Background: an optimization exercise with open tools, aiming at small area. Do not read the settings as production practice. In this exercise RTL edits were held to simulation tests only and were not proved equivalent to the original. Not every run is shown, and edits may drop behaviour that the tests do not exercise. Power figures rest on the tool's default switching activity, not on a simulated workload.

### flow/run.sh
#!/bin/bash
# synth_recipe.tcl (not shown) runs the flow's synth.tcl, then flattens the netlist and writes it again
# the make line also repeats each setting of config.mk as NAME=value (left out here)
make -C /OpenROAD-flow-scripts/flow DESIGN_CONFIG=/design/flow/config.mk WORK_HOME=/design/flow/orfs CLKGATE_MAP_FILE= SYNTH_SCRIPT=/design/flow/synth_recipe.tcl finish
### flow/design.v
module RAM_set (
    input      [4:0] c,
    input      [2:0] r,
    output reg [6:0] col
);
  always @(*) begin
    case ({c, r})
      8'd1: col = 7'b0111110;
      8'd2: col = 7'b1010001;
      8'd3: col = 7'b1001001;
      8'd4: col = 7'b1000101;
      8'd5: col = 7'b0111110;
      8'd10: col = 7'b1000010;
      8'd11: col = 7'b1111111;
      8'd12: col = 7'b1000000;
      8'd17: col = 7'b1000010;
      8'd18: col = 7'b1100001;
      8'd19: col = 7'b1010001;
      8'd20: col = 7'b1001001;
      8'd21: col = 7'b1000110;
      8'd25: col = 7'b0100010;
      8'd26: col = 7'b1000001;
      8'd27: col = 7'b1001001;
      8'd28: col = 7'b1001001;
      8'd29: col = 7'b0110110;
      8'd33: col = 7'b0011000;
      8'd34: col = 7'b0010100;
      8'd35: col = 7'b0010010;
      8'd36: col = 7'b1111111;
      8'd37: col = 7'b0010000;
      8'd41: col = 7'b0100111;
      8'd42: col = 7'b1000101;
      8'd43: col = 7'b1000101;
      8'd44: col = 7'b1000101;
      8'd45: col = 7'b0111001;
      8'd49: col = 7'b0111110;
      8'd50: col = 7'b1001001;
      8'd51: col = 7'b1001001;
      8'd52: col = 7'b1001001;
      8'd53: col = 7'b0110010;
      8'd57: col = 7'b1100001;
      8'd58: col = 7'b0010001;
      8'd59: col = 7'b0001001;
      8'd60: col = 7'b0000101;
      8'd61: col = 7'b0000011;
      8'd65: col = 7'b0110110;
      8'd66: col = 7'b1001001;
      8'd67: col = 7'b1001001;
      8'd68: col = 7'b1001001;
      8'd69: col = 7'b0110110;
      8'd73: col = 7'b0100110;
      8'd74: col = 7'b1001001;
      8'd75: col = 7'b1001001;
      8'd76: col = 7'b1001001;
      8'd77: col = 7'b0111110;
      8'd81: col = 7'b1111100;
      8'd82: col = 7'b0010010;
      8'd83: col = 7'b0010001;
      8'd84: col = 7'b0010010;
      8'd85: col = 7'b1111100;
      8'd89: col = 7'b1111111;
      8'd90: col = 7'b1001001;
      8'd91: col = 7'b1001001;
      8'd92: col = 7'b1001001;
      8'd93: col = 7'b0110110;
      8'd97: col = 7'b0111110;
      8'd98: col = 7'b1000001;
      8'd99: col = 7'b1000001;
      8'd100: col = 7'b1000001;
      8'd101: col = 7'b0100010;
      8'd105: col = 7'b1111111;
      8'd106: col = 7'b1000001;
      8'd107: col = 7'b1000001;
      8'd108: col = 7'b1000001;
      8'd109: col = 7'b0111110;
      8'd113: col = 7'b1111111;
      8'd114: col = 7'b1001001;
      8'd115: col = 7'b1001001;
      8'd116: col = 7'b1001001;
      8'd117: col = 7'b1000001;
      8'd121: col = 7'b1111111;
      8'd122: col = 7'b0001001;
      8'd123: col = 7'b0001001;
      8'd124: col = 7'b0001001;
      8'd125: col = 7'b0000001;
      8'd129: col = 7'b0111110;
      8'd130: col = 7'b1000001;
      8'd131: col = 7'b1000001;
      8'd132: col = 7'b1000001;
      8'd133: col = 7'b0111110;
      8'd137: col = 7'b1111111;
      8'd138: col = 7'b0000010;
      8'd139: col = 7'b0000100;
      8'd140: col = 7'b0001000;
      8'd141: col = 7'b1111111;
      8'd145: col = 7'b0100110;
      8'd146: col = 7'b1001001;
      8'd147: col = 7'b1001001;
      8'd148: col = 7'b1001001;
      8'd149: col = 7'b0110010;
      8'd153: col = 7'b1111111;
      8'd154: col = 7'b0000010;
      8'd155: col = 7'b0001100;
      8'd156: col = 7'b0000010;
      8'd157: col = 7'b1111111;
      8'd161: col = 7'b0000001;
      8'd162: col = 7'b0000001;
      8'd163: col = 7'b1111111;
      8'd164: col = 7'b0000001;
      8'd165: col = 7'b0000001;
      8'd169: col = 7'b1111111;
      8'd170: col = 7'b0001001;
      8'd171: col = 7'b0011001;
      8'd172: col = 7'b0101001;
      8'd173: col = 7'b1000110;
      8'd177: col = 7'b0011111;
      8'd178: col = 7'b0100000;
      8'd179: col = 7'b1000000;
      8'd180: col = 7'b0100000;
      8'd181: col = 7'b0011111;
      default: col = 7'b0000000;
    endcase
  end
endmodule
module vga_top (
    input             clk,
    input             rst,
    input      [31:0] record,
    input      [ 6:0] state,
    output     [ 3:0] red,
    output     [ 3:0] green,
    output     [ 3:0] blue,
    output            hs,
    output            vs
);
  reg [1:0] ph;
  reg [6:0] q;
  reg [2:0] r;
  reg [9:0] v;
  reg       pix;
  reg       colr;
  wire step = (ph == 2'd1);
  wire hend = (q == 7'd119) && (r == 3'd2);
  always @(posedge clk or negedge rst)
    if (!rst) ph <= 2'd0;
    else ph <= ph + 2'd1;
  always @(posedge clk or negedge rst)
    if (!rst) begin
      q <= 7'd5;
      r <= 3'd1;
    end else if (step) begin
      if (hend) begin
        q <= 7'd5;
        r <= 3'd1;
      end else if (r == 3'd6) begin
        q <= q + 7'd1;
        r <= 3'd0;
      end else r <= r + 3'd1;
    end
  always @(posedge clk or negedge rst)
    if (!rst) v <= 10'd0;
    else if (step) begin
      if (v == 10'd524) v <= 10'd0;
      else if (hend) v <= v + 10'd1;
    end
  assign hs = (q > 7'd18) || (q == 7'd18 && r == 3'd6);
  assign vs = (v >= 10'd2);
  reg [4:0] wcode;
  always @(*) begin
    case (state)
      7'b1100010:
        case (q)
          7'd50: wcode = 5'd10;
          7'd52: wcode = 5'd16;
          7'd53: wcode = 5'd17;
          default: wcode = 5'd31;
        endcase
      7'b1000001:
        case (q)
          7'd50: wcode = 5'd10;
          7'd52: wcode = 5'd16;
          7'd53: wcode = 5'd15;
          7'd54: wcode = 5'd15;
          default: wcode = 5'd31;
        endcase
      7'b0110010:
        case (q)
          7'd50: wcode = 5'd18;
          7'd52: wcode = 5'd16;
          7'd53: wcode = 5'd17;
          default: wcode = 5'd31;
        endcase
      7'b0010001:
        case (q)
          7'd50: wcode = 5'd18;
          7'd52: wcode = 5'd16;
          7'd53: wcode = 5'd15;
          7'd54: wcode = 5'd15;
          default: wcode = 5'd31;
        endcase
      7'b0001001:
        case (q)
          7'd50: wcode = 5'd19;
          7'd52: wcode = 5'd16;
          7'd53: wcode = 5'd15;
          7'd54: wcode = 5'd15;
          default: wcode = 5'd31;
        endcase
      7'b0101010:
        case (q)
          7'd50: wcode = 5'd19;
          7'd52: wcode = 5'd16;
          7'd53: wcode = 5'd17;
          default: wcode = 5'd31;
        endcase
      7'b0101011:
        case (q)
          7'd50: wcode = 5'd19;
          7'd52: wcode = 5'd16;
          7'd53: wcode = 5'd17;
          7'd55: wcode = 5'd18;
          7'd56: wcode = 5'd20;
          7'd57: wcode = 5'd10;
          7'd58: wcode = 5'd21;
          7'd59: wcode = 5'd20;
          default: wcode = 5'd31;
        endcase
      7'b0101100:
        case (q)
          7'd50: wcode = 5'd19;
          7'd52: wcode = 5'd16;
          7'd53: wcode = 5'd17;
          7'd55: wcode = 5'd19;
          7'd56: wcode = 5'd16;
          7'd57: wcode = 5'd22;
          7'd58: wcode = 5'd14;
          default: wcode = 5'd31;
        endcase
      default: wcode = 5'd31;
    endcase
  end
  reg [3:0] nib;
  always @(*) begin
    case (q[2:0])
      3'd0: nib = record[31:28];
      3'd1: nib = record[27:24];
      3'd2: nib = record[23:20];
      3'd3: nib = record[19:16];
      3'd4: nib = record[15:12];
      3'd5: nib = record[11:8];
      3'd6: nib = record[7:4];
      default: nib = record[3:0];
    endcase
  end
  wire       recslot = (q[6:3] == 4'd5);
  wire       wslot = (q >= 7'd50) && (q <= 7'd59);
  wire [4:0] code = recslot ? {1'b0, nib} : (wslot ? wcode : 5'd31);
  wire [6:0] col;
  RAM_set u_font (
      .c  (code),
      .r  (r),
      .col(col)
  );
  wire [9:0] row = v - 10'd35;
  wire vin = (v >= 10'd35) && (v <= 10'd41);
  wire fbit = vin && col[row[2:0]];
  always @(posedge clk)
    if (ph[1] || !wslot) pix <= fbit;
  always @(posedge clk or negedge rst)
    if (!rst) colr <= 1'b0;
    else if (step) colr <= pix;
  assign red = {4{colr}};
  assign green = {4{colr}};
  assign blue = {4{colr}};
endmodule
### flow/constraint.sdc
create_clock -name core_clock -period 10.0 [get_ports {clk}]
set_input_delay 2.0000 -clock core_clock [delete_from_list [all_inputs] [get_ports {clk}]]
set_output_delay 2.0000 -clock core_clock [all_outputs]
set_load 0.01 [all_outputs]
### flow/config.mk
export PLATFORM = sky130hd
export DESIGN_NAME = vga_top
export DESIGN_NICKNAME = vga_top
export VERILOG_FILES = /design/flow/design.v
export SDC_FILE = /design/flow/constraint.sdc
export NUM_CORES = 4
export LEC_CHECK = 0
export CAP_MARGIN = 20
export CORE_MARGIN = 2
export CORE_UTILIZATION = 40
export SLEW_MARGIN = 20
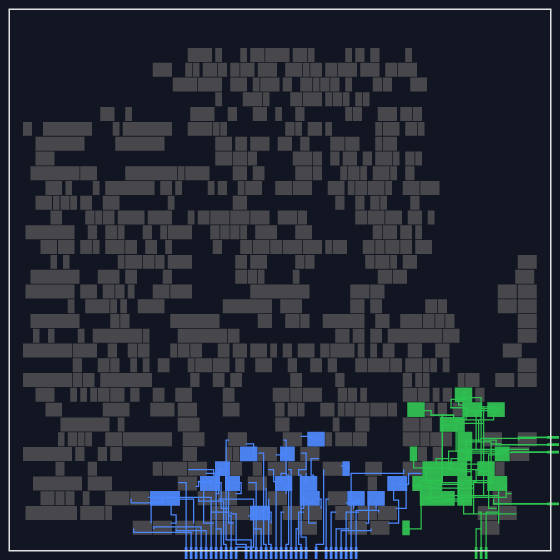
**Above:** run 1 (I/O nets highlighted).
legend:
  green:
    port: `state`
    direction: input
    edge: 4 east, 3 south
    end_cells: 21
    buffers: 7
    wire: 414 µm
  blue:
    port: `record`
    direction: input
    edge: south
    end_cells: 16
    buffers: 32
    wire: 552 µm

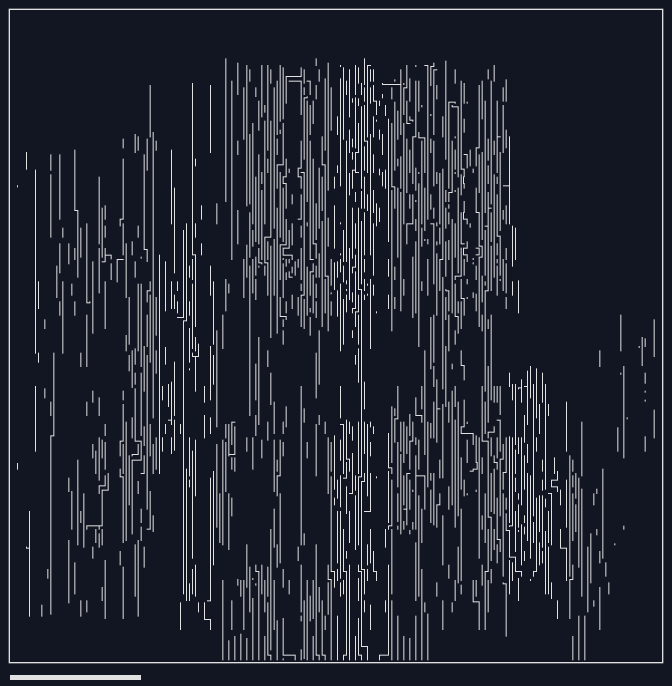
**Above:** run 1 (the metal 2 layer).
Scale bar: 20 µm.
wire length on this layer: 5200 µm
longest straight run: 43.5 µm
nets with wire on the layer: 480
share of all routed wire: 45%
main direction: vertical

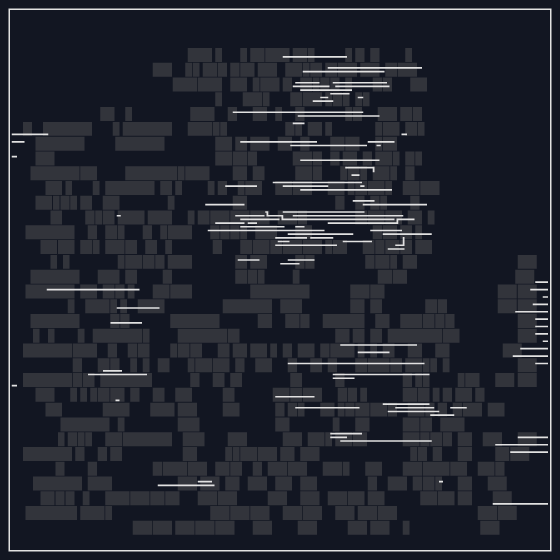
**Above:** run 1 (met3 routing).
Cells faint in the background.
wire length on this layer: 721 µm
longest straight run: 24.8 µm
met3 track demand over resource: 0.01476
vias: 3986
total wire length: 11.45 mm

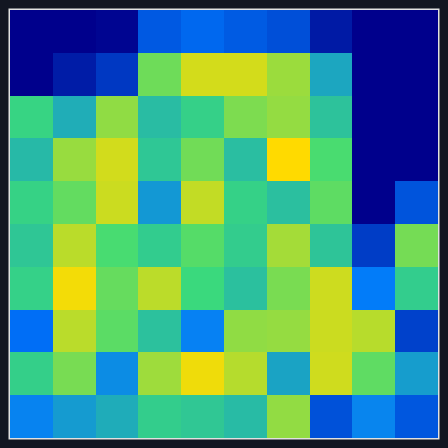
**Above:** run 1 (cell area per tile).
The die is cut into 10 by 10 equal tiles; dark blue is low, red is high, 0 to 100% covered.
fullest tile: 75%
nearly empty tiles: 13%
tiles over 75% full: 1.0%
Final Util: 0.4727
effective utilization at floorplan: 0.4155
core area: 8763 µm²

==> flow_summary.ini, run 1 <==
[power]
switchingPower_w = 0.00004148
p_sw_frac = 0.2233
power.group.top = sequential cells
powerSeq_w = 0.0000975
p_comb_frac = 0.158
p_int_w = 0.0001443
leakagePower_nw = 1.593
powerDensity_nw_per_um2 = 44.85

[cells_and_area]
clock_tree_area_fraction = 0.01087
stdcell_count = 616
largest_reg_flops = 10
top_register = v
seqAreaFraction = 0.1471
buffers = 59
antenna_cells = 0
multi_input_comb_cells = 400
layout-drive-gt1-share = 0.04921

[place]
dp.cells = 612
place_area_um2 = 4103

[worst_setup_path]
crit_buf_inv = 2
slowest_stage = nor4b_1
critPathMaxStageDelay_ns = 0.68
crit_start = state[4]
worstSetupEndpoint = pix
crit_chain = clkdlybuf4s50_1 > and4bb_2 > nand2_1 > nor3_1 > nor4b_1 > a31oi_4 > buf_4 > nor2_1 > mux2i_1 > a221o_1 > a311oi_1 > a221o_1 > o221a_1

[synth]
ys_warn_count = 2
ys_top_cells_by_area = dfrtp_1, ha_1, o21ai_0

[grt]
use_met2 = 0.3779
grt.total_usage = 0.2340
top_usage_layer = met2
grt_pass1_wl_mm = 19.23

[sta]
hold_slack_ns = 0.4333
finalSetupViolCount = 0
max_freq_ghz = 0.1678
slew_viol_final = 0

[outcome]
status = finished clean

[route]
highest_layer = met4
wire_per_inst_um = 18.59
wl_met3_um = 720

[clock_network]
cts.sinks = 24
cts_resized = 0
post_cts_buffers = 0
cts_buffers = 3

[min_path]
hold_class = reg2reg
==> run 2: changes to the inputs <==
==> flow/flow/run.sh (new file) <==
#!/bin/bash
set -uo pipefail
W=$PWD
{
  echo 'proc abc {args} {'
  echo '  set i [lsearch -exact $args -script]'
  echo '  if {$i >= 0} { set args [lreplace $args [expr {$i + 1}] [expr {$i + 1}] $::env(OWN_ABC_SCRIPT)] }'
  echo '  yosys abc {*}$args'
  echo '}'
  cat "$W/synth_recipe.tcl"
} > "$W/own_synth.tcl"
sed -E "s#'?SYNTH_SCRIPT=[^ ]*#SYNTH_SCRIPT=$W/own_synth.tcl#" "$W/standard.sh" > "$W/own_standard.sh"
export OWN_ABC_SCRIPT="$W/flow/area.abc"
export BUFFER_PORTS_ARGS="-buffer_cell sky130_fd_sc_hd__buf_1"
for t in synth floorplan place cts route finish; do
  echo "== $t"
  if ! bash "$W/own_standard.sh" "$t" > "$W/log_$t.txt" 2>&1; then
    echo "step $t failed"
    tail -40 "$W/log_$t.txt"
    exit 1
  fi
done
ls -l "$W/out"
==> flow/flow/area.abc (new file) <==
strash
&get -n
&deepsyn -T 60
&put
dch -f
amap
topo
==> flow/standard.sh (new file) <==
#!/bin/bash
# synth_recipe.tcl (not shown) runs the flow's synth.tcl, then flattens the netlist and writes it again
# the make line also repeats each setting of config.mk as NAME=value (left out here)
make -C /OpenROAD-flow-scripts/flow DESIGN_CONFIG=/design/flow/config.mk WORK_HOME=/design/flow/orfs CLKGATE_MAP_FILE= SYNTH_SCRIPT=/design/flow/synth_recipe.tcl "${@:-finish}"
removed: flow/run.sh
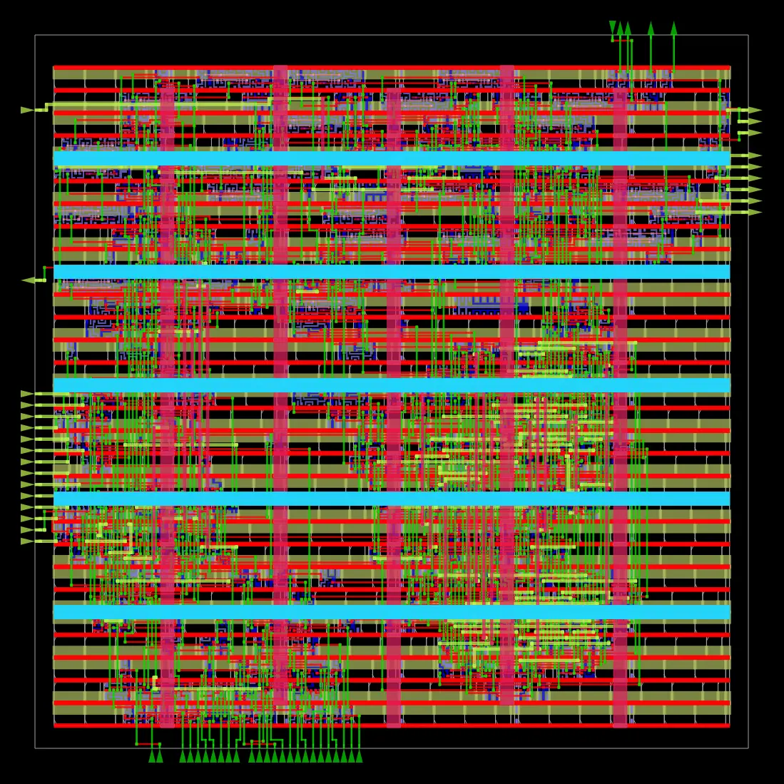
**Above:** run 2 (finished layout with every layer on).
Die Y: 85.51 µm
post-route cell area: 2963 µm²
Final Util: 0.4640

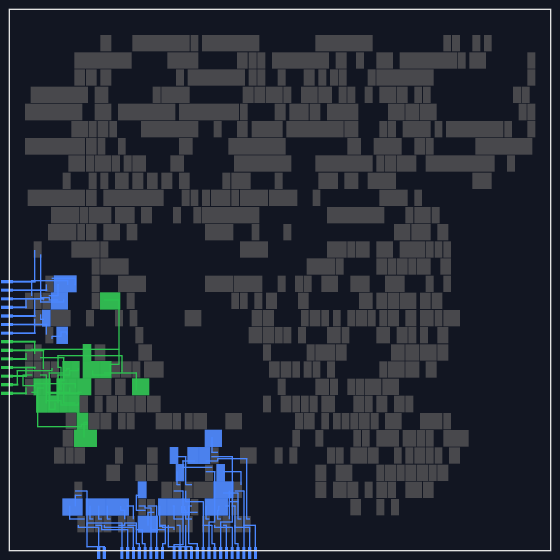
**Above:** run 2 (I/O nets highlighted).
Port Buffers: 54
# IOs: 55

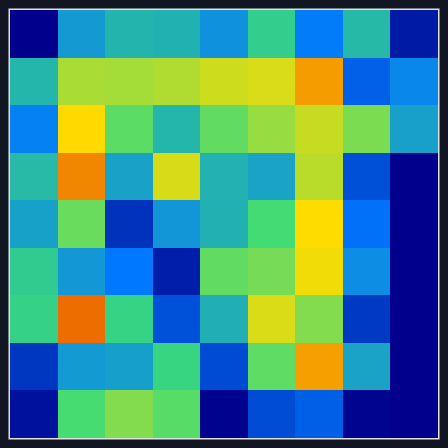
**Above:** run 2 (cell area per tile).
The die is cut into 9 by 9 equal tiles; dark blue is low, red is high, 0 to 100% covered.
tiles over 75% full: 6.2%
densest ninth of the die: north
emptiest ninth of the die: south-east
mean over tiles: 39%
nearly empty tiles: 11%

==> run 2 against run 1 <==
Still clean. Synthesized cell count decreased by 21%. Worst setup slack got worse by 0.10 ns. Critical path depth increased by 4. Routed wire length decreased by 26%. Register-to-register slack got worse by 0.31 ns. Area after synthesis decreased by 27%. Design area decreased by 28%. Via count decreased by 20%. Count of clock-buffer cells in the layout unchanged. Non-clock buffer count decreased by 1. Power increased by 4.8%.
==> flow_summary.ini, run 2 <==
[sta]
max_freq_ghz = 0.1650
slew_viol_final = 0
finalSetupViolCount = 0
timing.final.ws_setup_ns = 3.938
rsz0062_at_grt = no
hold_slack_ns = 0.4575

[cells_and_area]
seqAreaFraction = 0.2057
mostFrequentLayoutCells = clkinv_1, nor2_1, buf_1, o21ai_0, nand2_1
stdcell_count = 519
largest_reg_flops = 10
final_common_cell = clkinv_1
multi_input_comb_cells = 294
antenna_cells = 0
largest_class = multi-input combinational cells
clock_tree_area_fraction = 0.02238
nClkBuffers = 4
bufAreaShareNonClock = 0.07855
buffers = 58
top_register = v
layout-drive-gt1-share = 0.02489

[grt]
use_met2 = 0.3750
grt.total_usage = 0.2347
grt_pass1_vias = 2870
top_usage_layer = met2
grt_pass1_wl_mm = 13.94
grtUsageMet3 = 0.04042

[floorplan]
die_w_um = 85.51
coreArea_um2 = 6386
dieArea_um2 = 7312
start_util = 0.4161

[worst_setup_path]
r2r_start = q[0]
cp_top_family = compound AO/OA/AOI/OAI gates
startpoint_type = input pin
slowest_stage = o22ai_1
critPathMaxStageDelay_ns = 0.70
worstSetupEndpoint = pix
crit_chain = buf_1 > nor2_1 > a21oi_1 > nand2_1 > a211oi_1 > nand2b_1 > o22ai_1 > clkinv_1 > nor2_1 > clkinv_1 > o221ai_1 > nand2_1 > o2111a_1 > a2111oi_0 > o21ai_0 > o21a_1 > a2111oi_0
arrival_ns = 6.11
end_kind = flip-flop
worstPathRequired_ns = 10.05
crit_start = state[1]
crit_buf_inv = 3

[clock_network]
post_cts_buffers = 0
cts_resized = 0
path_clk_slew_ns = 0.09
cts.sinks = 24
cts_tree = yes
cts_buffers = 3
holdBufCountCts = 0

[synth]
ys_top_cells_by_count = clkinv_1, nor2_1, o21ai_0
ys_top_cells_by_area = dfrtp_1, clkinv_1, nor2_1
syn-cell-area_um2 = 2658
ys_warn_count = 2
syn_inst = 392
yosys.area.top_type_share = 0.1883

[power]
powerSeq_w = 0.0000975
switchingPower_w = 0.00004555
leakagePower_nw = 1.102
p_sw_frac = 0.2340
seq_power_share = 0.501
powerDensity_nw_per_um2 = 65.69
power.group.top = sequential cells
p_int_w = 0.0001491
p_comb_frac = 0.104

[route]
wl_met3_um = 627
routed_wl_mm = 8.497
viasPerCell = 6.156
vias = 3195
drt_iter0_drc = 295
wire_per_inst_um = 16.37
wl_met2_mm = 3.817
ant_nets = 0
highest_layer = met4

[min_path]
hold_class = reg2reg

[outcome]
status = finished clean

[place]
dp.cells = 515
place_ws_ns = 3.843
place_area_um2 = 2897
--- run 3 (changed files replaced; the others as in run 2) ---
==> flow/design.v <==
module RAM_set (
    input  [4:0] c,
    input  [2:0] r,
    output [6:0] col
);
  reg [6:0] colr;
  always @(*) begin
    case ({c, r})
      8'd1: colr = 7'b0111110;
      8'd2: colr = 7'b1010001;
      8'd3: colr = 7'b1001001;
      8'd4: colr = 7'b1000101;
      8'd5: colr = 7'b0111110;
      8'd10: colr = 7'b1000010;
      8'd11: colr = 7'b1111111;
      8'd12: colr = 7'b1000000;
      8'd17: colr = 7'b1000010;
      8'd18: colr = 7'b1100001;
      8'd19: colr = 7'b1010001;
      8'd20: colr = 7'b1001001;
      8'd21: colr = 7'b1000110;
      8'd25: colr = 7'b0100010;
      8'd26: colr = 7'b1000001;
      8'd27: colr = 7'b1001001;
      8'd28: colr = 7'b1001001;
      8'd29: colr = 7'b0110110;
      8'd33: colr = 7'b0011000;
      8'd34: colr = 7'b0010100;
      8'd35: colr = 7'b0010010;
      8'd36: colr = 7'b1111111;
      8'd37: colr = 7'b0010000;
      8'd41: colr = 7'b0100111;
      8'd42: colr = 7'b1000101;
      8'd43: colr = 7'b1000101;
      8'd44: colr = 7'b1000101;
      8'd45: colr = 7'b0111001;
      8'd49: colr = 7'b0111110;
      8'd50: colr = 7'b1001001;
      8'd51: colr = 7'b1001001;
      8'd52: colr = 7'b1001001;
      8'd53: colr = 7'b0110010;
      8'd57: colr = 7'b1100001;
      8'd58: colr = 7'b0010001;
      8'd59: colr = 7'b0001001;
      8'd60: colr = 7'b0000101;
      8'd61: colr = 7'b0000011;
      8'd65: colr = 7'b0110110;
      8'd66: colr = 7'b1001001;
      8'd67: colr = 7'b1001001;
      8'd68: colr = 7'b1001001;
      8'd69: colr = 7'b0110110;
      8'd73: colr = 7'b0100110;
      8'd74: colr = 7'b1001001;
      8'd75: colr = 7'b1001001;
      8'd76: colr = 7'b1001001;
      8'd77: colr = 7'b0111110;
      8'd81: colr = 7'b1111100;
      8'd82: colr = 7'b0010010;
      8'd83: colr = 7'b0010001;
      8'd84: colr = 7'b0010010;
      8'd85: colr = 7'b1111100;
      8'd89: colr = 7'b1111111;
      8'd90: colr = 7'b1001001;
      8'd91: colr = 7'b1001001;
      8'd92: colr = 7'b1001001;
      8'd93: colr = 7'b0110110;
      8'd97: colr = 7'b0111110;
      8'd98: colr = 7'b1000001;
      8'd99: colr = 7'b1000001;
      8'd100: colr = 7'b1000001;
      8'd101: colr = 7'b0100010;
      8'd105: colr = 7'b1111111;
      8'd106: colr = 7'b1000001;
      8'd107: colr = 7'b1000001;
      8'd108: colr = 7'b1000001;
      8'd109: colr = 7'b0111110;
      8'd113: colr = 7'b1111111;
      8'd114: colr = 7'b1001001;
      8'd115: colr = 7'b1001001;
      8'd116: colr = 7'b1001001;
      8'd117: colr = 7'b1000001;
      8'd121: colr = 7'b1111111;
      8'd122: colr = 7'b0001001;
      8'd123: colr = 7'b0001001;
      8'd124: colr = 7'b0001001;
      8'd125: colr = 7'b0000001;
      8'd129: colr = 7'b0111110;
      8'd130: colr = 7'b1000001;
      8'd131: colr = 7'b1000001;
      8'd132: colr = 7'b1000001;
      8'd133: colr = 7'b0111110;
      8'd137: colr = 7'b1111111;
      8'd138: colr = 7'b0000010;
      8'd139: colr = 7'b0000100;
      8'd140: colr = 7'b0001000;
      8'd141: colr = 7'b1111111;
      8'd145: colr = 7'b0100110;
      8'd146: colr = 7'b1001001;
      8'd147: colr = 7'b1001001;
      8'd148: colr = 7'b1001001;
      8'd149: colr = 7'b0110010;
      8'd153: colr = 7'b1111111;
      8'd154: colr = 7'b0000010;
      8'd155: colr = 7'b0001100;
      8'd156: colr = 7'b0000010;
      8'd157: colr = 7'b1111111;
      8'd161: colr = 7'b0000001;
      8'd162: colr = 7'b0000001;
      8'd163: colr = 7'b1111111;
      8'd164: colr = 7'b0000001;
      8'd165: colr = 7'b0000001;
      8'd169: colr = 7'b1111111;
      8'd170: colr = 7'b0001001;
      8'd171: colr = 7'b0011001;
      8'd172: colr = 7'b0101001;
      8'd173: colr = 7'b1000110;
      8'd177: colr = 7'b0011111;
      8'd178: colr = 7'b0100000;
      8'd179: colr = 7'b1000000;
      8'd180: colr = 7'b0100000;
      8'd181: colr = 7'b0011111;
      default: colr = 7'b0000000;
    endcase
  end
  assign col = colr;
endmodule
module vga_top (
    input         clk,
    input         rst,
    input  [31:0] record,
    input  [ 6:0] state,
    output [ 3:0] red,
    output [ 3:0] green,
    output [ 3:0] blue,
    output        hs,
    output        vs
);
  reg [1:0] ph;
  reg [6:0] q;
  reg [2:0] r;
  reg [9:0] vv;
  reg       pix;
  reg       colr;
  wire step = (ph == 2'd1);
  wire hend = (q == 7'd119) && (r == 3'd2);
  wire rlast = (r == 3'd6);
  reg [2:0] rn;
  always @(*) begin
    case (r)
      3'd0: rn = 3'd1;
      3'd1: rn = 3'd2;
      3'd2: rn = 3'd3;
      3'd3: rn = 3'd4;
      3'd4: rn = 3'd5;
      3'd5: rn = 3'd6;
      3'd6: rn = 3'd0;
      3'd7: rn = 3'd0;
    endcase
  end
  always @(posedge clk or negedge rst)
    if (!rst) ph <= 2'd0;
    else ph <= ph + 2'd1;
  always @(posedge clk or negedge rst)
    if (!rst) begin
      q <= 7'd5;
      r <= 3'd1;
    end else if (step) begin
      if (hend) begin
        q <= 7'd5;
        r <= 3'd1;
      end else begin
        if (rlast) q <= q + 7'd1;
        r <= rn;
      end
    end
  always @(posedge clk or negedge rst)
    if (!rst) vv <= 10'd0;
    else if (step) begin
      if (vv == 10'd524) vv <= 10'd0;
      else if (hend) vv <= vv + 10'd1;
    end
  assign hs = (q > 7'd18) || (q == 7'd18 && r == 3'd6);
  assign vs = (vv >= 10'd2);
  wire vin = (vv >= 10'd35) && (vv <= 10'd41);
  wire recslot = (q >= 7'd40) && (q <= 7'd47);
  wire wslot = (q >= 7'd50) && (q <= 7'd59);
  reg [3:0] nib;
  always @(*) begin
    case (q[2:0])
      3'd0: nib = record[31:28];
      3'd1: nib = record[27:24];
      3'd2: nib = record[23:20];
      3'd3: nib = record[19:16];
      3'd4: nib = record[15:12];
      3'd5: nib = record[11:8];
      3'd6: nib = record[7:4];
      3'd7: nib = record[3:0];
    endcase
  end
  reg [2:0] row;
  always @(*) begin
    case (vv[2:0])
      3'd3: row = 3'd0;
      3'd4: row = 3'd1;
      3'd5: row = 3'd2;
      3'd6: row = 3'd3;
      3'd7: row = 3'd4;
      3'd0: row = 3'd5;
      3'd1: row = 3'd6;
      3'd2: row = 3'd7;
    endcase
  end
  wire [6:0] col;
  RAM_set u_font (
      .c  ({1'b0, nib}),
      .r  (r),
      .col(col)
  );
  reg [3:0] cls;
  always @(*) begin
    case (state)
      7'b1100010: cls = 4'd0;
      7'b1000001: cls = 4'd1;
      7'b0110010: cls = 4'd2;
      7'b0010001: cls = 4'd3;
      7'b0001001: cls = 4'd4;
      7'b0101010: cls = 4'd5;
      7'b0101011: cls = 4'd6;
      7'b0101100: cls = 4'd7;
      default: cls = 4'd15;
    endcase
  end
  reg [6:0] wcol;
  always @(*) begin
    case ({cls, q, r})
      14'd401: wcol = 7'b1111100;
      14'd402: wcol = 7'b0010010;
      14'd403: wcol = 7'b0010001;
      14'd404: wcol = 7'b0010010;
      14'd405: wcol = 7'b1111100;
      14'd417: wcol = 7'b0111110;
      14'd418: wcol = 7'b1000001;
      14'd419: wcol = 7'b1000001;
      14'd420: wcol = 7'b1000001;
      14'd421: wcol = 7'b0111110;
      14'd425: wcol = 7'b1111111;
      14'd426: wcol = 7'b0000010;
      14'd427: wcol = 7'b0000100;
      14'd428: wcol = 7'b0001000;
      14'd429: wcol = 7'b1111111;
      14'd1425: wcol = 7'b1111100;
      14'd1426: wcol = 7'b0010010;
      14'd1427: wcol = 7'b0010001;
      14'd1428: wcol = 7'b0010010;
      14'd1429: wcol = 7'b1111100;
      14'd1441: wcol = 7'b0111110;
      14'd1442: wcol = 7'b1000001;
      14'd1443: wcol = 7'b1000001;
      14'd1444: wcol = 7'b1000001;
      14'd1445: wcol = 7'b0111110;
      14'd1449: wcol = 7'b1111111;
      14'd1450: wcol = 7'b0001001;
      14'd1451: wcol = 7'b0001001;
      14'd1452: wcol = 7'b0001001;
      14'd1453: wcol = 7'b0000001;
      14'd1457: wcol = 7'b1111111;
      14'd1458: wcol = 7'b0001001;
      14'd1459: wcol = 7'b0001001;
      14'd1460: wcol = 7'b0001001;
      14'd1461: wcol = 7'b0000001;
      14'd2449: wcol = 7'b0100110;
      14'd2450: wcol = 7'b1001001;
      14'd2451: wcol = 7'b1001001;
      14'd2452: wcol = 7'b1001001;
      14'd2453: wcol = 7'b0110010;
      14'd2465: wcol = 7'b0111110;
      14'd2466: wcol = 7'b1000001;
      14'd2467: wcol = 7'b1000001;
      14'd2468: wcol = 7'b1000001;
      14'd2469: wcol = 7'b0111110;
      14'd2473: wcol = 7'b1111111;
      14'd2474: wcol = 7'b0000010;
      14'd2475: wcol = 7'b0000100;
      14'd2476: wcol = 7'b0001000;
      14'd2477: wcol = 7'b1111111;
      14'd3473: wcol = 7'b0100110;
      14'd3474: wcol = 7'b1001001;
      14'd3475: wcol = 7'b1001001;
      14'd3476: wcol = 7'b1001001;
      14'd3477: wcol = 7'b0110010;
      14'd3489: wcol = 7'b0111110;
      14'd3490: wcol = 7'b1000001;
      14'd3491: wcol = 7'b1000001;
      14'd3492: wcol = 7'b1000001;
      14'd3493: wcol = 7'b0111110;
      14'd3497: wcol = 7'b1111111;
      14'd3498: wcol = 7'b0001001;
      14'd3499: wcol = 7'b0001001;
      14'd3500: wcol = 7'b0001001;
      14'd3501: wcol = 7'b0000001;
      14'd3505: wcol = 7'b1111111;
      14'd3506: wcol = 7'b0001001;
      14'd3507: wcol = 7'b0001001;
      14'd3508: wcol = 7'b0001001;
      14'd3509: wcol = 7'b0000001;
      14'd4497: wcol = 7'b1111111;
      14'd4498: wcol = 7'b0000010;
      14'd4499: wcol = 7'b0001100;
      14'd4500: wcol = 7'b0000010;
      14'd4501: wcol = 7'b1111111;
      14'd4513: wcol = 7'b0111110;
      14'd4514: wcol = 7'b1000001;
      14'd4515: wcol = 7'b1000001;
      14'd4516: wcol = 7'b1000001;
      14'd4517: wcol = 7'b0111110;
      14'd4521: wcol = 7'b1111111;
      14'd4522: wcol = 7'b0001001;
      14'd4523: wcol = 7'b0001001;
      14'd4524: wcol = 7'b0001001;
      14'd4525: wcol = 7'b0000001;
      14'd4529: wcol = 7'b1111111;
      14'd4530: wcol = 7'b0001001;
      14'd4531: wcol = 7'b0001001;
      14'd4532: wcol = 7'b0001001;
      14'd4533: wcol = 7'b0000001;
      14'd5521: wcol = 7'b1111111;
      14'd5522: wcol = 7'b0000010;
      14'd5523: wcol = 7'b0001100;
      14'd5524: wcol = 7'b0000010;
      14'd5525: wcol = 7'b1111111;
      14'd5537: wcol = 7'b0111110;
      14'd5538: wcol = 7'b1000001;
      14'd5539: wcol = 7'b1000001;
      14'd5540: wcol = 7'b1000001;
      14'd5541: wcol = 7'b0111110;
      14'd5545: wcol = 7'b1111111;
      14'd5546: wcol = 7'b0000010;
      14'd5547: wcol = 7'b0000100;
      14'd5548: wcol = 7'b0001000;
      14'd5549: wcol = 7'b1111111;
      14'd6545: wcol = 7'b1111111;
      14'd6546: wcol = 7'b0000010;
      14'd6547: wcol = 7'b0001100;
      14'd6548: wcol = 7'b0000010;
      14'd6549: wcol = 7'b1111111;
      14'd6561: wcol = 7'b0111110;
      14'd6562: wcol = 7'b1000001;
      14'd6563: wcol = 7'b1000001;
      14'd6564: wcol = 7'b1000001;
      14'd6565: wcol = 7'b0111110;
      14'd6569: wcol = 7'b1111111;
      14'd6570: wcol = 7'b0000010;
      14'd6571: wcol = 7'b0000100;
      14'd6572: wcol = 7'b0001000;
      14'd6573: wcol = 7'b1111111;
      14'd6585: wcol = 7'b0100110;
      14'd6586: wcol = 7'b1001001;
      14'd6587: wcol = 7'b1001001;
      14'd6588: wcol = 7'b1001001;
      14'd6589: wcol = 7'b0110010;
      14'd6593: wcol = 7'b0000001;
      14'd6594: wcol = 7'b0000001;
      14'd6595: wcol = 7'b1111111;
      14'd6596: wcol = 7'b0000001;
      14'd6597: wcol = 7'b0000001;
      14'd6601: wcol = 7'b1111100;
      14'd6602: wcol = 7'b0010010;
      14'd6603: wcol = 7'b0010001;
      14'd6604: wcol = 7'b0010010;
      14'd6605: wcol = 7'b1111100;
      14'd6609: wcol = 7'b1111111;
      14'd6610: wcol = 7'b0001001;
      14'd6611: wcol = 7'b0011001;
      14'd6612: wcol = 7'b0101001;
      14'd6613: wcol = 7'b1000110;
      14'd6617: wcol = 7'b0000001;
      14'd6618: wcol = 7'b0000001;
      14'd6619: wcol = 7'b1111111;
      14'd6620: wcol = 7'b0000001;
      14'd6621: wcol = 7'b0000001;
      14'd7569: wcol = 7'b1111111;
      14'd7570: wcol = 7'b0000010;
      14'd7571: wcol = 7'b0001100;
      14'd7572: wcol = 7'b0000010;
      14'd7573: wcol = 7'b1111111;
      14'd7585: wcol = 7'b0111110;
      14'd7586: wcol = 7'b1000001;
      14'd7587: wcol = 7'b1000001;
      14'd7588: wcol = 7'b1000001;
      14'd7589: wcol = 7'b0111110;
      14'd7593: wcol = 7'b1111111;
      14'd7594: wcol = 7'b0000010;
      14'd7595: wcol = 7'b0000100;
      14'd7596: wcol = 7'b0001000;
      14'd7597: wcol = 7'b1111111;
      14'd7609: wcol = 7'b1111111;
      14'd7610: wcol = 7'b0000010;
      14'd7611: wcol = 7'b0001100;
      14'd7612: wcol = 7'b0000010;
      14'd7613: wcol = 7'b1111111;
      14'd7617: wcol = 7'b0111110;
      14'd7618: wcol = 7'b1000001;
      14'd7619: wcol = 7'b1000001;
      14'd7620: wcol = 7'b1000001;
      14'd7621: wcol = 7'b0111110;
      14'd7625: wcol = 7'b0011111;
      14'd7626: wcol = 7'b0100000;
      14'd7627: wcol = 7'b1000000;
      14'd7628: wcol = 7'b0100000;
      14'd7629: wcol = 7'b0011111;
      14'd7633: wcol = 7'b1111111;
      14'd7634: wcol = 7'b1001001;
      14'd7635: wcol = 7'b1001001;
      14'd7636: wcol = 7'b1001001;
      14'd7637: wcol = 7'b1000001;
      default: wcol = 7'b0000000;
    endcase
  end
  wire fbit = vin && (recslot ? col[row] : wslot && wcol[row]);
  always @(posedge clk)
    if (ph[1] || !wslot) pix <= fbit;
  always @(posedge clk or negedge rst)
    if (!rst) colr <= 1'b0;
    else if (step) colr <= pix;
  assign red = {4{colr}};
  assign green = {4{colr}};
  assign blue = {4{colr}};
endmodule
==> flow/flow/run.sh <==
#!/bin/bash
# Own layout flow: the standard ORFS flow (standard.sh, synth_recipe.tcl)
# with these changes:
#  - synthesis maps the logic with an area-oriented ABC script (flow/area.abc)
#    instead of ORFS's speed script, and leaves adders as plain gates for ABC
#    (no extract_fa); the rest of synthesis is the standard flow's synth_recipe.tcl
#    (same registers, flatten and rename);
#  - port buffers are buf_1 cells;
#  - CTS without dummy loads, with small clock buffers.
# Each step's full output goes to log_<step>.txt in the work folder.
set -uo pipefail
W=$PWD
{
  echo 'proc abc {args} {'
  echo '  set i [lsearch -exact $args -script]'
  echo '  if {$i >= 0} { set args [lreplace $args [expr {$i + 1}] [expr {$i + 1}] $::env(OWN_ABC_SCRIPT)] }'
  echo '  yosys abc {*}$args'
  echo '}'
  echo 'proc extract_fa {args} { puts "extract_fa skipped" }'
  cat "$W/synth_recipe.tcl"
} > "$W/own_synth.tcl"
sed -E "s#'?SYNTH_SCRIPT=[^ ]*#SYNTH_SCRIPT=$W/own_synth.tcl#" "$W/standard.sh" > "$W/own_standard.sh"
export OWN_ABC_SCRIPT="$W/flow/area.abc"
export BUFFER_PORTS_ARGS="-buffer_cell sky130_fd_sc_hd__buf_1"
export CTS_ARGS="-sink_clustering_enable -repair_clock_nets -dont_use_dummy_load -buf_list sky130_fd_sc_hd__clkbuf_4 -sink_clustering_size 30 -sink_clustering_max_diameter 100"
for t in synth floorplan place cts route finish; do
  echo "== $t"
  if ! bash "$W/own_standard.sh" "$t" > "$W/log_$t.txt" 2>&1; then
    echo "step $t failed"
    tail -40 "$W/log_$t.txt"
    exit 1
  fi
done
ls -l "$W/out"
==> flow/flow/area.abc <==
strash
&get -n
&deepsyn -T 240
&put
dch -f
amap
topo
==> flow/config.mk <==
export PLATFORM = sky130hd
export DESIGN_NAME = vga_top
export DESIGN_NICKNAME = vga_top
export VERILOG_FILES = /design/flow/design.v
export SDC_FILE = /design/flow/constraint.sdc
export NUM_CORES = 4
export LEC_CHECK = 0
export CAP_MARGIN = 0
export CORE_MARGIN = 2
export CORE_UTILIZATION = 40
export SLEW_MARGIN = 0
==> run 3 against run 2 <==
Still clean on timing, DRC and antenna. Utilization decreased by 0.24 points. Routed wire length decreased by 17%. Sequential cell count unchanged. Design area down 13%. Cell count is 8.3% lower. Largest power group unchanged.
==> flow_summary.ini, run 3 <==
[outcome]
status = finished clean

[cells_and_area]
final_common_cell = nor2_1
fin_util = 0.4615
buffers = 56
mostFrequentLayoutCells = nor2_1, clkinv_1, buf_1, nand2_1, a21oi_1
nClkBuffers = 3
multi_input_comb_cells = 257
top_register = vv
antenna_cells = 0
bufAreaShareNonClock = 0.08463
layout-drive-gt1-share = 0.01980
seqAreaFraction = 0.2369
clock_tree_area_fraction = 0.008755
largest_reg_flops = 10
finalInstanceArea_um2 = 2572
largest_class = multi-input combinational cells

[synth]
synth-edff-count = 1
ys_top_cells_by_count = nor2_1, clkinv_1, nand2_1
syn-cell-area_um2 = 2332
syn_inst = 357
yosys.area.top_type_share = 0.2146
ys_warn_count = 2

[route]
drt_iter0_drc = 315
viasPerCell = 5.773
wl_met2_mm = 3.222
wire_per_inst_um = 14.89
wl_met3_um = 507
ant_nets = 0
highest_layer = met4

[sta]
slew_viol_final = 0
hold_slack_ns = 0.4986
timing.final.ws_setup_ns = 4.762
max_freq_ghz = 0.1909
worstMarginPinSlew_ns = 0.9102
fin_crit_sh = 0.5238
rsz0062_at_grt = no
finalSetupViolCount = 0

[worst_setup_path]
startpoint_type = input pin
r2r_start = q[1]
cp_top_family = compound AO/OA/AOI/OAI gates
end_kind = flip-flop
crit_buf_inv = 2
critPathMaxStageDelay_ns = 0.84
r2r_setup_slack_ns = 5.48
worstSetupEndpoint = pix
slowest_stage = o41ai_1
crit_chain = buf_1 > and3_1 > o41ai_1 > clkinv_1 > nor2_1 > nor2_1 > nor2_1 > nand2_1 > a21oi_1 > nor4_1 > nor2b_1 > a2111oi_0 > a31oi_1 > o21ai_0 > a21oi_1 > nor3_1
arrival_ns = 5.39

[power]
irDropWorstVdd_mv = 0.07632
p_comb_frac = 0.138
seq_power_share = 0.610
power.group.top = sequential cells
switchingPower_w = 0.00004014
powerSeq_w = 0.0000976
p_int_w = 0.0001199

[floorplan]
die_w_um = 80.36
ioPinCount = 55
die_h_um = 80.36
rows = 27
start_util = 0.4184
dieArea_um2 = 6458

[place]
dp.cells = 473
place_area_um2 = 2550
numPortBuffers = 54
place_ws_ns = 4.487

[min_path]
min_path_cells = 1
hold_class = reg2reg

[grt]
grt.total_usage = 0.2285
grt_pass1_wl_mm = 11.85
grt_pass1_vias = 2588
use_met2 = 0.3892

[clock_network]
holdBufCountCts = 0
cts.sinks = 24
post_cts_buffers = 0
cts_tree = yes
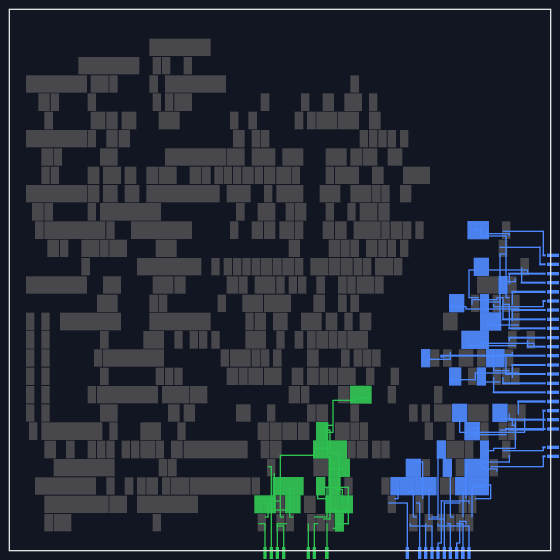
**Above:** run 3 (I/O nets highlighted).
legend:
  green:
    port: `state`
    direction: input
    edge: south
    end_cells: 16
    buffers: 7
    wire: 146 µm
  blue:
    port: `record`
    direction: input
    edge: 22 east, 10 south
    end_cells: 25
    buffers: 32
    wire: 455 µm

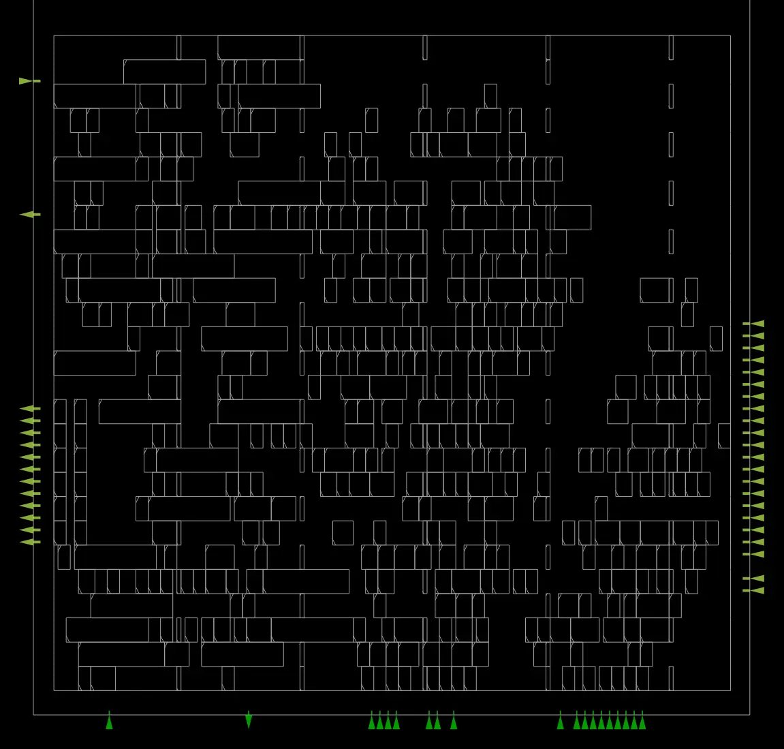
**Above:** run 3 (placed standard cells).
non-filler instance count after layout: 476
Seq cells: 24
core area: 5574 µm²

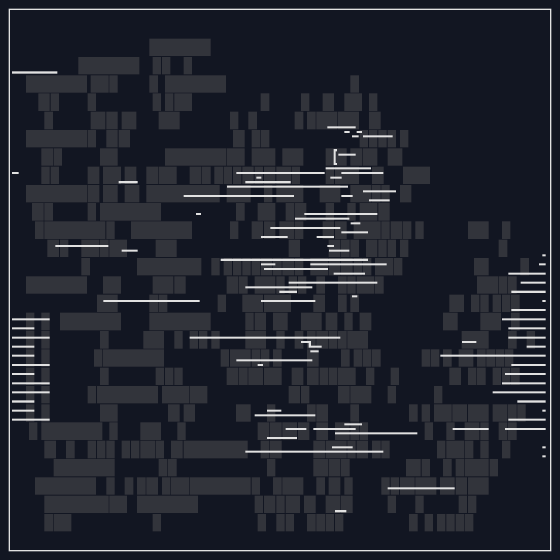
**Above:** run 3 (met3 routing).
Cells faint in the background.
wire length on this layer: 507 µm
main direction: horizontal
share of all routed wire: 7.2%
met3 track demand over resource: 0.02360
total wire length: 7.090 mm
vias: 2748

==> run 4: a larger rewrite; changed files in full <==
==> flow/design.v <==
module RAM_set (
    input [31:0] record,
    input [6:0] state,
    input colr,
    input [1:0] ph,
    input pix,
    input [6:0] q,
    input [2:0] r,
    input [9:0] vv,
    output d_pix,
    output e_pix,
    output d_q_0,
    output d_q_1,
    output d_q_2,
    output d_q_3,
    output d_q_4,
    output d_q_5,
    output d_q_6,
    output d_vv_0,
    output d_vv_1,
    output d_vv_2,
    output d_vv_3,
    output d_vv_4,
    output d_vv_5,
    output d_vv_6,
    output d_vv_7,
    output d_vv_8,
    output d_vv_9,
    output d_ph_0,
    output d_ph_1,
    output hs,
    output vs
);
  wire n44;
  wire n45;
  wire n47;
  wire n49;
  wire n50;
  wire n51;
  wire n52;
  wire n54;
  wire n56;
  wire n58;
  wire n60;
  wire n61;
  wire n64;
  wire n65;
  wire n66;
  wire n68;
  wire n70;
  wire n71;
  wire n74;
  wire n75;
  wire n77;
  wire n79;
  wire n80;
  wire n81;
  wire n82;
  wire n84;
  wire n85;
  wire n86;
  wire n87;
  wire n88;
  wire n89;
  wire n90;
  wire n91;
  wire n92;
  wire n93;
  wire n94;
  wire n95;
  wire n96;
  wire n97;
  wire n98;
  wire n99;
  wire n100;
  wire n101;
  wire n102;
  wire n103;
  wire n104;
  wire n105;
  wire n106;
  wire n107;
  wire n108;
  wire n109;
  wire n110;
  wire n111;
  wire n112;
  wire n113;
  wire n114;
  wire n115;
  wire n116;
  wire n117;
  wire n118;
  wire n119;
  wire n120;
  wire n121;
  wire n122;
  wire n123;
  wire n124;
  wire n125;
  wire n126;
  wire n127;
  wire n128;
  wire n129;
  wire n130;
  wire n131;
  wire n132;
  wire n133;
  wire n134;
  wire n135;
  wire n136;
  wire n137;
  wire n138;
  wire n139;
  wire n140;
  wire n141;
  wire n142;
  wire n143;
  wire n144;
  wire n145;
  wire n146;
  wire n147;
  wire n148;
  wire n149;
  wire n150;
  wire n151;
  wire n152;
  wire n153;
  wire n154;
  wire n155;
  wire n156;
  wire n157;
  wire n158;
  wire n159;
  wire n160;
  wire n161;
  wire n162;
  wire n163;
  wire n164;
  wire n165;
  wire n166;
  wire n167;
  wire n168;
  wire n169;
  wire n170;
  wire n172;
  wire n173;
  wire n174;
  wire n175;
  wire n176;
  wire n177;
  wire n178;
  wire n179;
  wire n180;
  wire n181;
  wire n182;
  wire n183;
  wire n184;
  wire n185;
  wire n186;
  wire n187;
  wire n188;
  wire n189;
  wire n190;
  wire n191;
  wire n192;
  wire n193;
  wire n194;
  wire n195;
  wire n196;
  wire n197;
  wire n198;
  wire n199;
  wire n200;
  wire n201;
  wire n202;
  wire n203;
  wire n204;
  wire n205;
  wire n206;
  wire n207;
  wire n208;
  wire n209;
  wire n210;
  wire n211;
  wire n212;
  wire n213;
  wire n214;
  wire n215;
  wire n216;
  wire n217;
  wire n218;
  wire n219;
  wire n220;
  wire n221;
  wire n222;
  wire n223;
  wire n224;
  wire n225;
  wire n226;
  wire n227;
  wire n228;
  wire n229;
  wire n230;
  wire n231;
  wire n232;
  wire n233;
  wire n234;
  wire n235;
  wire n236;
  wire n237;
  wire n238;
  wire n239;
  wire n240;
  wire n241;
  wire n242;
  wire n243;
  wire n244;
  wire n245;
  wire n246;
  wire n247;
  wire n248;
  wire n249;
  wire n250;
  wire n251;
  wire n252;
  wire n253;
  wire n254;
  wire n255;
  wire n256;
  wire n257;
  wire n258;
  wire n259;
  wire n260;
  wire n261;
  wire n262;
  wire n263;
  wire n264;
  wire n265;
  wire n266;
  wire n267;
  wire n268;
  wire n269;
  wire n270;
  wire n271;
  wire n272;
  wire n273;
  wire n274;
  wire n275;
  wire n276;
  wire n277;
  wire n278;
  wire n279;
  wire n280;
  wire n281;
  wire n286;
  wire n288;
  wire n289;
  wire n291;
  wire n292;
  wire n293;
  wire n294;
  wire n295;
  wire n296;
  wire n298;
  wire n299;
  wire n300;
  wire n301;
  wire n302;
  wire n303;
  wire n304;
  wire n305;
  wire n306;
  wire n307;
  wire n308;
  wire n309;
  wire n310;
  wire n311;
  wire n312;
  wire n313;
  wire n314;
  wire n315;
  wire n316;
  wire n317;
  wire n318;
  wire n319;
  wire n320;
  wire n321;
  wire n322;
  wire n323;
  wire n324;
  wire n325;
  wire n326;
  wire n327;
  wire n328;
  wire n329;
  wire n330;
  wire n331;
  wire n332;
  wire n333;
  wire n334;
  wire n335;
  wire n336;
  wire n337;
  wire n338;
  wire n339;
  wire n340;
  wire n341;
  wire n342;
  wire n343;
  wire n344;
  wire n345;
  wire n346;
  wire n347;
  wire n348;
  wire n349;
  wire n350;
  wire n351;
  wire n352;
  wire n353;
  wire n354;
  assign n47 = (~ph[0]);
  assign n49 = (~n47&~ph[1]);
  assign n50 = (~n49);
  assign n51 = (~n47) | (~ph[1]);
  assign n52 = (~n50) | (~n51);
  assign n54 = (~q[6]);
  assign n56 = (~n54) | (~q[5]);
  assign n58 = (~q[3]);
  assign n60 = (~q[2]);
  assign n61 = (~n58) | (~n60);
  assign n64 = (~q[1]&~n61) | (~q[4]);
  assign n65 = (~q[3]&~n56&~n64) | (~q[2]&~n56&~n64);
  assign n66 = (ph[1]) | (~n65);
  assign n68 = (~vv[0]);
  assign n70 = (~vv[1]);
  assign n71 = (~n68&~n70);
  assign n74 = (~vv[3]&~n71&~vv[2]);
  assign n75 = (~vv[2]);
  assign n77 = (~r[0]);
  assign n79 = (~r[1]);
  assign n80 = (~q[1]);
  assign n81 = (~n58&~state[2]);
  assign n82 = (~n80&~n81);
  assign n84 = (~q[0]);
  assign n85 = (~n84&~q[1]);
  assign n86 = (~n85);
  assign n87 = (~n58&~n86);
  assign n88 = (~state[5]);
  assign n89 = (~n84&~n80);
  assign n90 = (~state[0]&~state[2]);
  assign n91 = (state[6]) | (state[4]);
  assign n92 = (~state[3]);
  assign n93 = (~state[2]);
  assign n94 = (~state[6]) | (~state[4]);
  assign n95 = (~n92) | (~n93) | (~n94);
  assign n96 = (~n91) | (~n95);
  assign n97 = (~state[0]&~state[5]);
  assign n98 = (~state[2]&~n88);
  assign n99 = (~state[0]);
  assign n100 = (~n58&~n99) | (~n93&~n99);
  assign n101 = (~q[3]&~state[0]) | (~q[3]&~n92) | (~n99&~state[0]) | (~n99&~n92);
  assign n102 = (~state[1]) | (~n98) | (~n101);
  assign n103 = (~state[1]&~n97&~n98&~n100) | (~n102);
  assign n104 = (~state[3]&~n91) | (~n96) | (~n65) | (~n103);
  assign n105 = (n89&n90) | (q[0]&n88) | (n104);
  assign n106 = (~n58&~n56&~q[4]);
  assign n107 = (~n84&~record[17]) | (~n84&~n89) | (~n80&~record[17]) | (~record[29]&~record[17]) | (~n80&~n89) | (~record[29]&~n89);
  assign n108 = (~q[0]&~n80);
  assign n109 = (~record[21]&~record[25]) | (~record[21]&~n85) | (~n108&~record[25]) | (~n108&~n85);
  assign n110 = (~q[2]) | (~n106);
  assign n111 = (n84&n80&record[13]) | (record[5]&n108);
  assign n112 = (record[1]&n89) | (record[9]&n85) | (n111);
  assign n113 = (~n110&~n112);
  assign n114 = (~n60&~n113) | (~n106&~n113) | (~n107&~n113) | (~n109&~n113);
  assign n115 = (~n82&~n87&~n105) | (~n114);
  assign n116 = (~n79&~n115);
  assign n117 = (~n106);
  assign n118 = (~n84) | (~n80) | (~record[28]);
  assign n119 = (~record[16]&~record[24]) | (~record[16]&~n85) | (~n89&~record[24]) | (~n89&~n85);
  assign n120 = (~record[20]&~q[2]) | (~n108&~q[2]);
  assign n121 = (~n84&~n60) | (~n80&~n60) | (~record[12]&~n60);
  assign n122 = (~record[4]&~record[0]&~record[8]) | (~record[4]&~record[0]&~n85) | (~record[4]&~n89&~record[8]) | (~n108&~record[0]&~record[8]) | (~record[4]&~n89&~n85) | (~n108&~record[0]&~n85) | (~n108&~n89&~record[8]) | (~n108&~n89&~n85);
  assign n123 = (~n118&~n121) | (~n118&~n122) | (~n119&~n121) | (~n120&~n121) | (~n119&~n122) | (~n120&~n122);
  assign n124 = (~n108);
  assign n125 = (~q[2]&~n81);
  assign n126 = (~n92&~n61) | (~q[3]&~n86);
  assign n127 = (~state[2]&~n126) | (~n89&~n126);
  assign n128 = (~n124&~n125) | (~n127);
  assign n129 = (~n105&~n128) | (~n117&~n123);
  assign n130 = (~n129);
  assign n131 = (~n84) | (~n80);
  assign n132 = (~n89);
  assign n133 = (record[2]&record[6]&q[2]) | (n132&record[6]&q[2]) | (record[2]&n124&q[2]) | (n132&n124&q[2]);
  assign n134 = (~record[10]&~n86) | (~record[14]&~n131) | (~n133);
  assign n135 = (record[26]&record[18]&n60) | (n86&record[18]&n60) | (record[26]&n132&n60) | (n86&n132&n60);
  assign n136 = (~record[22]&~n124) | (~record[30]&~n131) | (~n135);
  assign n137 = (~q[2]) | (~n124);
  assign n138 = (~n58) | (~n60) | (~n84);
  assign n139 = (~n84&~state[2]);
  assign n140 = (~q[0]&~n93);
  assign n141 = (~n139&~n140) | (~n80);
  assign n142 = (~n137&~n105) | (~n138&~n105) | (~n141&~n105);
  assign n143 = (~n106&~n142) | (~n134&~n142) | (~n136&~n142);
  assign n144 = (~n143);
  assign n145 = (~n130&~n144);
  assign n146 = (~n115&~n144);
  assign n147 = (~n146);
  assign n148 = (~n77&~r[1]);
  assign n149 = (~n147) | (~n148);
  assign n150 = (~n145&~n149);
  assign n151 = (~n130&~n115);
  assign n152 = (~n115);
  assign n153 = (~n129&~n152);
  assign n154 = (~n151&~n153);
  assign n155 = (~n77&~n79);
  assign n156 = (~n155);
  assign n157 = (~n154) | (~n156);
  assign n158 = (~state[6]&~n61);
  assign n159 = (~q[2]&~n89&~n158) | (~state[5]&~n89&~n158);
  assign n160 = (~n139&~n82) | (~n159);
  assign n161 = (~n104&~n160) | (~n117);
  assign n162 = (~n161);
  assign n163 = (~n162) | (~n142);
  assign n164 = (~n148);
  assign n165 = (~n130&~n164);
  assign n166 = (~n115&~n165);
  assign n167 = (~r[1]&~n152);
  assign n168 = (~n166&~n167);
  assign n169 = (~n163&~n168);
  assign n170 = (~n153);
  assign n172 = (~r[0]) | (~r[2]);
  assign n173 = (~n170&~n172);
  assign n174 = (~n161&~n142&~n166&~n173);
  assign n175 = (~n169&~n174) | (~n150&~n157);
  assign n176 = (~n77&~n116&~n175);
  assign n177 = (~n172&~n163);
  assign n178 = (~r[1]&~r[2]);
  assign n179 = (~n178);
  assign n180 = (~r[1]) | (~r[2]);
  assign n181 = (~r[0]&~n179) | (~n180);
  assign n182 = (~vv[1]&~vv[2]);
  assign n183 = (~vv[2]&~n182) | (~n71&~n182);
  assign n184 = (~r[0]&~r[1]);
  assign n185 = (~record[27]&~n86);
  assign n186 = (~record[19]&~n132);
  assign n187 = (~record[23]&~n124);
  assign n188 = (~record[31]&~n131);
  assign n189 = (~n185&~n186&~n187&~n188);
  assign n190 = (~record[11]&~n86);
  assign n191 = (~record[3]&~n132);
  assign n192 = (~record[15]&~n131);
  assign n193 = (~record[7]&~n124);
  assign n194 = (~n190&~n191&~n192&~n193);
  assign n195 = (~q[2]&~n117&~n189) | (~n110&~n194);
  assign n196 = (~n195);
  assign n197 = (~n196&~n143);
  assign n198 = (~n197);
  assign n199 = (~n152&~r[0]&~n198) | (~n152&~n154&~n198) | (~n184&~r[0]&~n198) | (~n184&~n154&~n198);
  assign n200 = (~n163);
  assign n201 = (~r[0]&~n115);
  assign n202 = (~n198&~n201);
  assign n203 = (~n200&~n202) | (~n156);
  assign n204 = (~n162&~n199&~n203);
  assign n205 = (~r[2]);
  assign n206 = (~n196&~n144);
  assign n207 = (~n206);
  assign n208 = (~r[0]&~n130);
  assign n209 = (~n152&~n208);
  assign n210 = (~n205&~n207&~n209&~n201);
  assign n211 = (~r[2]&~n129);
  assign n212 = (~n77&~n211);
  assign n213 = (~n207&~n212) | (~n163);
  assign n214 = (~n162&~n195);
  assign n215 = (~n205&~n147) | (~n214);
  assign n216 = (~n154&~n207) | (~n215);
  assign n217 = (n148&n213) | (n210&n213) | (n148&n216) | (n210&n216);
  assign n218 = (~n174);
  assign n219 = (~n167);
  assign n220 = (~n129&~n219);
  assign n221 = (~n129&~n220) | (~n155&~n220);
  assign n222 = (~n218&~n221) | (~n68);
  assign n223 = (~n151);
  assign n224 = (~n162&~n199);
  assign n225 = (~r[0]&~n200&~n223&~n224);
  assign n226 = (~n204&~n217&~n222&~n225);
  assign n227 = (~n129&~n148);
  assign n228 = (~n163&~n165&~n227) | (~n75);
  assign n229 = (~r[0]) | (~n162);
  assign n230 = (~n229&~n221);
  assign n231 = (~n223&~n143);
  assign n232 = (~n164) | (~n231);
  assign n233 = (~n129&~n207);
  assign n234 = (~n184&~n116) | (~n129);
  assign n235 = (~n143&~n196) | (~n234&~n196);
  assign n236 = (~n214&~n233&~n235) | (~n232&~n233&~n235);
  assign n237 = (~n130&~n236) | (~n179&~n236) | (~n146&~n236);
  assign n238 = (n149&n237) | (n231&n237);
  assign n239 = (~n68&~n228&~n230&~n238);
  assign n240 = (~n181&~n183&~n226&~n239);
  assign n241 = (~n75&~n176&~n177) | (~n240);
  assign n242 = (~n178&~n150) | (~n214);
  assign n243 = (~n164&~n231) | (~n232);
  assign n244 = (~n115&~n77&~n243) | (~n115&~n233&~n243) | (~n143&~n77&~n243) | (~n143&~n233&~n243);
  assign n245 = (~n129&~n116) | (~n195);
  assign n246 = (~n231);
  assign n247 = (~n244&~n245) | (~n144&~n242) | (~n246);
  assign n248 = (~r[2]&~n170) | (~n150);
  assign n249 = (~n198) | (~n248);
  assign n250 = (~n151&~n153) | (~n155);
  assign n251 = (~n184&~n211&~n157) | (~n197) | (~n250);
  assign n252 = (~n247&~n249) | (~n161) | (~n251);
  assign n253 = (~r[0]&~n240) | (~n211&~n240);
  assign n254 = (~n241&~n253) | (~n252&~n253);
  assign n255 = (n178&n247) | (n235&n247);
  assign n256 = (~n244&~n173&~n255) | (~n224);
  assign n257 = (~n116&~n167);
  assign n258 = (~n145&~n220) | (~n257&~n220);
  assign n259 = (~n258&~n229);
  assign n260 = (~n115&~n259) | (~n213&~n259);
  assign n261 = (~n244&~n260);
  assign n262 = (~n151&~n75) | (~n178&~n75);
  assign n263 = (~r[0]) | (~n142);
  assign n264 = (~n129&~n263) | (~vv[0]);
  assign n265 = (~n184&~n264) | (~n233&~n264);
  assign n266 = (~n172&~n198) | (~n219&~n198);
  assign n267 = (~n75&~n266) | (~n170);
  assign n268 = (~n197&~n262) | (~n265) | (~n242) | (~n267);
  assign n269 = (~n181);
  assign n270 = (n215) | (~n243) | (~n250);
  assign n271 = (~n68) | (~n70);
  assign n272 = (~n271&~n210&~n259);
  assign n273 = (~n258&~n208) | (~n203&~n208);
  assign n274 = (~n206&~n258) | (~n205&~n207) | (~n273);
  assign n275 = (~n164) | (~n237);
  assign n276 = (~n147&~n162&~n195) | (~n156&~n162&~n195);
  assign n277 = (~n174&~n276&~n233&~n228);
  assign n278 = (~n270&~n275) | (~n270&~n277) | (~n272&~n275) | (~n274&~n275) | (~n272&~n277) | (~n274&~n277);
  assign n279 = (~n261&~n268) | (~n269) | (~n183) | (~n278);
  assign n280 = (n68&vv[1]&n175&n256) | (n279);
  assign n281 = (~n254&n280);
  assign n286 = (vv[7]) | (vv[6]) | (vv[8]) | (vv[4]);
  assign n288 = (vv[9]) | (n286);
  assign n289 = (~n182);
  assign n291 = (~vv[5]);
  assign n292 = (~vv[3]&~n291) | (~n289&~n291);
  assign n293 = (~n74&~n281&~n288&n292);
  assign n45 = (vv[3]) | (vv[5]) | (n289) | (n288);
  assign n294 = (~r[0]&~n180);
  assign n295 = (~n138&~n294);
  assign n296 = (~q[5]);
  assign n44 = (~n64&~n295) | (~n54) | (~n296);
  assign n298 = (colr&pix) | (n49&pix) | (colr&n50) | (n49&n50);
  assign n299 = (~vv[4]);
  assign n300 = (~n77) | (~n180);
  assign n301 = (~q[4]);
  assign n302 = (~q[3]&~n54&~n301&~n296);
  assign n303 = (q[2]&n89&n302) | (n79) | (n300);
  assign n304 = (~n79&~n49) | (~n50&~n164) | (~n303);
  assign n305 = (~n79&~n300&~n304);
  assign n306 = (~vv[0]) | (~n305);
  assign n307 = (~n70&~n306&~n75);
  assign n308 = (~vv[3]) | (~n307);
  assign n309 = (~n299&~n308);
  assign n310 = (~n309);
  assign n311 = (~n291&~n310);
  assign n312 = (~n291&~n311) | (~n310&~n311);
  assign n313 = (~n299&~n309) | (~n308&~n309);
  assign n314 = (~vv[9]) | (~vv[2]) | (~vv[3]) | (~n291);
  assign n315 = (n50) | (n271) | (n314) | (n286);
  assign n316 = (~vv[3]&~n307) | (~n315&~n307);
  assign n317 = (~vv[3]&~n316) | (~n307&~n316);
  assign n318 = (~n70&~n306);
  assign n319 = (~vv[2]&~n318) | (~n315&~n318);
  assign n320 = (~n307&~n319);
  assign n321 = (~n70&~n318) | (~n306&~n318);
  assign n322 = (vv[0]&n306&n315) | (n305&n306&n315);
  assign n323 = (~n49) | (~n294);
  assign n324 = (~n132&~n323);
  assign n325 = (~q[2]) | (~n324);
  assign n326 = (~n58&~n325);
  assign n327 = (~n326);
  assign n328 = (~n301&~n327);
  assign n329 = (~q[5]&~n328);
  assign n330 = (~n305&~n328);
  assign n331 = (~n296&~n330);
  assign n332 = (~n329&~n331);
  assign n333 = (~n301&~n305&~n328) | (~n327&~n305&~n328);
  assign n334 = (~n58&~n326) | (~n325&~n326);
  assign n335 = (~n50&~n156);
  assign n336 = (n50&r[2]) | (n180&r[2]) | (n50&n335) | (n180&n335);
  assign n337 = (q[2]&n325) | (n324&n325);
  assign n338 = (~n56&~n330) | (~n54&~n331);
  assign n339 = (~n84&~n323);
  assign n340 = (~q[1]&~n339);
  assign n341 = (~n305&~n340&~n324);
  assign n342 = (~vv[8]);
  assign n343 = (~vv[7]);
  assign n344 = (~vv[6]) | (~n311);
  assign n345 = (~n343&~n344);
  assign n346 = (~n345);
  assign n347 = (~n342&~n346);
  assign n348 = (~vv[9]&~n347) | (~n315);
  assign n349 = (~vv[9]&~n348) | (~n347&~n348);
  assign n350 = (~n84&~n339) | (~n323&~n339);
  assign n351 = (~n50&~n300) | (~n77&~n49);
  assign n352 = (~n342&~n347) | (~n346&~n347);
  assign n353 = (~n343&~n345) | (~n344&~n345);
  assign n354 = (vv[6]&n344) | (n311&n344);
  assign d_pix = n293;
  assign e_pix = n66;
  assign d_q_0 = n350;
  assign d_q_1 = n341;
  assign d_q_2 = n337;
  assign d_q_3 = n334;
  assign d_q_4 = n333;
  assign d_q_5 = n332;
  assign d_q_6 = n338;
  assign d_vv_0 = n322;
  assign d_vv_1 = n321;
  assign d_vv_2 = n320;
  assign d_vv_3 = n317;
  assign d_vv_4 = n313;
  assign d_vv_5 = n312;
  assign d_vv_6 = n354;
  assign d_vv_7 = n353;
  assign d_vv_8 = n352;
  assign d_vv_9 = n349;
  assign d_ph_0 = n47;
  assign d_ph_1 = n52;
  assign hs = n44;
  assign vs = n45;
endmodule
module vga_top (
    input         clk,
    input         rst,
    input  [31:0] record,
    input  [ 6:0] state,
    output [ 3:0] red,
    output [ 3:0] green,
    output [ 3:0] blue,
    output        hs,
    output        vs
);
  reg [1:0] ph;
  reg pix;
  reg [6:0] q;
  reg [9:0] vv;
  reg colr;
  reg [2:0] r;
  wire d_pix;
  wire e_pix;
  wire d_q_0;
  wire d_q_1;
  wire d_q_2;
  wire d_q_3;
  wire d_q_4;
  wire d_q_5;
  wire d_q_6;
  wire d_vv_0;
  wire d_vv_1;
  wire d_vv_2;
  wire d_vv_3;
  wire d_vv_4;
  wire d_vv_5;
  wire d_vv_6;
  wire d_vv_7;
  wire d_vv_8;
  wire d_vv_9;
  wire d_ph_0;
  wire d_ph_1;
  RAM_set u_logic (
      .record(record),
      .state(state),
      .colr(colr),
      .ph(ph),
      .pix(pix),
      .q(q),
      .r(r),
      .vv(vv),
      .d_pix(d_pix),
      .e_pix(e_pix),
      .d_q_0(d_q_0),
      .d_q_1(d_q_1),
      .d_q_2(d_q_2),
      .d_q_3(d_q_3),
      .d_q_4(d_q_4),
      .d_q_5(d_q_5),
      .d_q_6(d_q_6),
      .d_vv_0(d_vv_0),
      .d_vv_1(d_vv_1),
      .d_vv_2(d_vv_2),
      .d_vv_3(d_vv_3),
      .d_vv_4(d_vv_4),
      .d_vv_5(d_vv_5),
      .d_vv_6(d_vv_6),
      .d_vv_7(d_vv_7),
      .d_vv_8(d_vv_8),
      .d_vv_9(d_vv_9),
      .d_ph_0(d_ph_0),
      .d_ph_1(d_ph_1),
      .hs(hs),
      .vs(vs)
  );
  always @(posedge clk) if (e_pix) pix <= d_pix;
  always @(posedge clk or negedge rst) if (!rst) q[0] <= 1'b1; else q[0] <= d_q_0;
  always @(posedge clk or negedge rst) if (!rst) q[1] <= 1'b0; else q[1] <= d_q_1;
  always @(posedge clk or negedge rst) if (!rst) q[2] <= 1'b1; else q[2] <= d_q_2;
  always @(posedge clk or negedge rst) if (!rst) q[3] <= 1'b0; else q[3] <= d_q_3;
  always @(posedge clk or negedge rst) if (!rst) q[4] <= 1'b0; else q[4] <= d_q_4;
  always @(posedge clk or negedge rst) if (!rst) q[5] <= 1'b0; else q[5] <= d_q_5;
  always @(posedge clk or negedge rst) if (!rst) q[6] <= 1'b0; else q[6] <= d_q_6;
  always @(posedge clk or negedge rst) if (!rst) vv[0] <= 1'b0; else vv[0] <= d_vv_0;
  always @(posedge clk or negedge rst) if (!rst) vv[1] <= 1'b0; else vv[1] <= d_vv_1;
  always @(posedge clk or negedge rst) if (!rst) vv[2] <= 1'b0; else vv[2] <= d_vv_2;
  always @(posedge clk or negedge rst) if (!rst) vv[3] <= 1'b0; else vv[3] <= d_vv_3;
  always @(posedge clk or negedge rst) if (!rst) vv[4] <= 1'b0; else vv[4] <= d_vv_4;
  always @(posedge clk or negedge rst) if (!rst) vv[5] <= 1'b0; else vv[5] <= d_vv_5;
  always @(posedge clk or negedge rst) if (!rst) vv[6] <= 1'b0; else vv[6] <= d_vv_6;
  always @(posedge clk or negedge rst) if (!rst) vv[7] <= 1'b0; else vv[7] <= d_vv_7;
  always @(posedge clk or negedge rst) if (!rst) vv[8] <= 1'b0; else vv[8] <= d_vv_8;
  always @(posedge clk or negedge rst) if (!rst) vv[9] <= 1'b0; else vv[9] <= d_vv_9;
  always @(posedge clk or negedge rst) if (!rst) ph[0] <= 1'b0; else ph[0] <= d_ph_0;
  always @(posedge clk or negedge rst) if (!rst) ph[1] <= 1'b0; else ph[1] <= d_ph_1;
  always @(posedge clk or negedge rst)
    if (!rst) colr <= 1'b0;
    else if (ph == 2'd1) colr <= pix;
  always @(posedge clk or negedge rst)
    if (!rst) r <= 3'd1;
    else if (ph == 2'd1) r <= (q == 7'd119 && r == 3'd2) ? 3'd1 : (r == 3'd6) ? 3'd0 : r + 3'd1;
  assign red[0] = colr;
  assign red[1] = colr;
  assign red[2] = colr;
  assign red[3] = colr;
  assign green[0] = colr;
  assign green[1] = colr;
  assign green[2] = colr;
  assign green[3] = colr;
  assign blue[0] = colr;
  assign blue[1] = colr;
  assign blue[2] = colr;
  assign blue[3] = colr;
endmodule
==> flow/flow/run.sh <==
#!/bin/bash
# Own layout flow: the standard ORFS flow (standard.sh, synth_recipe.tcl)
# with these changes:
#  - synthesis maps the logic with an area-oriented ABC script (flow/area.abc)
#    instead of ORFS's speed script (the RTL's logic is already optimised, see
#    gen/) and leaves adders as plain gates (no extract_fa); the rest of
#    synthesis is the standard flow's synth_recipe.tcl (same registers, flatten and rename);
#  - port buffers are buf_1 cells;
#  - CTS without dummy loads, with small clock buffers.
# Each step's full output goes to log_<step>.txt in the work folder.
set -uo pipefail
W=$PWD
{
  echo 'proc abc {args} {'
  echo '  set i [lsearch -exact $args -script]'
  echo '  if {$i >= 0} { set args [lreplace $args [expr {$i + 1}] [expr {$i + 1}] $::env(OWN_ABC_SCRIPT)] }'
  echo '  yosys abc {*}$args'
  echo '}'
  echo 'proc extract_fa {args} { puts "extract_fa skipped" }'
  cat "$W/synth_recipe.tcl"
} > "$W/own_synth.tcl"
sed -E "s#'?SYNTH_SCRIPT=[^ ]*#SYNTH_SCRIPT=$W/own_synth.tcl#" "$W/standard.sh" > "$W/own_standard.sh"
export OWN_ABC_SCRIPT="$W/flow/area.abc"
export BUFFER_PORTS_ARGS="-buffer_cell sky130_fd_sc_hd__buf_1"
export CTS_ARGS="-sink_clustering_enable -repair_clock_nets -dont_use_dummy_load -buf_list sky130_fd_sc_hd__clkbuf_8 -sink_clustering_size 30 -sink_clustering_max_diameter 100"
for t in synth floorplan place cts route finish; do
  echo "== $t"
  if ! bash "$W/own_standard.sh" "$t" > "$W/log_$t.txt" 2>&1; then
    echo "step $t failed"
    tail -40 "$W/log_$t.txt"
    exit 1
  fi
done
ls -l "$W/out"
==> flow/flow/area.abc <==
strash
dch -f
amap
topo
==> flow/config.mk <==
export PLATFORM = sky130hd
export DESIGN_NAME = vga_top
export DESIGN_NICKNAME = vga_top
export VERILOG_FILES = /design/flow/design.v
export SDC_FILE = /design/flow/constraint.sdc
export NUM_CORES = 4
export LEC_CHECK = 0
export CAP_MARGIN = 0
export CORE_MARGIN = 2
export CORE_UTILIZATION = 65
export SLEW_MARGIN = 0
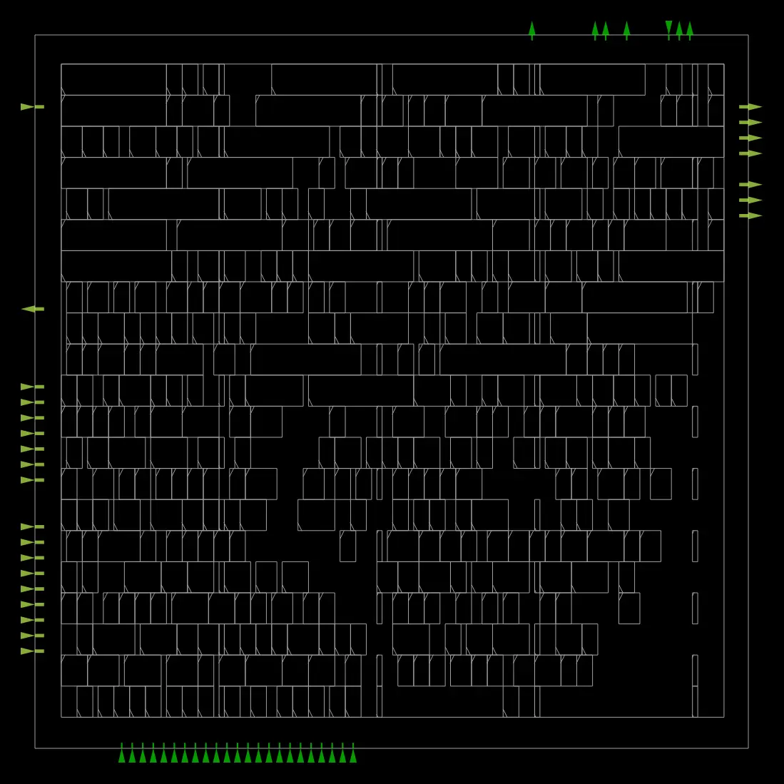
**Above:** run 4 (placed standard cells).
fillcell total: 283
core area: 3311 µm²
non-filler instance count after layout: 432

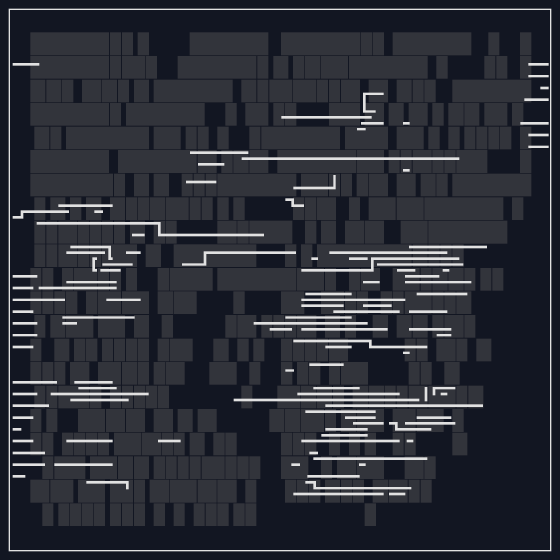
**Above:** run 4 (met3 routing).
Cells faint in the background.
total wire length: 6.577 mm
vias: 2722
met3 track demand over resource: 0.05225

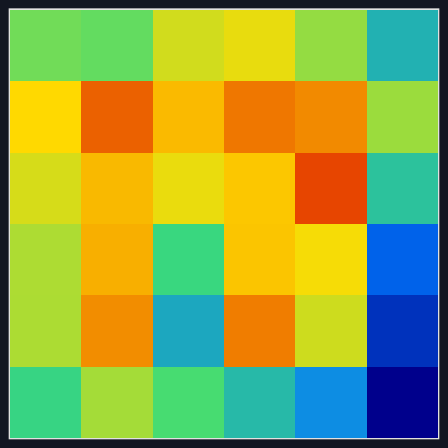
**Above:** run 4 (cell area per tile).
The die is cut into 6 by 6 equal tiles; dark blue is low, red is high, 0 to 100% covered.
mean over tiles: 62%
fullest tile: 92%
tiles over 75% full: 33%
emptiest ninth of the die: south-east
nearly empty tiles: 2.8%

==> run 4 against run 3 <==
Cell count shrank 9.2%. Design area is 4.8% lower. Clock skew grew 0.0085 ns. Critical path depth increased by 9. Routed wire length is 7.2% lower. Count of clock-buffer cells in the layout did not move. Power up 4.1%. Non-clock buffer count grew 1. Maximum frequency is 24% lower. Die area decreased by 40%. Area after synthesis is 5.0% lower. Sequential power is essentially flat.
==> flow_summary.ini, run 4 <==
[grt]
top_usage_layer = met2
grt_pass1_vias = 2455
grt.total_usage = 0.3451
antenna_found_initial = 0
grt_pass1_wl_mm = 11.01
use_met2 = 0.6114

[place]
place_area_um2 = 2409
dp.cells = 429
place_ws_ns = 2.997

[sta]
timing.final.ws_setup_ns = 3.091
worstMarginPinSlew_ns = 0.9993
max_freq_ghz = 0.1447
slew_viol_final = 0
fin_crit_sh = 0.6909
rsz0062_at_grt = no
finalSetupViolCount = 0

[power]
powerDensity_nw_per_um2 = 68.02
leakagePower_nw = 0.9173
comb_cell_power_w = 0.0000135
p_sw_frac = 0.2153
switchingPower_w = 0.00003588
seq_power_share = 0.585
powerSeq_w = 0.0000975
power.group.top = sequential cells
p_comb_frac = 0.081
finalPower_w = 0.0001666

[route]
drt_iter0_drc = 365
highest_layer = met4
ant_nets = 0
wl_met3_um = 597
wire_per_inst_um = 15.22
wl_met2_mm = 3.231
viasPerCell = 6.301

[cells_and_area]
multi_input_comb_cells = 256
numSequentialCells = 24
multi_input_area_share = 0.5485
finalInstanceArea_um2 = 2450
antenna_cells = 0
largest_reg_flops = 10
bufAreaShareNonClock = 0.09193
buffers = 57
clock_tree_area_fraction = 0.01685
final_common_cell = nor2_1
seqAreaFraction = 0.2487
largest_class = multi-input combinational cells
layout-drive-gt1-share = 0.02332
nClkBuffers = 3
fin_util = 0.7400
top_register = vv
mostFrequentLayoutCells = nor2_1, buf_1, clkinv_1, nand2_1

[worst_setup_path]
worstSetupEndpoint = pix
crit_start = state[2]
worstPathRequired_ns = 10.01
r2r_setup_slack_ns = 4.05
r2r_start = q[2]
crit_buf_inv = 5
arrival_ns = 6.92
slowest_stage = o31ai_1
cp_top_family = compound AO/OA/AOI/OAI gates
end_kind = flip-flop
startpoint_type = input pin
critPathMaxStageDelay_ns = 0.82

[synth]
synth_top_family_by_area = simple AND/OR/NAND/NOR gates
synth_top_cell_by_area = dfrtp_1
ys_warn_count = 1
yosysSeqAreaShare = 0.2750
ys_top_cells_by_count = nor2_1, clkinv_1, nand2_1
yosys.area.top_type_share = 0.2259
synthSimpleGateAreaFrac = 0.3168
synth-edff-count = 1
syn_inst = 338
syn-cell-area_um2 = 2216
ys_top_cells_by_area = dfrtp_1, nor2_1, clkinv_1

[min_path]
min_path_cells = 1
hp-start = ph[0]
hold_class = reg2reg

[floorplan]
start_util = 0.6693
dieArea_um2 = 3892
rows = 21
die_w_um = 62.39
ioPinCount = 55
die_h_um = 62.39

[clock_network]
cts_buffers = 3
path_clk_slew_ns = 0.08
holdBufCountCts = 0
cts.sinks = 24
post_cts_buffers = 0
cts_tree = yes
cts_resized = 0

[outcome]
status = finished clean
--- run 5: outline of the changes from run 4 ---
flow/design.v: 743 -> 747 lines; modules unchanged: 1
  RAM_set: edited, 633 -> 637 lines
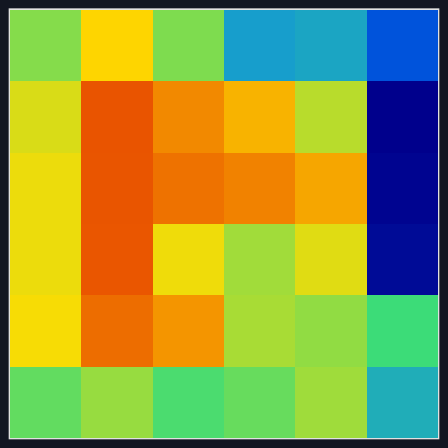
**Above:** run 5 (cell area per tile).
The die is cut into 6 by 6 equal tiles; dark blue is low, red is high, 0 to 100% covered.
core area: 3284 µm²
Final Util: 0.7341
effective utilization at floorplan: 0.6651

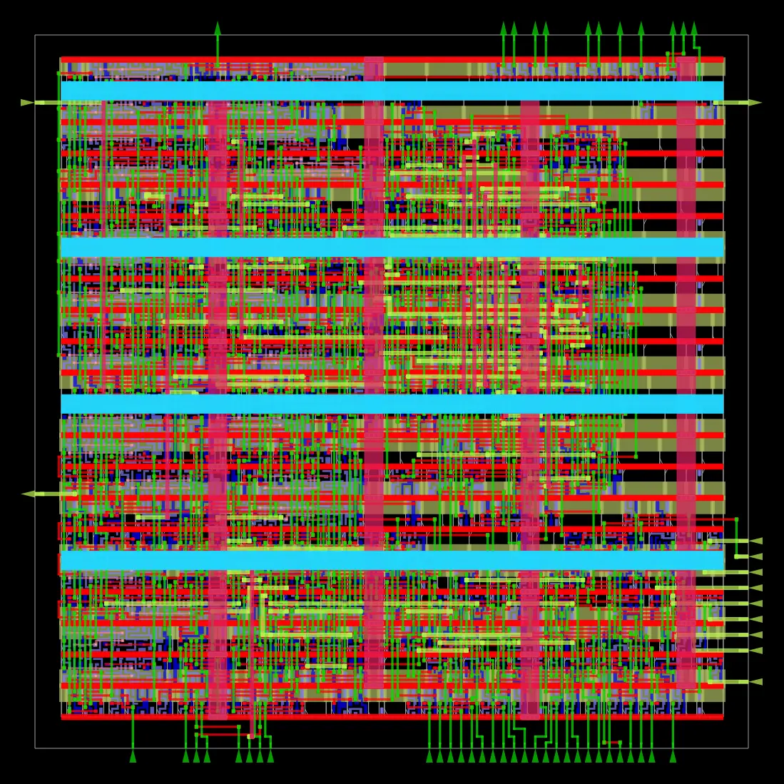
**Above:** run 5 (finished layout with every layer on).
die width: 61.98 µm
post-route cell area: 2411 µm²
row cnt: 21
Die ar.: 3841 µm²

==> run 5 against run 4 <==
Still clean. Sequential share of layout area rose by 0.40 points. Utilization fell by 0.59 points. Design area fell by 1.6%. Routed wire length fell by 0.44%. Count of clock-buffer cells in the layout did not move. Maximum frequency rose by 10%. Power fell by 1.2%. Via count fell by 0.99%. Sequential cell count did not move. Global-route usage rose by 3.0 points. Critical endpoint unchanged. Largest power group unchanged. Highest routed layer unchanged.
==> flow_summary.ini, run 5 <==
[outcome]
status = finished clean

[min_path]
hold_class = reg2reg
min_path_cells = 1

[grt]
antenna_found_initial = 0
top_usage_layer = met2
grt_pass1_wl_mm = 10.92
use_met2 = 0.6146
grt.total_usage = 0.3751
grt_pass1_vias = 2425

[route]
wl_met3_um = 575
wire_per_inst_um = 15.67
viasPerCell = 6.447

[worst_setup_path]
slowest_stage = o311ai_0
worstPathRequired_ns = 10.02
arrival_ns = 6.28
cp_top_family = compound AO/OA/AOI/OAI gates
crit_start = state[0]
startpoint_type = input pin
critPathMaxStageDelay_ns = 0.59
r2r_start = q[2]
end_kind = flip-flop
worstSetupEndpoint = pix

[synth]
yosysSeqAreaShare = 0.2789
ys_warn_count = 1
syn_inst = 325
ys_top_cells_by_count = nor2_1, clkinv_1, o21ai_0
synth_top_cell_by_area = dfrtp_1
syn-cell-area_um2 = 2185
synth-edff-count = 1
synthSimpleGateAreaFrac = 0.2881

[clock_network]
path_clk_slew_ns = 0.08
cts_buffers = 3
cts_tree = yes
cts_resized = 0
post_cts_buffers = 0
holdBufCountCts = 0

[cells_and_area]
mostFrequentLayoutCells = nor2_1, buf_1, clkinv_1, o21ai_0
largest_reg_flops = 10
nClkBuffers = 3
fillers = 258
seqAreaFraction = 0.2527
multi_input_area_share = 0.5475
multi_input_comb_cells = 245
largest_class = multi-input combinational cells
top_register = vv

[power]
comb_cell_power_w = 0.0000126
p_int_w = 0.0001301
p_sw_frac = 0.2096
leakagePower_nw = 0.9069
powerDensity_nw_per_um2 = 68.28
irDropWorstVdd_mv = 0.09546
powerSeq_w = 0.0000976
switchingPower_w = 0.00003450

[floorplan]
ioPinCount = 55

[place]
dp.cells = 415

[sta]
finalSetupViolCount = 0
max_freq_ghz = 0.1598
rsz0062_at_grt = no
worstMarginPinSlew_ns = 0.7816
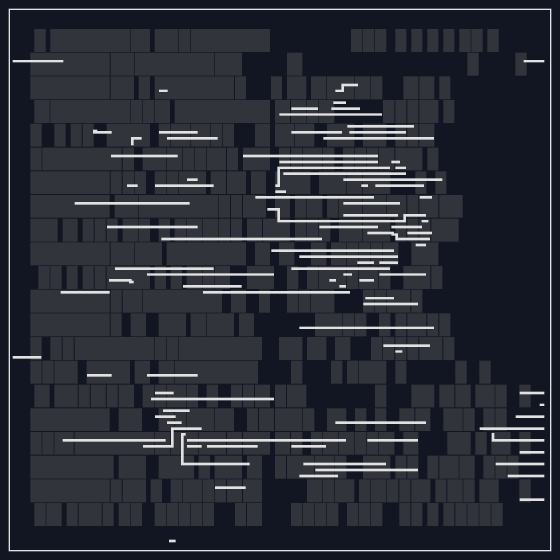
**Above:** run 5 (met3 routing).
Cells faint in the background.
met3 track demand over resource: 0.04762
total wire length: 6.548 mm
vias: 2695


==> layout pictures side by side <==
Finished layout with every layer on.
picture 1
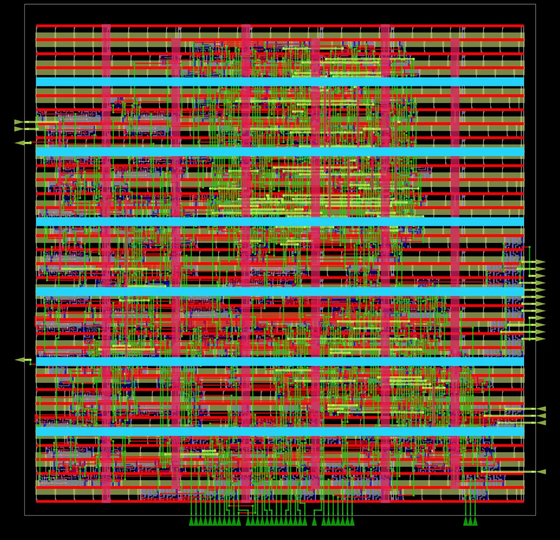
picture 2
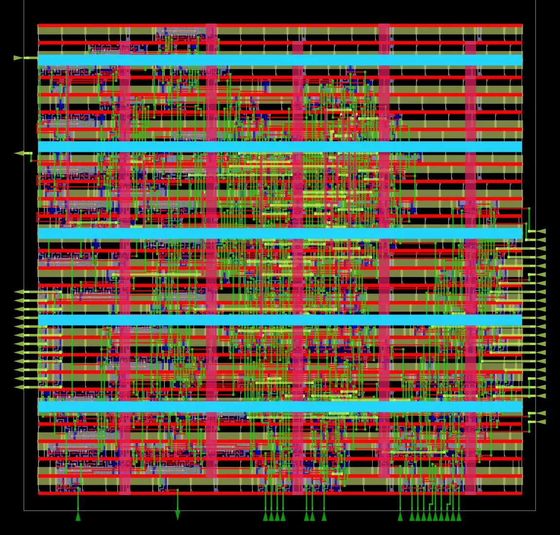
picture 3
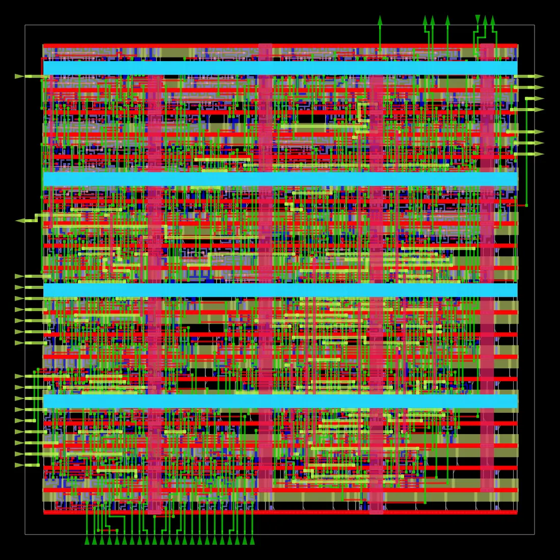
picture 2 -> run 3
picture 3 -> run 4
picture 1 -> run 1
Of these, smallest die: picture 3
Of these, largest die: picture 1


==> layout pictures side by side <==
The metal 2 layer.
Scale bar: 20 µm.
panel A
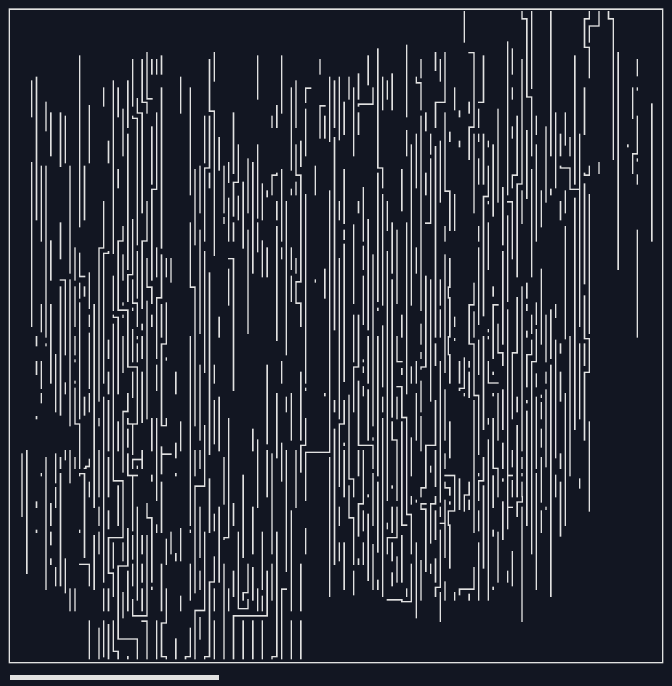
panel B
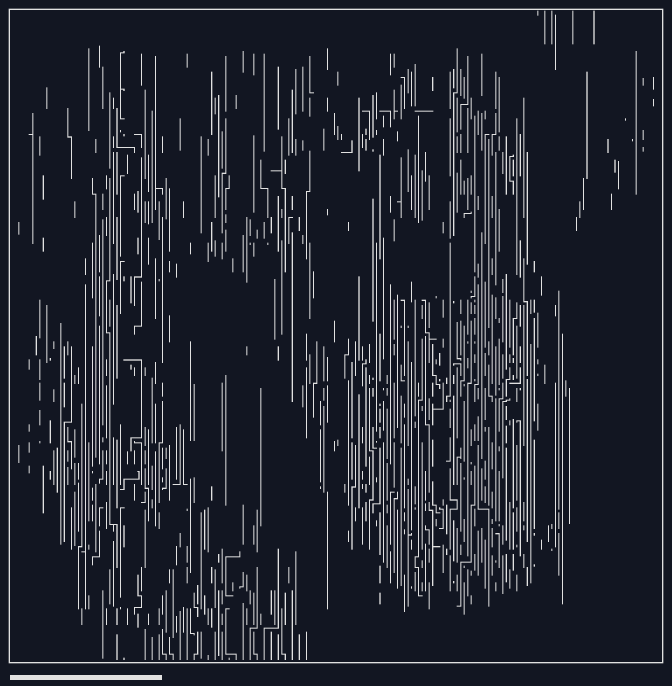
panel C
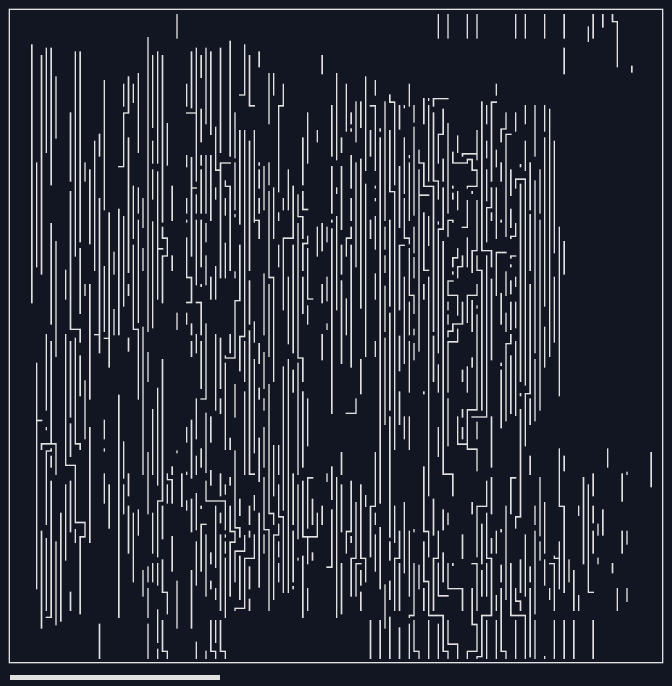
panel D
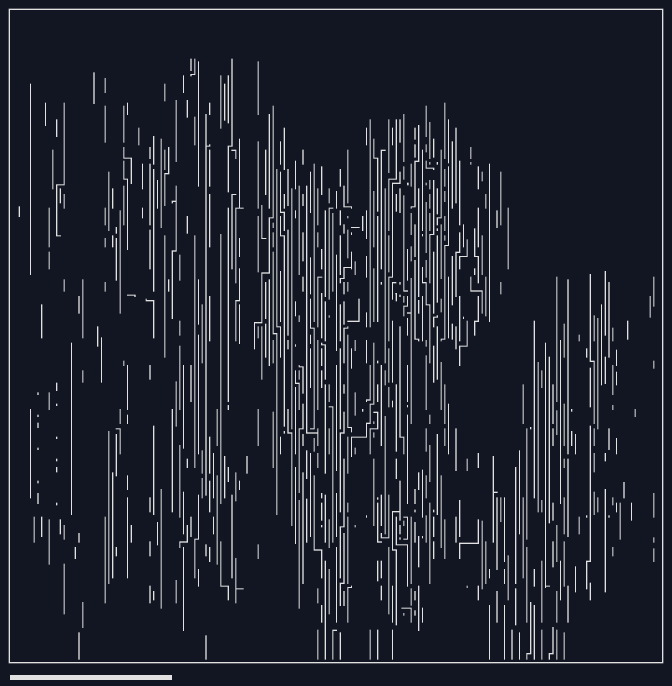
panel D: run 3
panel C: run 5
panel A: run 4
panel B: run 2

==> re-timing with driven ports <==
The results above use ideal ports. As a check the final layouts listed here were re-extracted and re-timed, cells and wires unchanged.
Step 1 sets driving cells, clkbuf_16 on the clock port and buf_2 on the other inputs (assumed; they add their load-dependent delay and slew).
Step 2 times the ports against the registers' clock, not the clock port: input delays grow and output delays shrink by t, the midpoint of the rising clock arrivals with the driver on.
Three values: ideal ports, drivers, drivers and shift; two values: the first two.
run	t, ns	setup WS [ns]	worst setup path at the end
run 1	0.293	4.041 / 4.045 / 3.751	input to register
run 2	0.293	3.938 / 3.941 / 3.648	input to register
run 3	0.323	4.762 / 4.762 / 4.440	input to register
run 4	0.288	3.091 / 3.099 / 2.811	input to register
run 5	0.284	3.743 / 3.742 / 3.457	input to register
After both steps setup and hold are still met in every run listed. The setup slack of run 3, which loses most, moves by 0.000 ns with the drivers and by -0.322 ns with both steps.
